Source: an optimization exercise on an open RTL-to-GDS flow (aim: small area, a short achievable clock period and few clock cycles per item). Production flows keep margins and buffers that such runs may drop. In this exercise RTL edits were held to simulation tests only and were not proved equivalent to the original. The series may have gaps, and a smaller design here may also do less where the tests do not look.

--- flow/design.v: outline only ---
// module registro: 18 lines
// module registroaux: 11 lines
// module registroespecial: 11 lines
// module concatenar: 12 lines
// module multiplicador: 8 lines
// module sumador: 15 lines
// module truncamiento: 13 lines
// module unidadaritmetica: 68 lines
// module muxpa20: 34 lines
// module muxpa200: 34 lines
// module muxpa5000: 34 lines
// module muxpb200: 34 lines
// module muxpb20000: 34 lines
// module muxpb5000: 34 lines
// module filtropa20: 2967 lines
// module filtropa200: 2573 lines
// module filtropa5000: 3997 lines
// module filtropb200: 2665 lines
// module filtropb20000: 3903 lines
// module filtropb5000: 3291 lines
// module ControlUnidadArit: 169 lines
// module UnidadFiltrado: 26 lines
module UnidadFiltrado(
	input wire clk,reset,datolisto,
	input wire [27:0] uk,
	output wire [27:0] yk1,yk2,yk3,
	output wire resultlisto
    );
  // ...
==> flow/run.sh <==
#!/bin/bash
# synth_recipe.tcl (not shown) runs the flow's synth.tcl, then flattens the netlist and writes it again
# the make line also repeats each setting of config.mk as NAME=value (left out here)
make -C /OpenROAD-flow-scripts/flow DESIGN_CONFIG=/design/flow/config.mk WORK_HOME=/design/flow/orfs CLKGATE_MAP_FILE= SYNTH_SCRIPT=/design/flow/synth_recipe.tcl finish
==> flow/config.mk <==
export PLATFORM = sky130hd
export DESIGN_NAME = UnidadFiltrado
export DESIGN_NICKNAME = UnidadFiltrado
export VERILOG_FILES = /design/flow/design.v
export SDC_FILE = /design/flow/constraint.sdc
export NUM_CORES = 4
export LEC_CHECK = 0
export CAP_MARGIN = 20
export CORE_MARGIN = 2
export CORE_UTILIZATION = 40
export SLEW_MARGIN = 20
==> flow/constraint.sdc <==
create_clock -name core_clock -period 9.0 [get_ports {clk}]
set_input_delay 1.8000 -clock core_clock [delete_from_list [all_inputs] [get_ports {clk}]]
set_output_delay 1.8000 -clock core_clock [all_outputs]
set_load 0.01 [all_outputs]
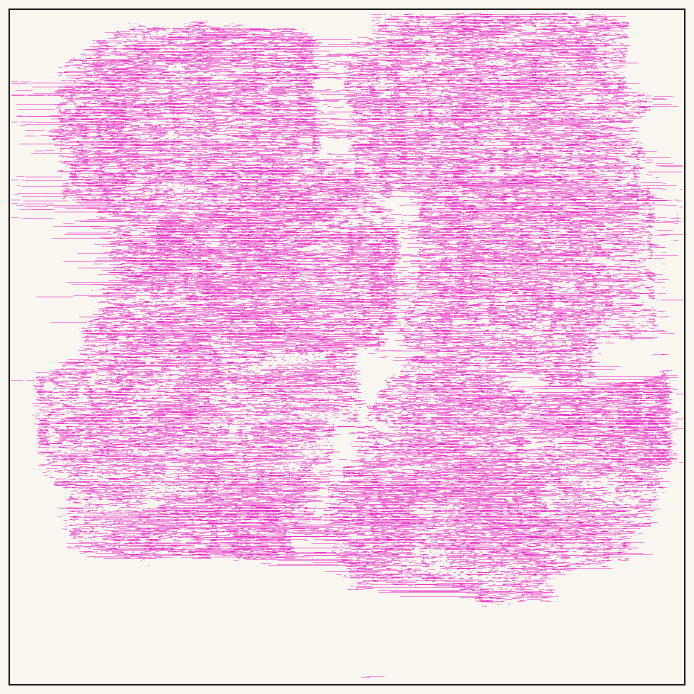
*M1 wires, run 1*
longest straight run: 103 µm
main direction: horizontal

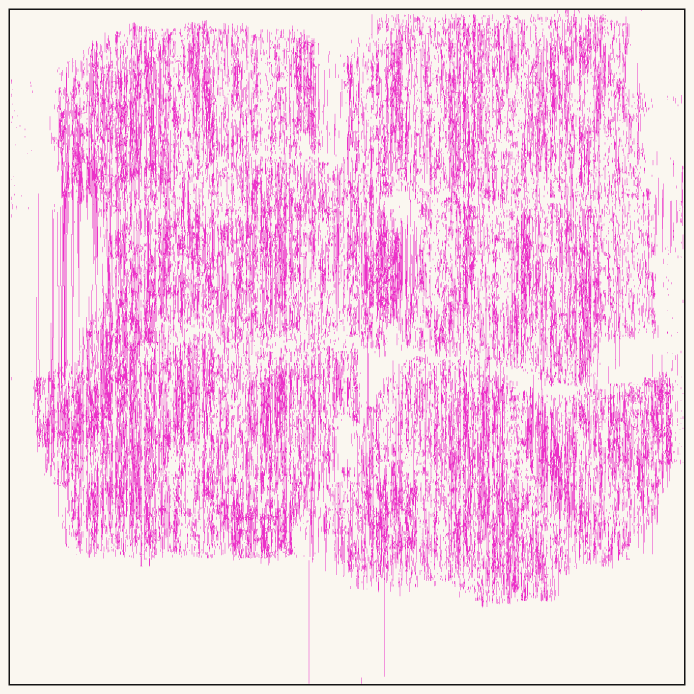
*Met2 routing, run 1*
main direction: vertical
wire length on this layer: 189 mm

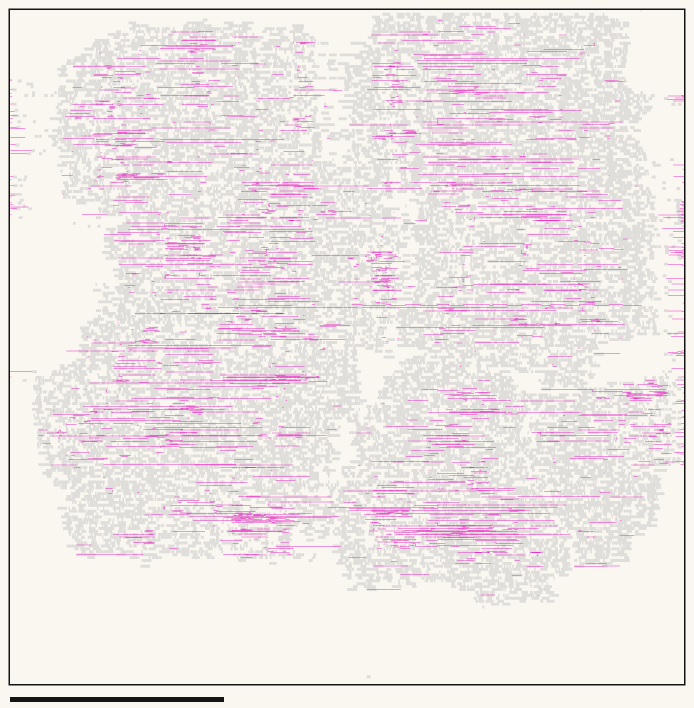
*The metal 3 layer, run 1*
Scale bar: 200 µm.
share of all routed wire: 6.9%
nets with wire on the layer: 1238
longest straight run: 176 µm
main direction: horizontal
wire length on this layer: 31.4 mm

==> results by group, run 1 <==
STA
  • Clock Skew: 0.0460 ns
  • Final hold viol count: 0
  • FMAX: 0.119 GHz
  • Final min period: 8.42 ns
  • Final setup vio count: 0
  • RSZ-0062 raised after global routing: false
  • Fin Hold WS: 0.507 ns
  • Final setup margin: 0.583 ns
  • Tcrit/Tclk final: 93.5%
  • Final TNS setup: 0 ns
  • Rel. slew slack: 17.7%
  • Fin. max-slew vios: 0
  • Slew @ Worst Pin: 1.23 ns

GRT
  • Total GRT Usage: 22.9%
  • Initial antenna violation count: 16
  • Largest net degree at the start of global routing: 200
  • Vias in the first global route: 114582
  • First-pass GRT wire length: 707000 µm
  • GRT overflow: 0

Worst setup path
  • Worst EP arrival: 6.62 ns
  • WP data required: 7.20 ns
  • Reg2reg path depth: 26
  • WP depth: 17
  • R2r setup slk: 1.32 ns
  • Slowest-stage cell, CP: o32a_1
  • Startpoint Class: flop
  • CP Cell Sequence: fa_1, fa_1, ha_1, a21o_1, a21o_1, a21o_1, a21oi_1, o21ai_0, a21o_1, o21ai_0, o221ai_1, o41a_1, o2111a_1, o32a_1, a21boi_0, o211ai_1, clkdlybuf4s50_1
  • Crit-path max cell delay: 0.62 ns
  • CP Class: flop to output port
  • Critical path's most frequent cell: a21o_1
  • CP max FO: 18
  • Crit end category: output port
  • Crit path buffers/inverters: 1
  • Cell family with most CP delay: compound AO/OA/AOI/OAI gates

Clock network
  • Post-CTS Resized: 0
  • Cts hold-fix bufs: 0
  • Clock sinks: 1278
  • Clk pin slew, worst setup/hold paths: 0.06 ns
  • CTS tree: built
  • Setup bufs post-CTS: 0
  • CTS Buf Count: 167
  • H-tree depth: 4
  • Clk latency of the worst-skew pair: 0.88 ns
  • Clock Tree Root: clkbuf_16
  • Max Root-Sink Buffers: 4

Flow run
  • Number of max-cap violations: 0

Synth
  • FFs w/ async S/R, synth: 77.5%
  • Sequential area share after synthesis: 19.4%
  • Synth unique cells: 98
  • Mapped cell area: 157000 µm²
  • Simple-gate area share of the yosys netlist: 7.89%
  • Synth Area in Compound Gates: 13.5%
  • Cells after Synth: 15882
  • Number of synthesized register bits: 1278
  • Post-Synth Adder-Cell Area: 43.3%
  • Mean Syn Cell Area: 9.90 µm²
  • Syn_nets: 20018
  • EDFF count, synth: 0
  • Yosys warnings: 8
  • XOR/XNOR Fraction of Synth Area: 4.69%
  • Top_reg_cell synth: dfrtp_1
  • Largest family of logic cells by synthesized area: adder cells
  • Post-synthesis mux area share: 3.19%

Floorplan
  • Die area: 398000 µm²
  • Placeable Area: 392000 µm²
  • Horiz. Die Dim: 631 µm
  • Top Ports: 116
  • Die Y: 631 µm
  • Std cell rows: 230
  • Initial core utilization: 40.1%

Place
  • DP HPWL: 366000 µm
  • Worst slack, placed: 1.02 ns
  • PortBufs: 115
  • Placed instance area: 165000 µm²
  • GP Congestion: 0.921
  • Inst Count DP: 20992

Detailed routing
  • Total wire length: 452000 µm
  • Routed WL per cell: 21.2 µm
  • Vias: 113564
  • Post-route ant nets: 0
  • DRC: 0
  • DR iter-0 viols: 8671
  • Via/cell ratio: 5.33
  • Drt first pass iters: 8

Final layout
  • Layout cells sized above 1: 6.38%
  • Final core utilization: 43.5%
  • Final Cell Area: 171000 µm²
  • Commonest non-fill, non-tap cells in the layout: inv_1 (2859), fa_1 (2232), ha_1 (1873)
  • Post-layout net count: 20078
  • Commonest non-fill, non-tap cell in the layout: inv_1
  • Post-route non-filler standard cell count: 21300
  • Max reg flops: 81
  • Multi-input logic area: 114000 µm²
  • Area Growth Syn to Fin: 8.53%
  • FF+latch area: 30600 µm²
  • Fillers: 37632

Status
  • Status: timing/DRC/antenna clean

Worst hold path
  • Hold WC Path Type: flop to flop
  • Cells on Worst Hold Path: 1
Testbench counts for the RTL of run 1, summed over its fixed seeds: cycles 3,848, samples 1,280.
-- run 1: cells in the mapped netlist, types with 55 or more instances --
library cell | number | share of area, %
o31ai_1 | 58 | 0.28
ha_1 | 1873 | 15
buf_4 | 59 | 0.28
fa_1 | 2232 | 28
o211ai_1 | 78 | 0.37
dfxtp_1 | 288 | 3.7
xnor2_1 | 542 | 3.0
nor2b_1 | 133 | 0.53
o21ai_0 | 783 | 2.5
nand2_1 | 740 | 1.8
o22ai_1 | 66 | 0.26
xor2_1 | 299 | 1.7
dfrtp_1 | 990 | 16
nand2b_1 | 78 | 0.31
nand3_1 | 228 | 0.73
or3_1 | 66 | 0.26
a21o_1 | 465 | 2.2
mux2_2 | 417 | 3.0
o221ai_1 | 59 | 0.33
a31oi_1 | 134 | 0.53
o21bai_1 | 77 | 0.37
a211oi_1 | 100 | 0.48
o21a_1 | 92 | 0.44
and3_1 | 91 | 0.36
nor2_1 | 676 | 1.6
a21oi_1 | 1021 | 3.3
inv_1 | 2860 | 6.8
clkbuf_1 | 311 | 0.74
nor3_1 | 175 | 0.56
nand4_1 | 94 | 0.37
or2_2 | 55 | 0.22
-- run 1: worst register-to-register path: stages, from the launching register on --
cell	delay, ns
dfrtp_1	0.32
buf_4	0.27
inv_1	0.32
fa_1	0.66
inv_1	0.08
fa_1	0.36
inv_1	0.08
fa_1	0.43
fa_1	0.49
inv_1	0.05
fa_1	0.47
inv_1	0.06
fa_1	0.43
ha_1	0.34
a21o_1	0.19
a21o_1	0.17
a221oi_1	0.45
o41a_1	0.22
a21oi_1	0.11
o31ai_1	0.44
a211oi_1	0.14
a221oi_1	0.30
buf_4	0.20
nor2_1	0.11
nor2_2	0.58
o21ai_0	0.24
nand2_1	0.11
-- run 1: cell type report --
class,instances,share of cell area (%)
diodes,6,0.00880
repair buffers,290,1.52
inverters,2868,6.31
flip-flops and latches,1278,17.9
clock inverters,85,0.644
multi-input cells,11337,67.0
clock buffers,216,2.77
well taps,5220,3.83
-- run 1: per-layer routing --
layer | track usage, % | routed length (µm) | vias up
met3 | 3.80 | 31400 | 496
met1 | 35.4 | 222000 | 56931
li1 | - | - | 52865
met5 | 0 | 91 | -
met2 | 33.5 | 189000 | 3258
met4 | 4.46 | 9110 | 14
### Clock network drawn from the DEF, run 1

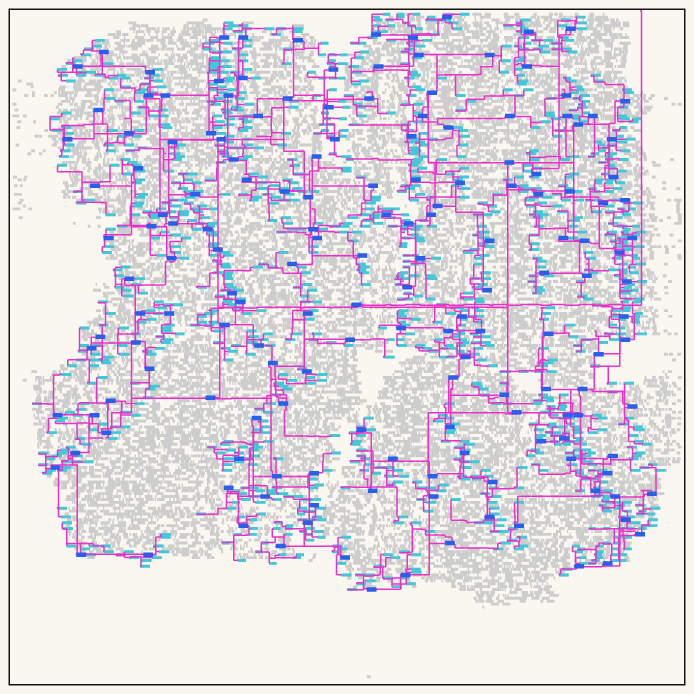

==> run 2: too many edits to list; what changed since run 1 <==
flow/design.v: 19973 -> 18174 lines; modules unchanged: 17
  filtropa200: edited, 2573 -> 1607 lines
  filtropa5000: edited, 3997 -> 3133 lines
  filtropb200: edited, 2665 -> 1699 lines
  filtropb5000: edited, 3291 -> 2427 lines
  UnidadFiltrado: edited, 26 -> 31 lines
  prepa200: new, 979 lines
  prepa5000: new, 877 lines
==> module UnidadFiltrado as of run 2 <==
module UnidadFiltrado(
	input wire clk,reset,datolisto,
	input wire [27:0] uk,
	output wire [27:0] yk1,yk2,yk3,
	output wire resultlisto
    );
reg d1, d2, d3;
reg [27:0] h1, h2, h3;
wire [27:0] y1, y2, y3;
always @(posedge clk, posedge reset)
  if (reset) begin
    d1 <= 1'b0; d2 <= 1'b0; d3 <= 1'b0;
  end else begin
    d1 <= datolisto; d2 <= d1; d3 <= d2;
  end
always @(posedge clk) begin
  h1 <= y1; h2 <= y2; h3 <= y3;
end
filtropa20    hp1 (.clk(clk), .reset(reset), .en(datolisto), .en2(d1), .u(uk), .y(y1));
wire [27:0] hp2f1, hp2f2, lp1f1, lp1f2, hp3f1, hp3f2, lp2f1, lp2f2;
wire [28:0] pa200A1; wire [27:0] pa200A2;
wire [28:0] pa5000A1; wire [26:0] pa5000A2;
prepa200  pre2 (.x1(d1 ? hp2f1 : lp1f1), .x2(d1 ? hp2f2 : lp1f2), .A1n(pa200A1), .A2n(pa200A2));
prepa5000 pre3 (.x1(d1 ? hp3f1 : lp2f1), .x2(d1 ? hp3f2 : lp2f2), .A1n(pa5000A1), .A2n(pa5000A2));
filtropa200   hp2 (.clk(clk), .reset(reset), .en(datolisto), .en2(d1), .u(uk), .A1n(pa200A1), .A2n(pa200A2), .f1o(hp2f1), .f2o(hp2f2), .y(y2));
filtropa5000  hp3 (.clk(clk), .reset(reset), .en(datolisto), .en2(d1), .u(uk), .A1n(pa5000A1), .A2n(pa5000A2), .f1o(hp3f1), .f2o(hp3f2), .y(y3));
filtropb200   lp1 (.clk(clk), .reset(reset), .en(d2), .en2(d3), .u(h1), .A1n(pa200A1), .A2n(pa200A2), .f1o(lp1f1), .f2o(lp1f2), .y(yk1));
filtropb5000  lp2 (.clk(clk), .reset(reset), .en(d2), .en2(d3), .u(h2), .A1n(pa5000A1), .A2n(pa5000A2), .f1o(lp2f1), .f2o(lp2f2), .y(yk2));
filtropb20000 lp3 (.clk(clk), .reset(reset), .en(d2), .en2(d3), .u(h3), .y(yk3));
assign resultlisto = d3;
endmodule
--- a/flow/config.mk
+++ b/flow/config.mk
@@ -8,4 +8,5 @@
 export CAP_MARGIN = 20
 export CORE_MARGIN = 2
-export CORE_UTILIZATION = 40
+export CORE_UTILIZATION = 55
+export SETUP_SLACK_MARGIN = 1.5
 export SLEW_MARGIN = 20
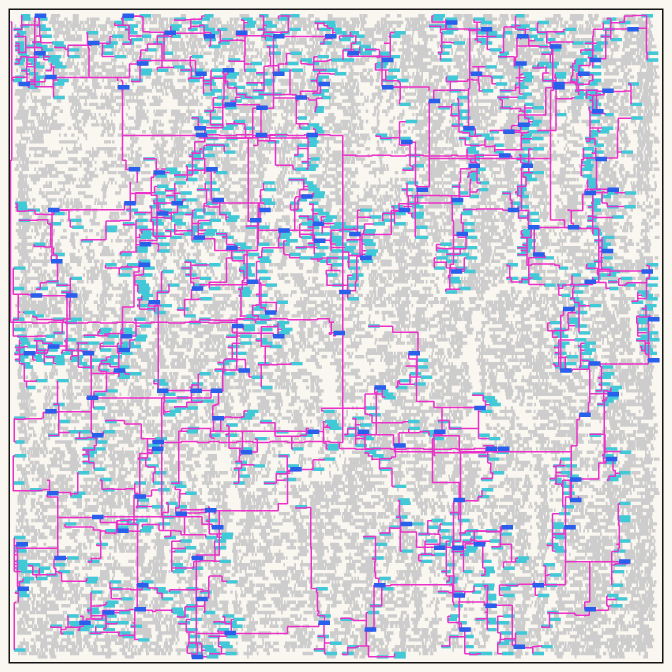
*Clock network drawn from the DEF, run 2*
[cyan] flip-flops | count: 1278
[blue] cells driving clock nets | count: 166
[magenta] clock wires | length: 20.9 mm
routed clock nets: 167
flops lie: widely spread

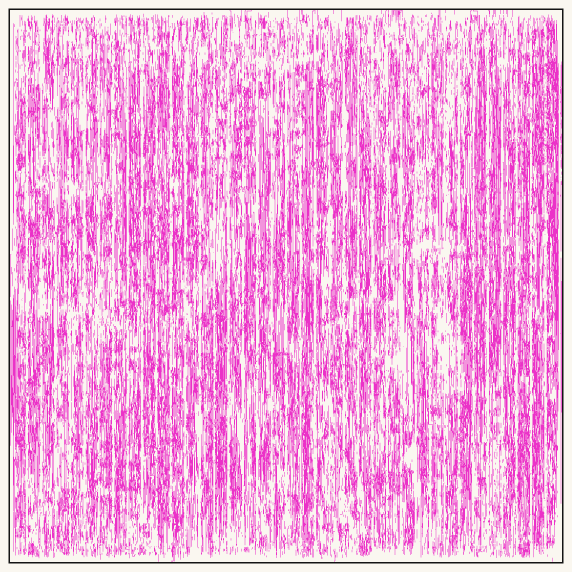
*Met2 routing, run 2*
wire length on this layer: 230 mm
main direction: vertical

==> run 2 against run 1 <==
Synthesized area shrank 6.8%. Cell count shrank 12%. Via count shrank 3.0%. Critical path depth grew 3. Utilization grew 16 points. Sequential share of layout area grew 1.3 points. Die area shrank 32%. First-iteration DRC count shrank 8.4%. Fmax grew 12%. Setup slack gained 0.93 ns. Highest routed layer unchanged. Still clean.
==> results by group, run 2 <==
Worst setup path
  • Slowest-stage cell, CP: fa_1
  • Startpoint Class: flop
  • CP Class: flop to output port
  • Reg2reg path depth: 20
  • Crit end category: output port
  • CP Cell Sequence: fa_1, fa_1, ha_4, a21o_1, a21o_1, a21oi_2, o21ai_2, a21oi_2, o21ai_2, a2111oi_4, o21ai_2, o211ai_1, nor4b_4, a31oi_4, a311oi_4, buf_4, buf_6, buf_6, a21oi_2, buf_2
  • WP data required: 7.20 ns
  • Worst EP arrival: 5.69 ns
  • R2r setup slk: 1.67 ns
  • Crit-path max cell delay: 0.62 ns
  • CP max FO: 4

Floorplan
  • Die Y: 520 µm
  • Std cell rows: 189
  • Horiz. Die Dim: 520 µm
  • Die area: 270000 µm²
  • Initial core utilization: 55.2%
  • Top Ports: 116
  • Placeable Area: 265000 µm²

Detailed routing
  • Met1 wire length: 186000 µm
  • Vias: 110153
  • Uppermost layer routed: met5
  • Met2 routed WL: 230000 µm
  • Routed WL per cell: 25.7 µm
  • Drt first pass iters: 28
  • DR iter-0 viols: 7941
  • DR WL met3: 25600 µm
  • DRC: 0
  • Post-route ant nets: 0
  • Via/cell ratio: 5.89

Synth
  • Sequential area share after synthesis: 20.9%
  • Syn_nets: 18518
  • Commonest cells in the netlist: inv_1 (2587), fa_1 (1955), ha_1 (1663)
  • Number of synthesized register bits: 1278
  • Top_reg_cell synth: dfrtp_1
  • Mapped cell area: 146000 µm²
  • Cells after Synth: 14869
  • Yosys top cell area share: 26.7%
  • FFs w/ async S/R, synth: 77.5%
  • Synth area leaders: fa_1 (27%), dfrtp_1 (17%), ha_1 (14%), inv_1 (6.6%), dfxtp_1 (3.9%)
  • Mean Syn Cell Area: 9.85 µm²
  • Most common cell in the netlist: inv_1
  • Largest area contributor in the netlist: fa_1
  • Synth unique cells: 104
  • Yosys warnings: 8
  • EDFF count, synth: 0

Final layout
  • Commonest non-fill, non-tap cell in the layout: inv_1
  • Fillers: 22751
  • Area Growth Syn to Fin: 8.38%
  • Post-route non-filler standard cell count: 18691
  • Commonest non-fill, non-tap cells in the layout: inv_1 (2581), fa_1 (1955), ha_1 (1661)
  • Post-layout net count: 18650
  • Final core utilization: 59.9%
  • Max reg flops: 81
  • Layout cells sized above 1: 8.30%

STA
  • Fin Hold WS: 0.509 ns
  • Final setup vio count: 0
  • Final min period: 7.49 ns
  • Rel. slew slack: 19.2%
  • Clock Skew: 0.0400 ns
  • Slew @ Worst Pin: 1.21 ns
  • FMAX: 0.134 GHz
  • Final setup margin: 1.51 ns
  • RSZ-0062 raised after global routing: true
  • Final hold viol count: 0
  • Fin. max-slew vios: 0
  • Tcrit/Tclk final: 83.2%

Status
  • Status: timing/DRC/antenna clean

Place
  • Worst slack, placed: 1.07 ns
  • GP Congestion: 1.01
  • PortBufs: 115
  • DP HPWL: 397000 µm
  • Inst Count DP: 18314

Clock network
  • Clk latency of the worst-skew pair: 0.88 ns
  • CTS tree: built
  • Max Root-Sink Buffers: 4
  • H-tree depth: 4
  • Clk pin slew, worst setup/hold paths: 0.05 ns
  • CTS Buf Count: 166
  • Clock sinks: 1278
  • Clock Tree Root: clkbuf_16

GRT
  • First-pass GRT wire length: 728000 µm
  • Largest net degree at the start of global routing: 206
  • Initial antenna violation count: 34
  • GRT overflow: 0
  • Vias in the first global route: 116051
  • Total GRT Usage: 35.8%

Worst hold path
  • Hold WC Path Type: flop to flop
  • Cells on Worst Hold Path: 2

Flow run
  • Number of max-cap violations: 0
Testbench counts for the RTL of run 2, summed over its fixed seeds: cycles 3,848, samples 1,280.
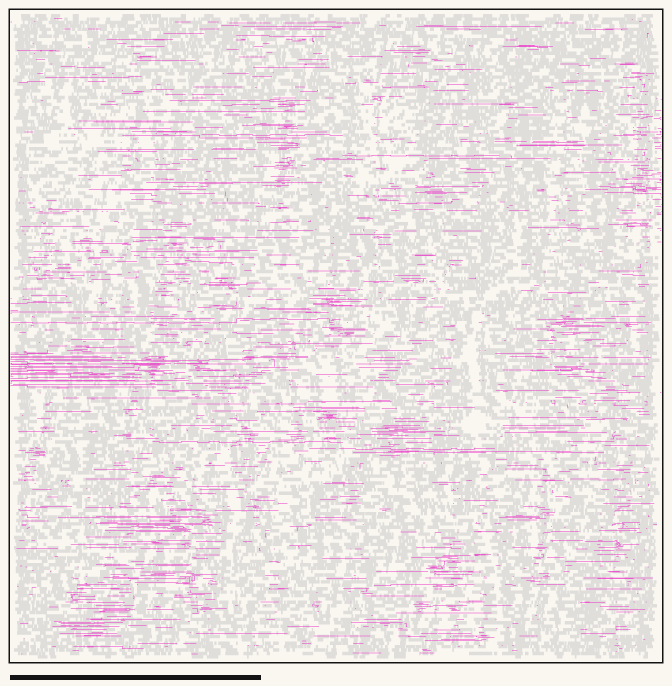
*The metal 3 layer, run 2*
Scale bar: 200 µm.
M3 GR Usage: 5.34%
total wire length: 480000 µm

-- run 2: cell types whose count changed in the layout (fill, tap and decap cells not counted), moves of 52 or more --
cell     delta
ha_1      -212
inv_1     -278
fa_1      -277
a21oi_1   -112
buf_4      +91
mux2_2     +53
xnor2_1    -74
o21ai_0   -119
nand2_1   +148
nor2_1     -52
-- run 2: repair_timing --
action	in CTS	in global routing
buffers inserted	23	26
gates resized for setup	69	116
cloned	2	1
endpoints found under the setup margin	86	102
hold endpoints to repair	0	0
hold buffers	0	0
pin swaps	16	25
-- run 2: worst max-delay path, delay by kind of cell (launching register included) --
kind / cells / cell delay (ns)
adders and majority gates: 3 / 1.35
buffers and inverters: 4 / 0.56
and+or+nand+nor: 1 / 0.31
DFF: 1 / 0.39
AOI/OAI and AO/OA: 12 / 2.17
-- run 2: routing by layer --
metal / track usage, % / up-vias
met2: 59.8 / 3588
met3: 5.34 / 1282
met5: 0 / -
met4: 23.5 / 38
met1: 43.1 / 55498
li1: - / 49747
-- run 2: cells by family (layout without fill, tap and decap cells) --
| logic type | after synthesis | in the layout | synth area share (%) |
|---|---|---|---|
| AND/OR/NAND/NOR | 2573 | 2574 | 8.42 |
| XOR/XNOR | 719 | 719 | 4.30 |
| other | 0 | 19 | 0 |
| multiplexers | 516 | 516 | 3.93 |
| adder cells (fa/ha/maj) | 3618 | 3618 | 40.9 |
| AO/OA/AOI/OAI | 3153 | 3153 | 13.7 |
| flip-flops | 1278 | 1278 | 20.9 |
| buffers and inverters | 3012 | 3281 | 7.87 |
-- run 2: layout make-up --
cell class                      instances  area, µm²  area share (%)
Multi-Input combinational cell      10580     105000            66.1
Sequential cell                      1278      30600            19.3
Inverter                             2590       9740            6.14
Clock buffer                          222       4700            2.96
Tap cell                             3533       4420            2.79
Timing Repair Buffer                  385       3280            2.07
Clock inverter                         84       1060           0.666
Antenna cell                           19       47.5          0.0300
-- run 2: per-stage QoR --
step	TNS [ns]	area, µm²
2_1_floorplan	-6373.98	146000
3_3_place_gp	0	152000
3_5_place_dp	0	152000
4_1_cts	0	158000
5_1_grt	0	159000
6_report	0	159000
### M1 wires, run 2

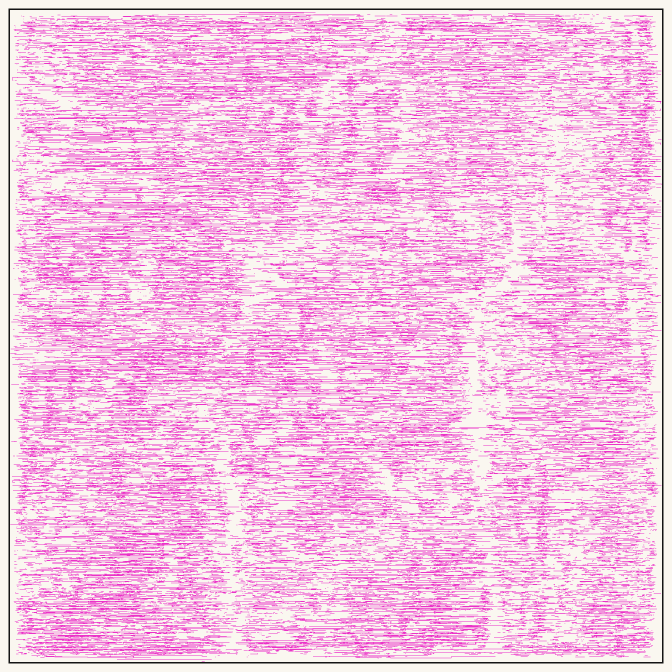

==> run 3: too many edits to list; what changed since run 2 <==
flow/design.v: 18174 -> 18154 lines; modules unchanged: 18
  filtropa20: edited, 2967 -> 2967 lines
  filtropa200: edited, 1607 -> 1607 lines
  filtropa5000: edited, 3133 -> 3133 lines
  filtropb200: edited, 1699 -> 1693 lines
  filtropb20000: edited, 3903 -> 3897 lines
  filtropb5000: edited, 2427 -> 2419 lines
--- a/flow/config.mk
+++ b/flow/config.mk
@@ -6,7 +6,8 @@
 export NUM_CORES = 4
 export LEC_CHECK = 0
+export ABC_AREA = 1
 export CAP_MARGIN = 20
 export CORE_MARGIN = 2
 export CORE_UTILIZATION = 55
-export SETUP_SLACK_MARGIN = 1.5
+export SETUP_SLACK_MARGIN = 2.5
 export SLEW_MARGIN = 20
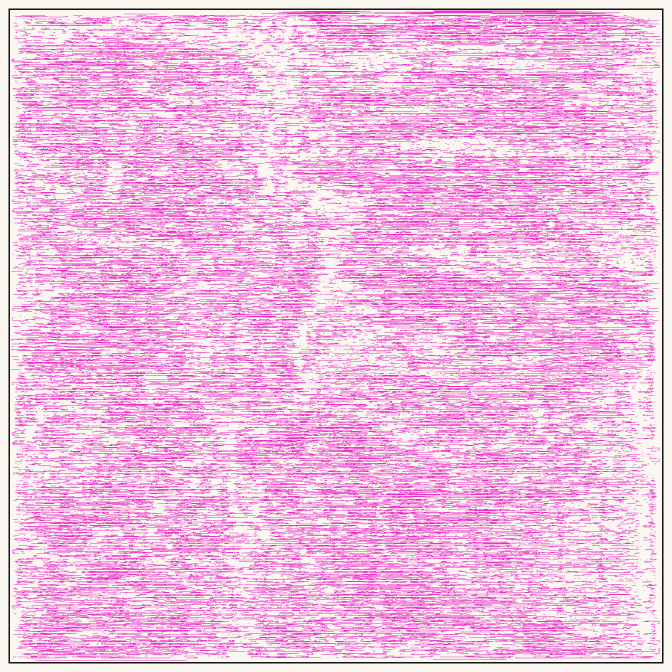
*M1 wires, run 3*
Vias: 131490
M1 GR Usage: 50.0%

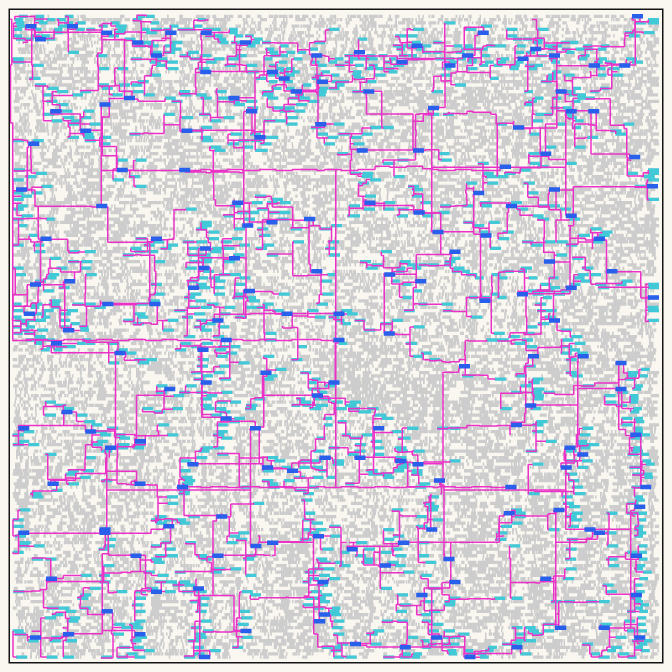
*Clock network drawn from the DEF, run 3*
[blue] cells driving clock nets | count: 181
[magenta] clock wires | length: 24.2 mm
[cyan] flip-flops | count: 1351
flops lie: widely spread
routed clock nets: 182

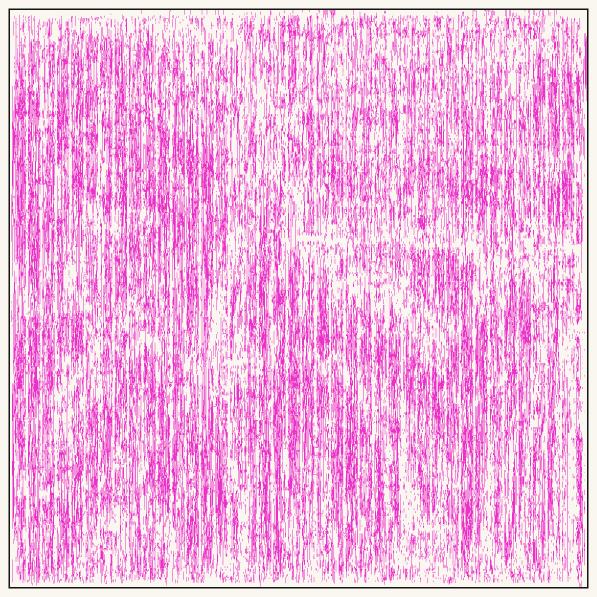
*Met2 routing, run 3*
longest straight run: 184 µm
nets with wire on the layer: 18326
wire length on this layer: 220 mm
share of all routed wire: 43%

==> run 3 against run 2 <==
Critical endpoint is now yk3[13]. Sequential cell count is 73 higher. Utilization hardly changed. Die area grew 8.8%. Global-route usage down 0.91 points. Via count grew 19%. Highest routed layer unchanged.
==> results by group, run 3 <==
Status
  • Status: timing/DRC/antenna clean

Final layout
  • Post-layout net count: 23953
  • Max reg flops: 141
  • Area Growth Syn to Fin: 8.24%
  • Final core utilization: 59.9%
  • Layout cells sized above 1: 4.75%
  • Commonest non-fill, non-tap cell in the layout: nand2_1
  • Final Cell Area: 173000 µm²
  • Commonest non-fill, non-tap cells in the layout: nand2_1 (5043), inv_1 (3938), fa_1 (1949)

Clock network
  • Max Root-Sink Buffers: 4
  • Clk latency of the worst-skew pair: 0.90 ns
  • Clk pin slew, worst setup/hold paths: 0.07 ns
  • CTS Buf Count: 181
  • Cts hold-fix bufs: 0
  • H-tree depth: 4
  • Clock Tree Root: clkbuf_16
  • Clock sinks: 1351
  • CTS tree: built

Floorplan
  • Die area: 294000 µm²
  • Initial core utilization: 55.3%
  • Placeable Area: 288000 µm²
  • Top Ports: 116
  • Die Y: 542 µm
  • Horiz. Die Dim: 542 µm
  • Std cell rows: 197

Worst setup path
  • WP data required: 7.20 ns
  • Crit end category: output port
  • R2r setup slk: 2.65 ns
  • CP Class: flop to output port
  • Reg2reg path depth: 17
  • Startpoint Class: flop
  • Worst EP arrival: 4.55 ns
  • CP max FO: 10

Synth
  • Syn_nets: 23852
  • Sequential area share after synthesis: 20.1%
  • Top_reg_cell synth: dfrtp_1
  • Yosys warnings: 8
  • Cells after Synth: 20203
  • Mapped cell area: 159000 µm²
  • EDFF count, synth: 0
  • Synth unique cells: 70
  • Commonest cells in the netlist: nand2_1 (5108), inv_1 (3964), fa_1 (1954)
  • Largest area contributor in the netlist: fa_1
  • FFs w/ async S/R, synth: 73.4%
  • Number of synthesized register bits: 1351
  • Most common cell in the netlist: nand2_1
  • Synth area leaders: fa_1 (25%), dfrtp_1 (16%), ha_1 (13%), nand2_1 (12%), inv_1 (9.3%)
  • Yosys top cell area share: 24.5%
  • Mean Syn Cell Area: 7.89 µm²

Detailed routing
  • DRC: 0
  • Routed WL per cell: 20.9 µm
  • Drt first pass iters: 6
  • Post-route ant nets: 0
  • Via/cell ratio: 5.42
  • Total wire length: 506000 µm
  • DR iter-0 viols: 11451

GRT
  • Total GRT Usage: 34.9%
  • Vias in the first global route: 129009
  • GRT overflow: 0
  • Largest net degree at the start of global routing: 162
  • Initial antenna violation count: 20
  • First-pass GRT wire length: 783000 µm

STA
  • Final setup margin: 2.65 ns
  • Clock Skew: 0.0464 ns
  • Final TNS setup: 0 ns
  • Tcrit/Tclk final: 70.6%
  • RSZ-0062 raised after global routing: true
  • Rel. slew slack: 22.1%
  • Fin. max-slew vios: 0
  • FMAX: 0.157 GHz
  • Final setup vio count: 0
  • Slew @ Worst Pin: 1.16 ns
  • Final min period: 6.35 ns
  • Final hold viol count: 0

Worst hold path
  • Cells on Worst Hold Path: 1
  • Hold WC Path Type: flop to flop

Place
  • Placed instance area: 165000 µm²
  • Worst slack, placed: 2.01 ns
  • DP HPWL: 410000 µm
  • PortBufs: 115
  • GP Congestion: 0.967

Flow run
  • Number of max-cap violations: 0
Testbench counts for the RTL of run 3, summed over its fixed seeds: cycles 3,848, samples 1,280.
==> run 3: changes by cell type after synthesis, sizes merged, moves of 83 or more <==
cell / previous run / this run
a21o: 477 / 90
buf: 89 / 212
inv: 2589 / 3976
mux2: 470 / 0
nand2: 888 / 5153
nand2b: 84 / 1
nand3: 188 / 1571
nand4: 96 / 188
nor2: 628 / 862
nor2b: 121 / 0
o21ai: 682 / 897
xnor2: 469 / 149
==> run 3: per-stage QoR <==
stage	std cells	hold slack (ns)
after floorplan	20203	0.352
after global placement	23794	0.395
after detailed placement	23794	0.401
after CTS	24163	0.410
after global routing	24240	0.418
final	24245	0.406
==> run 3: critical path, cell delays in order, from the launching register on <==
cell	delay, ns
dfxtp_1	0.33
ha_1	0.31
nand2_1	0.08
inv_1	0.06
nand3_1	0.12
nor3_1	0.15
nand2_1	0.08
nand2_2	0.22
nand2_1	0.14
nand2_4	0.17
nand3_1	0.12
nand2_1	0.07
nand2_1	0.06
nand2_2	0.15
clkinvlp_4	0.34
o21ai_4	0.27
nand3_1	0.13
nand2_1	0.08
nand2_1	0.20
clkdlybuf4s50_1	0.56
==> run 3: routing by layer <==
layer / part of all wire, % / track usage, %
met2: 43 / 53.1
met1: 45 / 50.0
met5: 0.013 / 0
met3: 7.5 / 5.80
met4: 4.4 / 12.9
==> run 3: timing repair <==
item | 4_1_cts | 5_1_grt
gates resized for setup | 56 | 150
buffers inserted | 31 | 65
gates cloned | 2 | 8
endpoints found under the setup margin | 105 | 182
pin swaps | 2 | 13
==> run 3: final cells by class <==
type	count	area (µm²)
Fill cell	26689	116000
Multi-Input combinational cell	14372	111000
Sequential cell	1351	32100
Inverter	3981	15000
Clock buffer	246	5340
Tap cell	3781	4730
Timing Repair Buffer	416	3750
Clock inverter	90	1000
Antenna cell	7	17.5
Timing Repair inverter	1	7.51
==> run 3: cells by family after synthesis <==
family	after synthesis	synth area share (%)
xor+xnor	392	2.15
flops	1351	20.1
fa+ha+maj	3618	37.6
compound gates	2247	7.88
buf+inv	4487	10.9
simple gates	8108	21.4
### Placement view, run 3

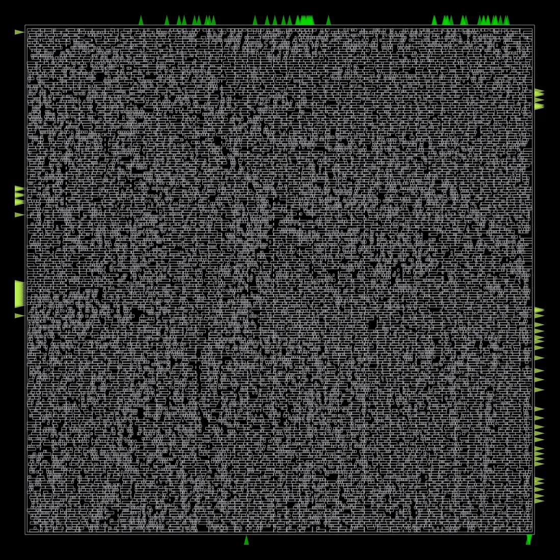

==> run 4: too many edits to list; what changed since run 3 <==
flow/design.v: 18154 -> 18189 lines; modules unchanged: 21
  filtropa5000: edited, 3133 -> 3154 lines
  filtropb20000: edited, 3897 -> 3903 lines
  filtropb5000: edited, 2419 -> 2427 lines
--- a/flow/config.mk
+++ b/flow/config.mk
@@ -10,4 +10,4 @@
 export CORE_MARGIN = 2
 export CORE_UTILIZATION = 55
-export SETUP_SLACK_MARGIN = 2.5
+export SETUP_SLACK_MARGIN = 3.0
 export SLEW_MARGIN = 20
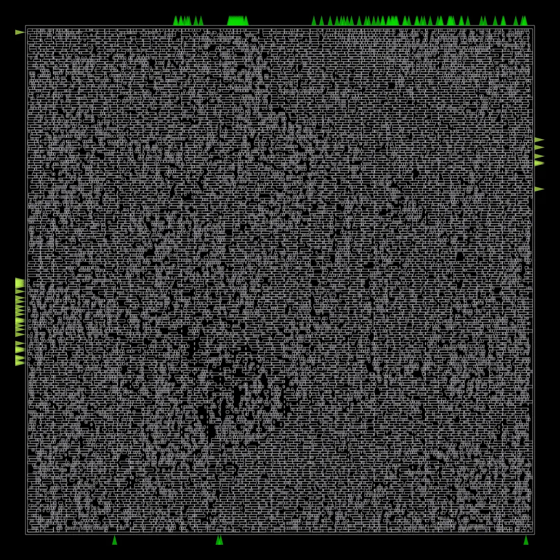
*Placement view, run 4*
post-route non-filler standard cell count: 24731
sequential share of cell area: 18.9%
std cell rows: 199

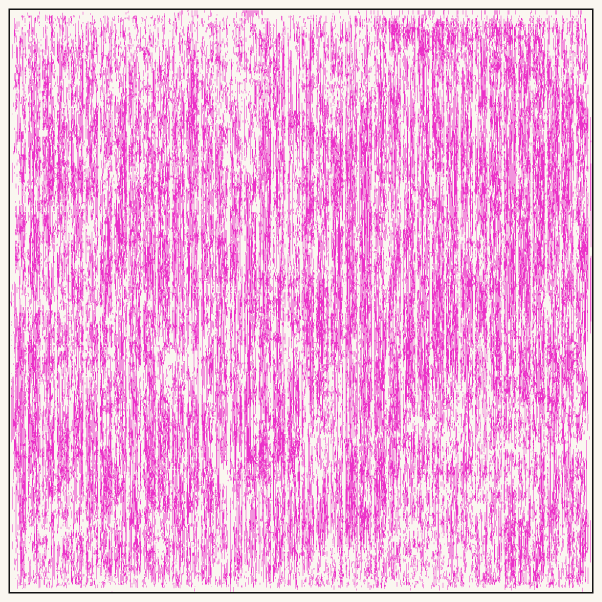
*Met2 routing, run 4*
longest straight run: 214 µm
share of all routed wire: 47%

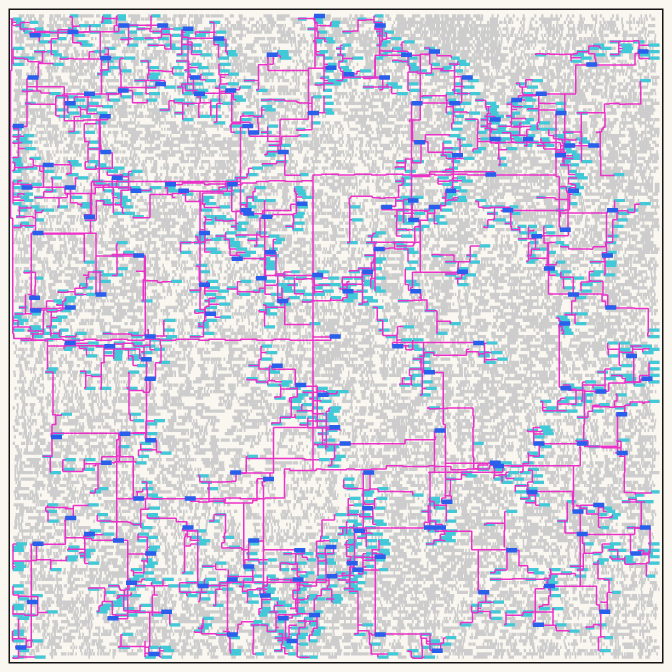
*Clock network drawn from the DEF, run 4*
[cyan] flip-flops | count: 1409
[magenta] clock wires | length: 23.3 mm
[blue] cells driving clock nets | count: 174
routed clock nets: 175

==> run 4 against run 3 <==
Critical path depth rose by 2. Count of clock-buffer cells in the layout fell by 12. Global-route usage rose by 0.79 points. First-iteration DRC count fell by 1.4%. Highest routed layer unchanged.
==> results by group, run 4 <==
Status
  • Status: timing/DRC/antenna clean

Synth
  • Sequential area share after synthesis: 20.4%
  • EDFF count, synth: 0
  • Largest family of logic cells by synthesized area: adder cells
  • Mean Syn Cell Area: 7.89 µm²
  • Yosys top cell area share: 24.3%
  • XOR/XNOR Fraction of Synth Area: 1.95%
  • Most common cell in the netlist: nand2_1
  • Post-Synth Adder-Cell Area: 37.0%
  • Number of synthesized register bits: 1409
  • Mapped cell area: 163000 µm²
  • Synth Area in Compound Gates: 7.73%
  • Top_reg_cell synth: dfrtp_1
  • Commonest cells in the netlist: nand2_1 (5087), inv_1 (4114), fa_1 (1971)
  • Synth area leaders: fa_1 (24%), dfrtp_1 (15%), ha_1 (13%), nand2_1 (12%), inv_1 (9.5%)
  • Cells after Synth: 20598
  • Yosys warnings: 8
  • Synth unique cells: 71
  • Post-synthesis mux area share: 0%
  • Simple-gate area share of the yosys netlist: 21.7%
  • FFs w/ async S/R, synth: 70.3%
  • Syn_nets: 24257
  • Largest area contributor in the netlist: fa_1

Final layout
  • Area Growth Syn to Fin: 8.14%
  • Commonest non-fill, non-tap cells in the layout: nand2_1 (5010), inv_1 (4084), fa_1 (1953)
  • Final core utilization: 59.8%
  • Max reg flops: 124
  • Post-layout net count: 24324
  • Layout cells sized above 1: 5.56%
  • Commonest non-fill, non-tap cell in the layout: nand2_1

Clock network
  • Max Root-Sink Buffers: 4
  • Clock sinks: 1409
  • Clk pin slew, worst setup/hold paths: 0.06 ns
  • CTS Buf Count: 174
  • Cts hold-fix bufs: 0
  • H-tree depth: 4
  • Clock Tree Root: clkbuf_16
  • CTS tree: built
  • Clk latency of the worst-skew pair: 0.93 ns

STA
  • Fin. max-slew vios: 0
  • Rel. slew slack: 21.4%
  • Final hold viol count: 0
  • Fin Hold WS: 0.474 ns
  • Final min period: 6.43 ns
  • RSZ-0062 raised after global routing: true
  • FMAX: 0.156 GHz
  • Slew @ Worst Pin: 1.18 ns
  • Clock Skew: 0.0693 ns
  • Final setup vio count: 0
  • Tcrit/Tclk final: 71.4%

Detailed routing
  • DRC: 0
  • Post-route ant nets: 0
  • Drt first pass iters: 7
  • Total wire length: 531000 µm
  • Routed WL per cell: 21.5 µm
  • Vias: 134425
  • DR iter-0 viols: 11288
  • Via/cell ratio: 5.44

Floorplan
  • Horiz. Die Dim: 548 µm
  • Top Ports: 116
  • Initial core utilization: 55.3%
  • Placeable Area: 294000 µm²
  • Die area: 300000 µm²
  • Die Y: 548 µm

Worst setup path
  • CP Class: flop to output port
  • CP max FO: 7
  • Worst EP arrival: 4.63 ns
  • Crit end category: output port
  • CP Cell Sequence: fa_2, fa_1, ha_4, inv_2, o21bai_1, a21oi_1, nand2_2, a21oi_4, nand2_4, nand2_4, nand2_2, nand2_2, nand2_4, buf_12, o21ai_4, buf_12, buf_12, nand3_1, nand2_1, nand2_1, buf_2
  • Cell family with most CP delay: adder cells
  • Crit path buffers/inverters: 5
  • Crit-path max cell delay: 0.58 ns
  • Slowest-stage cell, CP: fa_2
  • Startpoint Class: flop
  • WP data required: 7.20 ns
  • WP depth: 21
  • Reg2reg path depth: 18
  • R2r setup slk: 3.24 ns

GRT
  • First-pass GRT wire length: 811000 µm
  • Vias in the first global route: 133041
  • Largest net degree at the start of global routing: 163
  • Initial antenna violation count: 7
  • Total GRT Usage: 35.7%
  • GRT overflow: 0

Worst hold path
  • Cells on Worst Hold Path: 2
  • Hold WC Path Type: flop to flop

Place
  • PortBufs: 115
  • DP HPWL: 431000 µm
  • GP Congestion: 0.970

Flow run
  • Number of max-cap violations: 0
Testbench counts for the RTL of run 4, summed over its fixed seeds: cycles 3,848, samples 1,280.
run 4: changes by cell type in the layout (fill, tap and decap cells not counted), sizes merged, moves of 15 or more:
| cell | before | now |
|---|---|---|
| a31oi | 81 | 105 |
| dfxtp | 360 | 418 |
| xor2 | 243 | 213 |
| o21ai | 902 | 884 |
| nand3b | 74 | 91 |
| nand4 | 188 | 232 |
| nor2 | 862 | 918 |
| fa | 1954 | 1971 |
| buf | 298 | 320 |
| nand3 | 1571 | 1672 |
| inv | 3979 | 4158 |
| nor3 | 152 | 137 |
| a21oi | 854 | 802 |
| clkdlybuf4s50 | 106 | 40 |
run 4: stage by stage:
step            TNS, ns  std cells  setup slack, ns  cell area (µm²)
2_1_floorplan  -6394.28      20598            -6.45           163000
3_3_place_gp          0      24271             1.64           167000
3_5_place_dp          0      24271             1.61           167000
4_1_cts               0      24654             2.57           174000
5_1_grt               0      24730             2.34           176000
6_report              0      24731             2.57           176000
run 4: area by class of cell:
cell class,count,area [µm²]
antenna,2,5.00
clock buffer,234,5090
clock inverter,87,978
fill,27311,118000
inverter,4159,15700
multi-input combinational,14528,113000
sequential,1409,33200
tap,3919,4900
timing repair buffer,393,3410
run 4: timing repair:
item	4_1_cts	5_1_grt
gates resized for setup	360	255
pin swaps	68	85
setup endpoints to repair	199	262
setup buffers	55	68
cloned	7	5
run 4: routing by layer:
| metal | routed length, µm | GRT usage, % | vias up | part of all wire (%) |
|---|---|---|---|---|
| met3 | 26800 | 4.00 | 1109 | 5.0 |
| met2 | 251000 | 59.4 | 3860 | 47 |
| met5 | 23 | 0 | - | 0.0043 |
| li1 | - | - | 64281 | - |
| met4 | 35200 | 19.4 | 4 | 6.6 |
| met1 | 218000 | 45.6 | 65171 | 41 |
run 4: cells by family after synthesis:
logic type | Yosys count
AO/OA/AOI/OAI | 2215
XOR/XNOR | 362
adder cells (fa/ha/maj) | 3628
buffers and inverters | 4671
flip-flops | 1409
AND/OR/NAND/NOR | 8313
### M1 wires, run 4

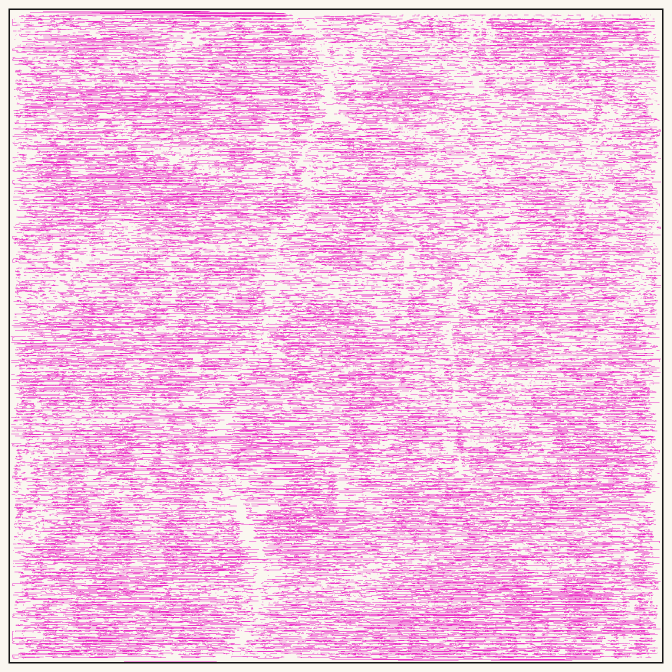

--- run 5: outline of the changes from run 4 ---
flow/design.v: 18189 -> 18157 lines; modules unchanged: 18
  filtropa20: edited, 2967 -> 2961 lines
  filtropa200: edited, 1607 -> 1604 lines
  filtropa5000: edited, 3154 -> 3151 lines
  filtropb200: edited, 1693 -> 1692 lines
  filtropb20000: edited, 3903 -> 3893 lines
  filtropb5000: edited, 2427 -> 2418 lines
--- a/flow/config.mk
+++ b/flow/config.mk
@@ -10,4 +10,4 @@
 export CORE_MARGIN = 2
 export CORE_UTILIZATION = 55
-export SETUP_SLACK_MARGIN = 3.0
+export SETUP_SLACK_MARGIN = 2.5
 export SLEW_MARGIN = 20
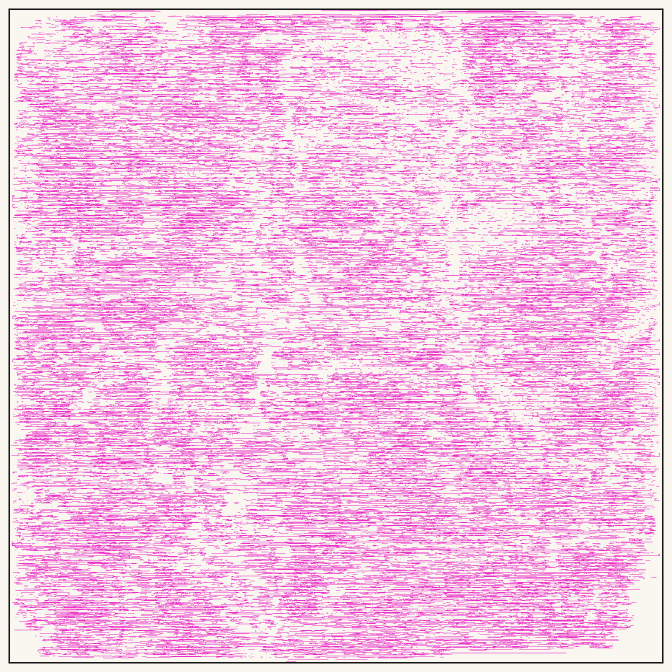
*M1 wires, run 5*
Vias: 115299
M1 GR Usage: 41.7%
total wire length: 460000 µm

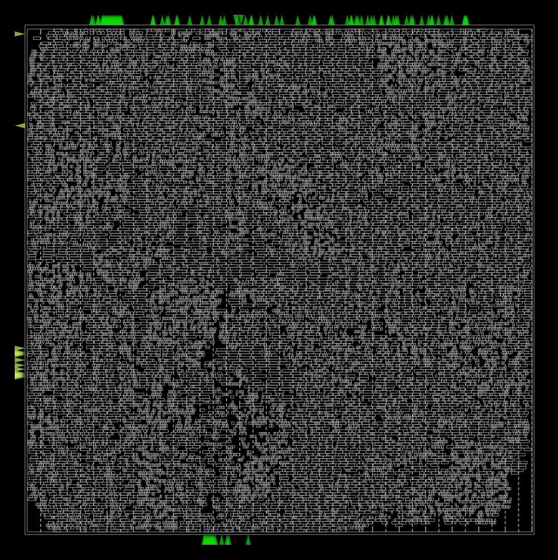
*Placement view, run 5*
Seq cells: 1413
post-route non-filler standard cell count: 21989
final core utilization: 59.4%

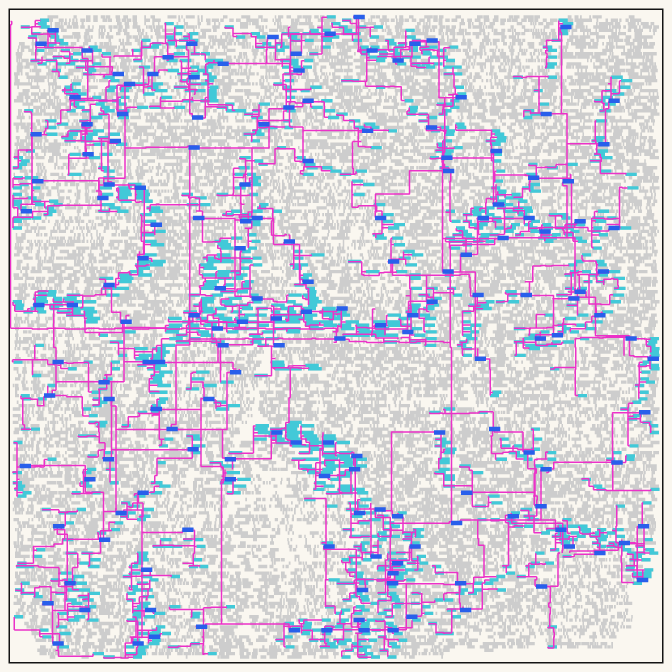
*Clock network drawn from the DEF, run 5*
[cyan] flip-flops | count: 1413
[magenta] clock wires | length: 21.9 mm
[blue] cells driving clock nets | count: 169
flops lie: widely spread
routed clock nets: 170

==> run 5 against run 4 <==
Highest routed layer unchanged. First-iteration DRC count shrank 30%. Hold slack lost 0.12 ns. Sequential share of layout area grew 0.96 points. Clock skew shrank 0.016 ns.
==> results by group, run 5 <==
Worst hold path
  • Hold WC Path Type: flop to flop

STA
  • Final setup vio count: 0
  • Tcrit/Tclk final: 70.1%
  • Final TNS setup: 0 ns
  • RSZ-0062 raised after global routing: true
  • Rel. slew slack: 26.1%
  • Final min period: 6.31 ns

Floorplan
  • Placeable Area: 274000 µm²
  • Die Y: 529 µm
  • Die area: 280000 µm²
  • Std cell rows: 192
  • Initial core utilization: 55.4%
  • Horiz. Die Dim: 529 µm

GRT
  • Total GRT Usage: 33.4%
  • Vias in the first global route: 115534
  • Initial antenna violation count: 10
  • Largest net degree at the start of global routing: 121

Worst setup path
  • WP depth: 17
  • Crit-path max cell delay: 0.64 ns
  • Worst EP arrival: 4.51 ns
  • CP max FO: 14
  • WP data required: 7.20 ns
  • R2r setup slk: 2.81 ns
  • CP Class: flop to output port
  • Crit path buffers/inverters: 2
  • Slowest-stage cell, CP: dfxtp_1

Synth
  • Commonest cells in the netlist: inv_1 (3954), nand2_1 (3714), fa_1 (1960)
  • Mapped cell area: 152000 µm²
  • Sequential area share after synthesis: 21.3%
  • Yosys warnings: 8
  • Cells after Synth: 18105
  • Mean Syn Cell Area: 8.38 µm²
  • Syn_nets: 21767
  • Synth unique cells: 77
  • Synth area leaders: fa_1 (26%), ha_1 (14%), dfxtp_1 (11%), inv_1 (9.8%), nand2_1 (9.2%)
  • Yosys top cell area share: 25.9%
  • FFs w/ async S/R, synth: 24.0%
  • Top_reg_cell synth: dfxtp_1

Final layout
  • Post-layout net count: 21816
  • Commonest non-fill, non-tap cells in the layout: inv_1 (3949), nand2_1 (3712), fa_1 (1960)
  • Fillers: 25102
  • Area Growth Syn to Fin: 7.33%
  • Commonest non-fill, non-tap cell in the layout: inv_1
  • Max reg flops: 124

Detailed routing
  • Routed WL per cell: 20.9 µm
  • Via/cell ratio: 5.24
  • DR iter-0 viols: 7950
  • Drt first pass iters: 5
  • DRC: 0
  • Post-route ant nets: 0

Clock network
  • Clk pin slew, worst setup/hold paths: 0.06 ns
  • Clock sinks: 1413
  • H-tree depth: 4
  • CTS tree: built

Flow run
  • Number of max-cap violations: 0

Place
  • Inst Count DP: 21653
  • PortBufs: 115
  • DP HPWL: 383000 µm

Status
  • Status: timing/DRC/antenna clean
Testbench counts for the RTL of run 5, summed over its fixed seeds: cycles 3,848, samples 1,280.
[run 5: kinds of logic (layout without fill, tap and decap cells)]
kind of cell | count (synthesis) | after routing | synth area share, %
and+or+nand+nor | 6128 | 6129 | 17.1
buffers and inverters | 4356 | 4541 | 11.2
adders and majority gates | 3631 | 3631 | 39.6
AOI/OAI and AO/OA | 1985 | 1988 | 7.43
DFF | 1413 | 1413 | 21.3
xor gates and xnor gates | 592 | 592 | 3.42
other | 0 | 9 | 0
[run 5: per-stage QoR]
stage / hold slack, ns / setup WS [ns] / area (µm²)
4_1_cts: 0.354 / 2.49 / 162000
6_report: 0.352 / 2.69 / 163000
5_1_grt: 0.363 / 2.48 / 163000
2_1_floorplan: 0.310 / 2.67 / 152000
3_3_place_gp: 0.343 / 1.74 / 156000
3_5_place_dp: 0.340 / 1.70 / 156000
[run 5: worst reg2reg max path, delay by kind of cell, from the launching register on]
kind | cells | cell delay (ns)
adder cells (fa/ha/maj) | 6 | 2.62
AO/OA/AOI/OAI | 6 | 1.41
buffers and inverters | 8 | 1.15
flip-flops | 1 | 0.82
AND/OR/NAND/NOR | 2 | 0.16
[run 5: metal layers]
layer / GRT usage, % / wire length, µm / vias up
met1: 41.7 / 187000 / 55484
met5: 0 / 93 / -
met4: 18.5 / 30700 / 14
met3: 3.00 / 19400 / 909
li1: - / - / 56075
met2: 56.9 / 222000 / 2817
[run 5: layout make-up]
type	instances	area (µm²)	share of cell area [%]
multi-input combinational	12340	103000	63.1
sequential	1413	32300	19.8
inverter	3997	15000	9.22
clock buffer	232	4880	3.00
tap	3686	4610	2.83
timing repair buffer	233	2190	1.34
clock inverter	79	1040	0.640
antenna	9	22.5	0.0138
[run 5: what timing repair did]
action	in CTS	in global routing
pin swaps	3	6
cloned	1	3
buffers inserted	4	7
endpoints found under the setup margin	29	82
gates resized for setup	25	79
hold buffers	0	0
### The metal 3 layer, run 5

Scale bar: 200 µm.
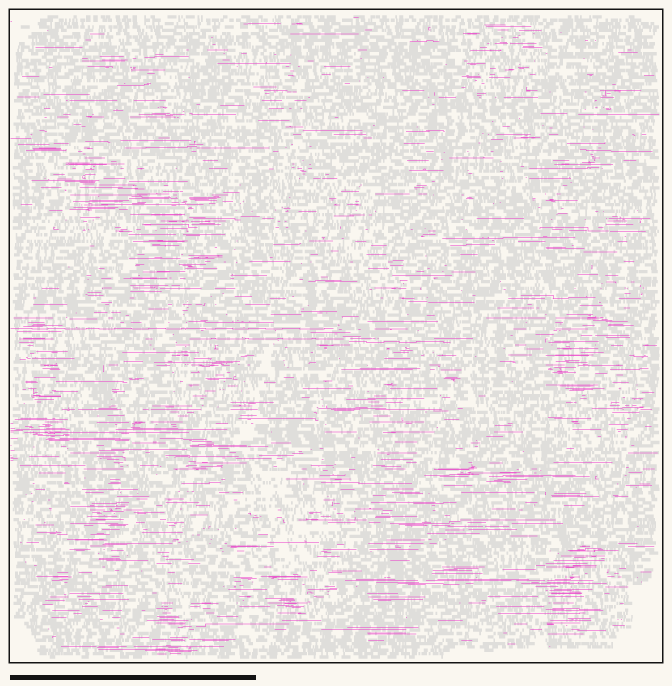

## Run 6: large edit since run 5, in outline
flow/design.v: 18157 -> 18070 lines; modules unchanged: 23
  filtropa200: edited, 1604 -> 1517 lines
--- a/flow/config.mk
+++ b/flow/config.mk
@@ -9,5 +9,5 @@
 export CAP_MARGIN = 20
 export CORE_MARGIN = 2
-export CORE_UTILIZATION = 55
-export SETUP_SLACK_MARGIN = 2.5
+export CORE_UTILIZATION = 60
+export SETUP_SLACK_MARGIN = 3.6
 export SLEW_MARGIN = 20
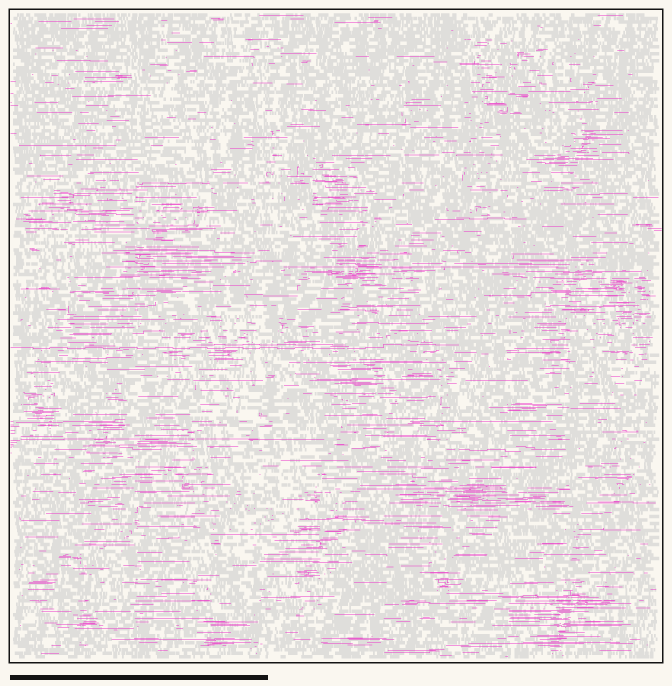
*The metal 3 layer, run 6*
Scale bar: 200 µm.
wire length on this layer: 24.7 mm
share of all routed wire: 5.3%

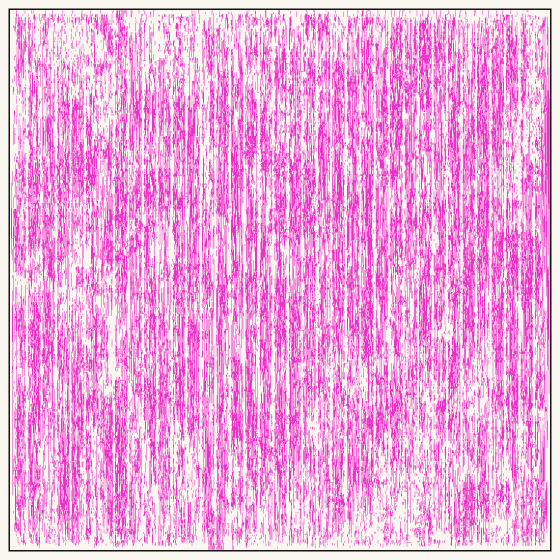
*Met2 routing, run 6*
main direction: vertical
nets with wire on the layer: 17520
longest straight run: 192 µm
share of all routed wire: 48%
wire length on this layer: 222 mm

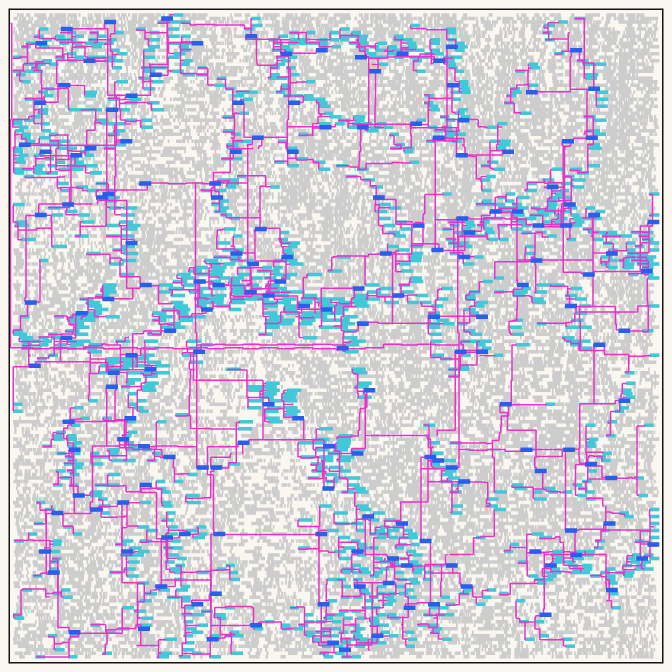
*Clock network drawn from the DEF, run 6*
[blue] cells driving clock nets | count: 175
[magenta] clock wires | length: 21.7 mm
[cyan] flip-flops | count: 1384
flops lie: widely spread
routed clock nets: 176

==> run 6 against run 5 <==
Utilization grew 7.8 points. Critical path depth grew 1. Clock skew increased by 0.031 ns. Sequential share of layout area fell by 0.88 points. Synthesized cell count fell by 1.2%. Die area decreased by 8.7%. Non-clock buffer count increased by 412. Register-to-register slack improved by 0.75 ns. Critical path type unchanged. Critical endpoint unchanged. Largest cell class unchanged.
==> results by group, run 6 <==
Status
  • Status: timing/DRC/antenna clean

Synth
  • Sequential area share after synthesis: 21.0%
  • Top_reg_cell synth: dfxtp_1
  • Cells after Synth: 17892
  • Number of synthesized register bits: 1384
  • Synth unique cells: 90
  • Commonest cells in the netlist: inv_1 (3862), nand2_1 (3619), fa_1 (1961)
  • Yosys top cell area share: 26.0%
  • Yosys warnings: 8
  • Mean Syn Cell Area: 8.44 µm²
  • Largest area contributor in the netlist: fa_1
  • Synth area leaders: fa_1 (26%), ha_1 (14%), dfxtp_1 (11%), inv_1 (9.6%), nand2_1 (9.0%)
  • Syn_nets: 21574
  • FFs w/ async S/R, synth: 24.5%
  • EDFF count, synth: 226

Detailed routing
  • DR iter-0 viols: 8704
  • Post-route ant nets: 0
  • Routed WL per cell: 21.1 µm
  • Uppermost layer routed: met5
  • Via/cell ratio: 5.41
  • Met1 wire length: 180000 µm
  • Drt first pass iters: 10
  • DRC: 0
  • Vias: 118353

STA
  • Rel. slew slack: 28.8%
  • Clock Skew: 0.0843 ns
  • Fin. max-slew vios: 0
  • Tcrit/Tclk final: 65.6%
  • Final min period: 5.90 ns
  • Slew @ Worst Pin: 1.07 ns
  • FMAX: 0.169 GHz
  • Final setup vio count: 0

GRT
  • GRT overflow: 0
  • Largest net degree at the start of global routing: 119
  • First-pass GRT wire length: 702000 µm
  • Initial antenna violation count: 13

Floorplan
  • Die area: 256000 µm²
  • Horiz. Die Dim: 506 µm
  • Top Ports: 116
  • Placeable Area: 251000 µm²
  • Std cell rows: 184

Final layout
  • Commonest non-fill, non-tap cells in the layout: inv_1 (3744), nand2_1 (3464), fa_1 (1926)
  • Final Cell Area: 169000 µm²
  • Max reg flops: 124
  • Post-layout net count: 22055
  • Layout cells sized above 1: 11.1%
  • Commonest non-fill, non-tap cell in the layout: inv_1
  • Final core utilization: 67.2%
  • Area Growth Syn to Fin: 11.6%
  • Fillers: 21188

Worst setup path
  • CP Class: flop to output port
  • Reg2reg path depth: 26
  • Startpoint Class: flop
  • Crit end category: output port
  • Worst EP arrival: 4.10 ns

Flow run
  • Number of max-cap violations: 0

Worst hold path
  • Hold WC Path Type: flop to flop

Place
  • Placed instance area: 155000 µm²
  • PortBufs: 115
  • Inst Count DP: 21093
  • GP Congestion: 0.951

Clock network
  • Clk pin slew, worst setup/hold paths: 0.06 ns
  • Clock sinks: 1384
  • Clk latency of the worst-skew pair: 0.89 ns
  • Clock Tree Root: clkbuf_16
  • CTS tree: built
  • Max Root-Sink Buffers: 4
  • Cts hold-fix bufs: 0
Testbench counts for the RTL of run 6, summed over its fixed seeds: cycles 3,848, samples 1,280.
==> run 6: what timing repair did <==
action                     CTS  global route
hold endpoints to repair     0             0
setup buffers              166           258
pin swaps                   97           213
cloned                      17            10
setup endpoints to repair  518           419
gates resized for setup    838           717
==> run 6: stage by stage <==
stage               setup WS, ns  setup TNS (ns)  hold slack (ns)
CTS                         3.09               0            0.337
finish                      3.10               0            0.336
detailed placement          1.66               0            0.315
global route                2.92               0            0.350
global placement            1.67               0            0.311
floorplan                  -2.34         -264.45            0.310
==> run 6: kinds of logic (layout without fill, tap and decap cells) <==
kind of cell | after synthesis | count (layout) | synth area share [%]
simple gates | 5988 | 5997 | 17.0
other cells | 0 | 13 | 0
flops | 1384 | 1384 | 21.0
xor+xnor | 630 | 630 | 3.66
fa+ha+maj | 3651 | 3651 | 40.0
compound gates | 1951 | 1958 | 7.33
buf+inv | 4288 | 4892 | 11.1
==> run 6: routing by layer <==
layer  track usage, %  up-vias
li1                 -    56383
met1             44.8    57041
met2             60.8     3744
met3             3.91     1181
met4             21.9        4
met5                0        -
==> run 6: layout make-up <==
type                    instances  area, µm²  area share [%]
clock inverters                90        885           0.525
flip-flops and latches       1384      32000            19.0
inverters                    3926      15000            8.91
multi-input cells           12236     106000            62.9
clock buffers                 226       4880            2.89
diodes                         13       32.5          0.0193
well taps                    3348       4190            2.49
repair inverters                5       40.0          0.0238
repair buffers                645       5530            3.28
==> run 6: worst max-delay path: stages (launching register included) <==
cell           delay, ns
dfxtp_4             0.37
fa_1                0.59
ha_4                0.22
a21o_1              0.18
nand3_2             0.07
nand2_2             0.07
a21oi_2             0.13
nand2_1             0.08
a21oi_2             0.17
nand2_4             0.12
a21oi_2             0.18
nor2_4              0.09
buf_12              0.14
o21ai_4             0.14
buf_12              0.15
nand3_1             0.09
nand2_1             0.08
nand2_1             0.08
dlygate4sd2_1       0.29
### Placement view, run 6

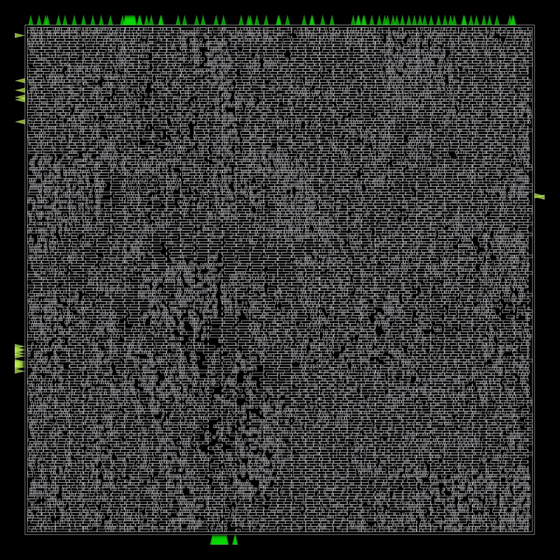

## Run 7: what changed since run 6
--- a/flow/config.mk
+++ b/flow/config.mk
@@ -10,4 +10,4 @@
 export CORE_MARGIN = 2
-export CORE_UTILIZATION = 60
-export SETUP_SLACK_MARGIN = 3.6
+export CORE_UTILIZATION = 55
+export SETUP_SLACK_MARGIN = 3.2
 export SLEW_MARGIN = 20
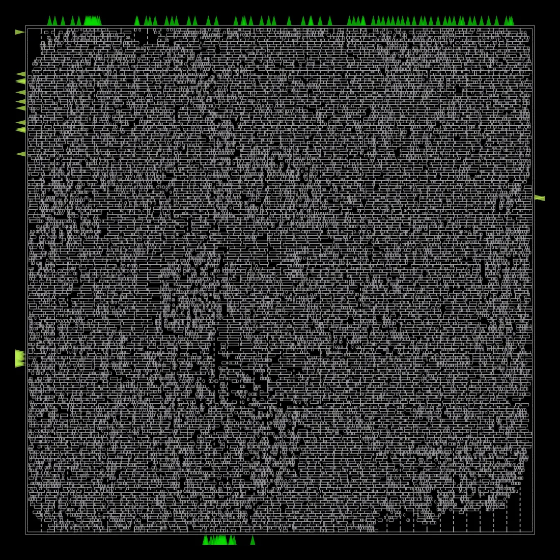
*Placement view, run 7*
tap cells: 3589
final core utilization: 60.2%
std cell rows: 192

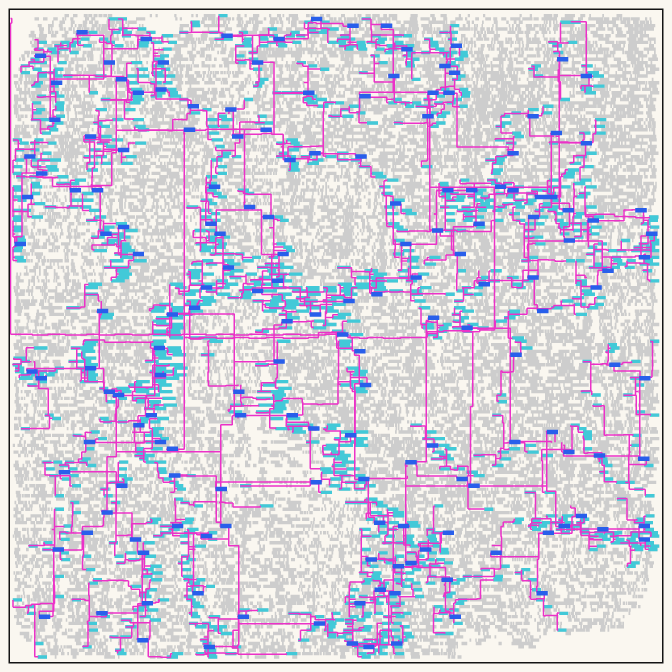
*Clock network drawn from the DEF, run 7*
[blue] cells driving clock nets | count: 172
[magenta] clock wires | length: 21.8 mm
[cyan] flip-flops | count: 1384
routed clock nets: 173
flops lie: widely spread

==> run 7 against run 6 <==
Count of clock-buffer cells in the layout grew 3. Setup slack gained 0.040 ns. Clock skew shrank 0.031 ns. Sequential share of layout area grew 0.37 points. Cell area shrank 2.3%. Register-to-register slack lost 0.36 ns. First-iteration DRC count shrank 7.3%. Highest routed layer unchanged.
==> results by group, run 7 <==
Status
  • Status: timing/DRC/antenna clean

Final layout
  • Commonest non-fill, non-tap cell in the layout: inv_1
  • Area Growth Syn to Fin: 8.96%
  • Layout cells sized above 1: 7.28%
  • Final Cell Area: 165000 µm²
  • Post-layout net count: 21764
  • Commonest non-fill, non-tap cells in the layout: inv_1 (3819), nand2_1 (3518), fa_1 (1955)
  • Max reg flops: 124

Synth
  • Cells after Synth: 17892
  • EDFF count, synth: 226
  • Mapped cell area: 151000 µm²
  • Commonest cells in the netlist: inv_1 (3862), nand2_1 (3619), fa_1 (1961)
  • Mean Syn Cell Area: 8.44 µm²
  • Yosys warnings: 8
  • Top_reg_cell synth: dfxtp_1
  • FFs w/ async S/R, synth: 24.5%
  • Synth unique cells: 90
  • Sequential area share after synthesis: 21.0%
  • Yosys top cell area share: 26.0%
  • Most common cell in the netlist: inv_1
  • Synth area leaders: fa_1 (26%), ha_1 (14%), dfxtp_1 (11%), inv_1 (9.6%), nand2_1 (9.0%)
  • Number of synthesized register bits: 1384
  • Syn_nets: 21574
  • Largest area contributor in the netlist: fa_1

Detailed routing
  • Routed WL per cell: 20.9 µm
  • Via/cell ratio: 5.26
  • Vias: 114871
  • DR iter-0 viols: 8065
  • DRC: 0
  • Total wire length: 456000 µm
  • Drt first pass iters: 6
  • Post-route ant nets: 0

Place
  • DP HPWL: 376000 µm
  • Placed instance area: 156000 µm²
  • GP Congestion: 0.958
  • PortBufs: 115

STA
  • Fin. max-slew vios: 0
  • Clock Skew: 0.0530 ns
  • FMAX: 0.171 GHz
  • Rel. slew slack: 24.6%
  • Slew @ Worst Pin: 1.12 ns
  • Final min period: 5.86 ns
  • RSZ-0062 raised after global routing: true
  • Final hold viol count: 0
  • Final setup vio count: 0
  • Tcrit/Tclk final: 65.2%

GRT
  • Initial antenna violation count: 13
  • Largest net degree at the start of global routing: 164
  • Total GRT Usage: 32.9%
  • Vias in the first global route: 115453
  • First-pass GRT wire length: 694000 µm
  • GRT overflow: 0

Worst setup path
  • CP Class: flop to output port
  • Worst EP arrival: 4.06 ns
  • CP max FO: 5
  • Startpoint Class: flop
  • WP data required: 7.20 ns
  • R2r setup slk: 3.20 ns
  • Crit end category: output port
  • Reg2reg path depth: 22

Floorplan
  • Horiz. Die Dim: 528 µm
  • Top Ports: 116
  • Placeable Area: 273000 µm²
  • Die area: 279000 µm²
  • Initial core utilization: 55.3%
  • Die Y: 528 µm

Clock network
  • Cts hold-fix bufs: 0
  • H-tree depth: 4
  • Clk latency of the worst-skew pair: 0.89 ns
  • Clock sinks: 1384
  • Max Root-Sink Buffers: 4
  • Clk pin slew, worst setup/hold paths: 0.06 ns
  • CTS tree: built
  • Clock Tree Root: clkbuf_16
  • CTS Buf Count: 172

Worst hold path
  • Cells on Worst Hold Path: 0
  • Hold WC Path Type: flop to flop

Flow run
  • Number of max-cap violations: 0
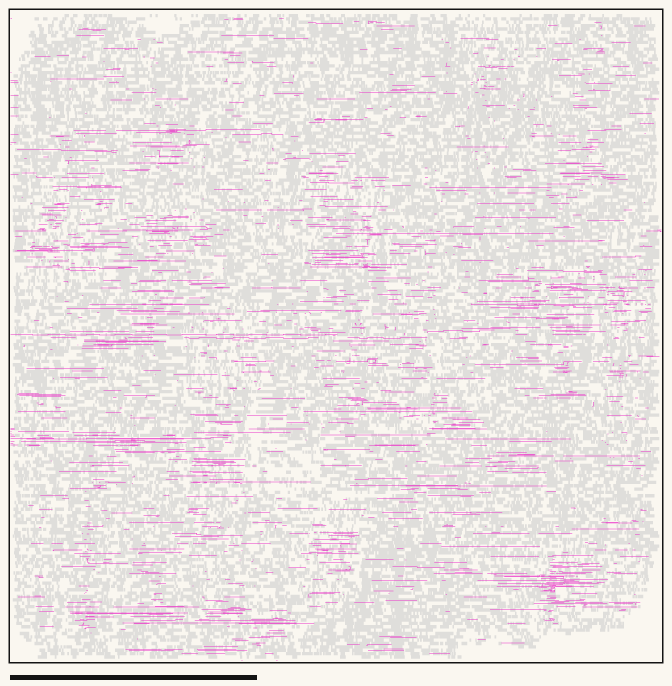
*The metal 3 layer, run 7*
Scale bar: 200 µm.
nets with wire on the layer: 1071
wire length on this layer: 21.4 mm
share of all routed wire: 4.7%
main direction: horizontal
longest straight run: 176 µm

[run 7: timing repair]
action,4_1_cts,5_1_grt
endpoints found under the hold margin,0,0
setup buffers,34,97
pin swaps,48,86
endpoints found under the setup margin,253,331
gates cloned,6,13
resized for setup,414,381
[run 7: critical path, stage by stage, from the launching register on]
cell and delay, ns:
dfxtp_4 0.36, fa_1 0.58, ha_4 0.23, a21o_1 0.20
nand3_2 0.07, nand2_2 0.06, a21oi_2 0.14, nand2_1 0.09
a21oi_2 0.12, nand2_2 0.12, a21oi_2 0.18, nor2_4 0.07
buf_12 0.13, o21ai_4 0.21, buf_12 0.14, buf_16 0.10
buf_6 0.09, nand3_4 0.07, nand2_2 0.08, nand2_2 0.05
buf_6 0.12
[run 7: cell families (layout without fill, tap and decap cells)]
kind of cell	count (synthesis)	count (layout)	synth area share (%)
compound gates	1951	1959	7.33
xor+xnor	630	630	3.66
fa+ha+maj	3651	3651	40.0
buf+inv	4288	4606	11.1
flops	1384	1384	21.0
other cells	0	9	0
simple gates	5988	5993	17.0
[run 7: cell type report]
type / count / area [µm²]
sequential: 1384 / 31800
inverter: 3926 / 14900
multi-input combinational: 12233 / 104000
clock buffer: 229 / 5020
clock inverter: 86 / 1040
timing repair inverter: 2 / 11.3
antenna: 9 / 22.5
tap: 3589 / 4490
fill: 24690 / 109000
timing repair buffer: 363 / 3170
[run 7: metal layers]
layer | share of wire, % | vias up | track usage [%]
li1 | - | 55738 | -
met1 | 41 | 55212 | 41.0
met2 | 49 | 2999 | 56.7
met3 | 4.7 | 914 | 3.39
met4 | 6.2 | 8 | 16.9
met5 | 0.011 | - | 0
[run 7: stage by stage]
step | setup WS, ns | instances | setup TNS, ns | hold WS, ns
after floorplan | -2.34 | 17892 | -264.45 | 0.310
after global placement | 1.69 | 21347 | 0 | 0.311
after detailed placement | 1.69 | 21347 | 0 | 0.313
after CTS | 3.04 | 21702 | 0 | 0.327
after global routing | 2.97 | 21815 | 0 | 0.342
final | 3.14 | 21821 | 0 | 0.324

-- port drivers added, routing unchanged --
The flow's constraints put no driver on any port. The routed layouts listed below were extracted and timed again, unchanged, in two steps. Step 1 sets driving cells, clkbuf_16 on the clock port and buf_2 on the other inputs (assumed; they add their load-dependent delay and slew). Step 2 times the ports against the registers' clock, not the clock port: input delays grow and output delays shrink by t, the midpoint of the rising clock arrivals with the driver on. a / b / c = ideal ports / drivers / drivers and shift; a / b = the first two.
| run | shift t [ns] | slack for setup (ns) | hold slack, ns | worst setup path after step 2 | cell pins on the clock port's net |
|---|---|---|---|---|---|
| run 1 | 0.972 | 0.583 / 0.470 / 1.213 | 0.507 / 0.507 / 0.507 | input to register | 1 |
| run 2 | 0.975 | 1.514 / 1.405 / 1.274 | 0.509 / 0.509 / 0.509 | input to register | 1 |
| run 3 | 0.990 | 2.650 / 2.539 / 2.376 | 0.406 / 0.406 / 0.406 | input to register | 1 |
| run 4 | 1.002 | 2.570 / 2.466 / 2.258 | 0.474 / 0.474 / 0.474 | input to register | 1 |
| run 5 | 0.965 | 2.687 / 2.586 / 1.964 | 0.352 / 0.352 / 0.352 | input to register | 1 |
| run 6 | 0.954 | 3.095 / 2.993 / 2.842 | 0.336 / 0.336 / 0.336 | input to register | 1 |
| run 7 | 0.973 | 3.136 / 3.034 / 2.534 | 0.324 / 0.324 / 0.324 | input to register | 1 |
After both steps setup and hold are still met in every run listed. For run 5, which loses most, drivers alone change the setup slack by -0.101 ns; drivers and shift together by -0.723 ns.
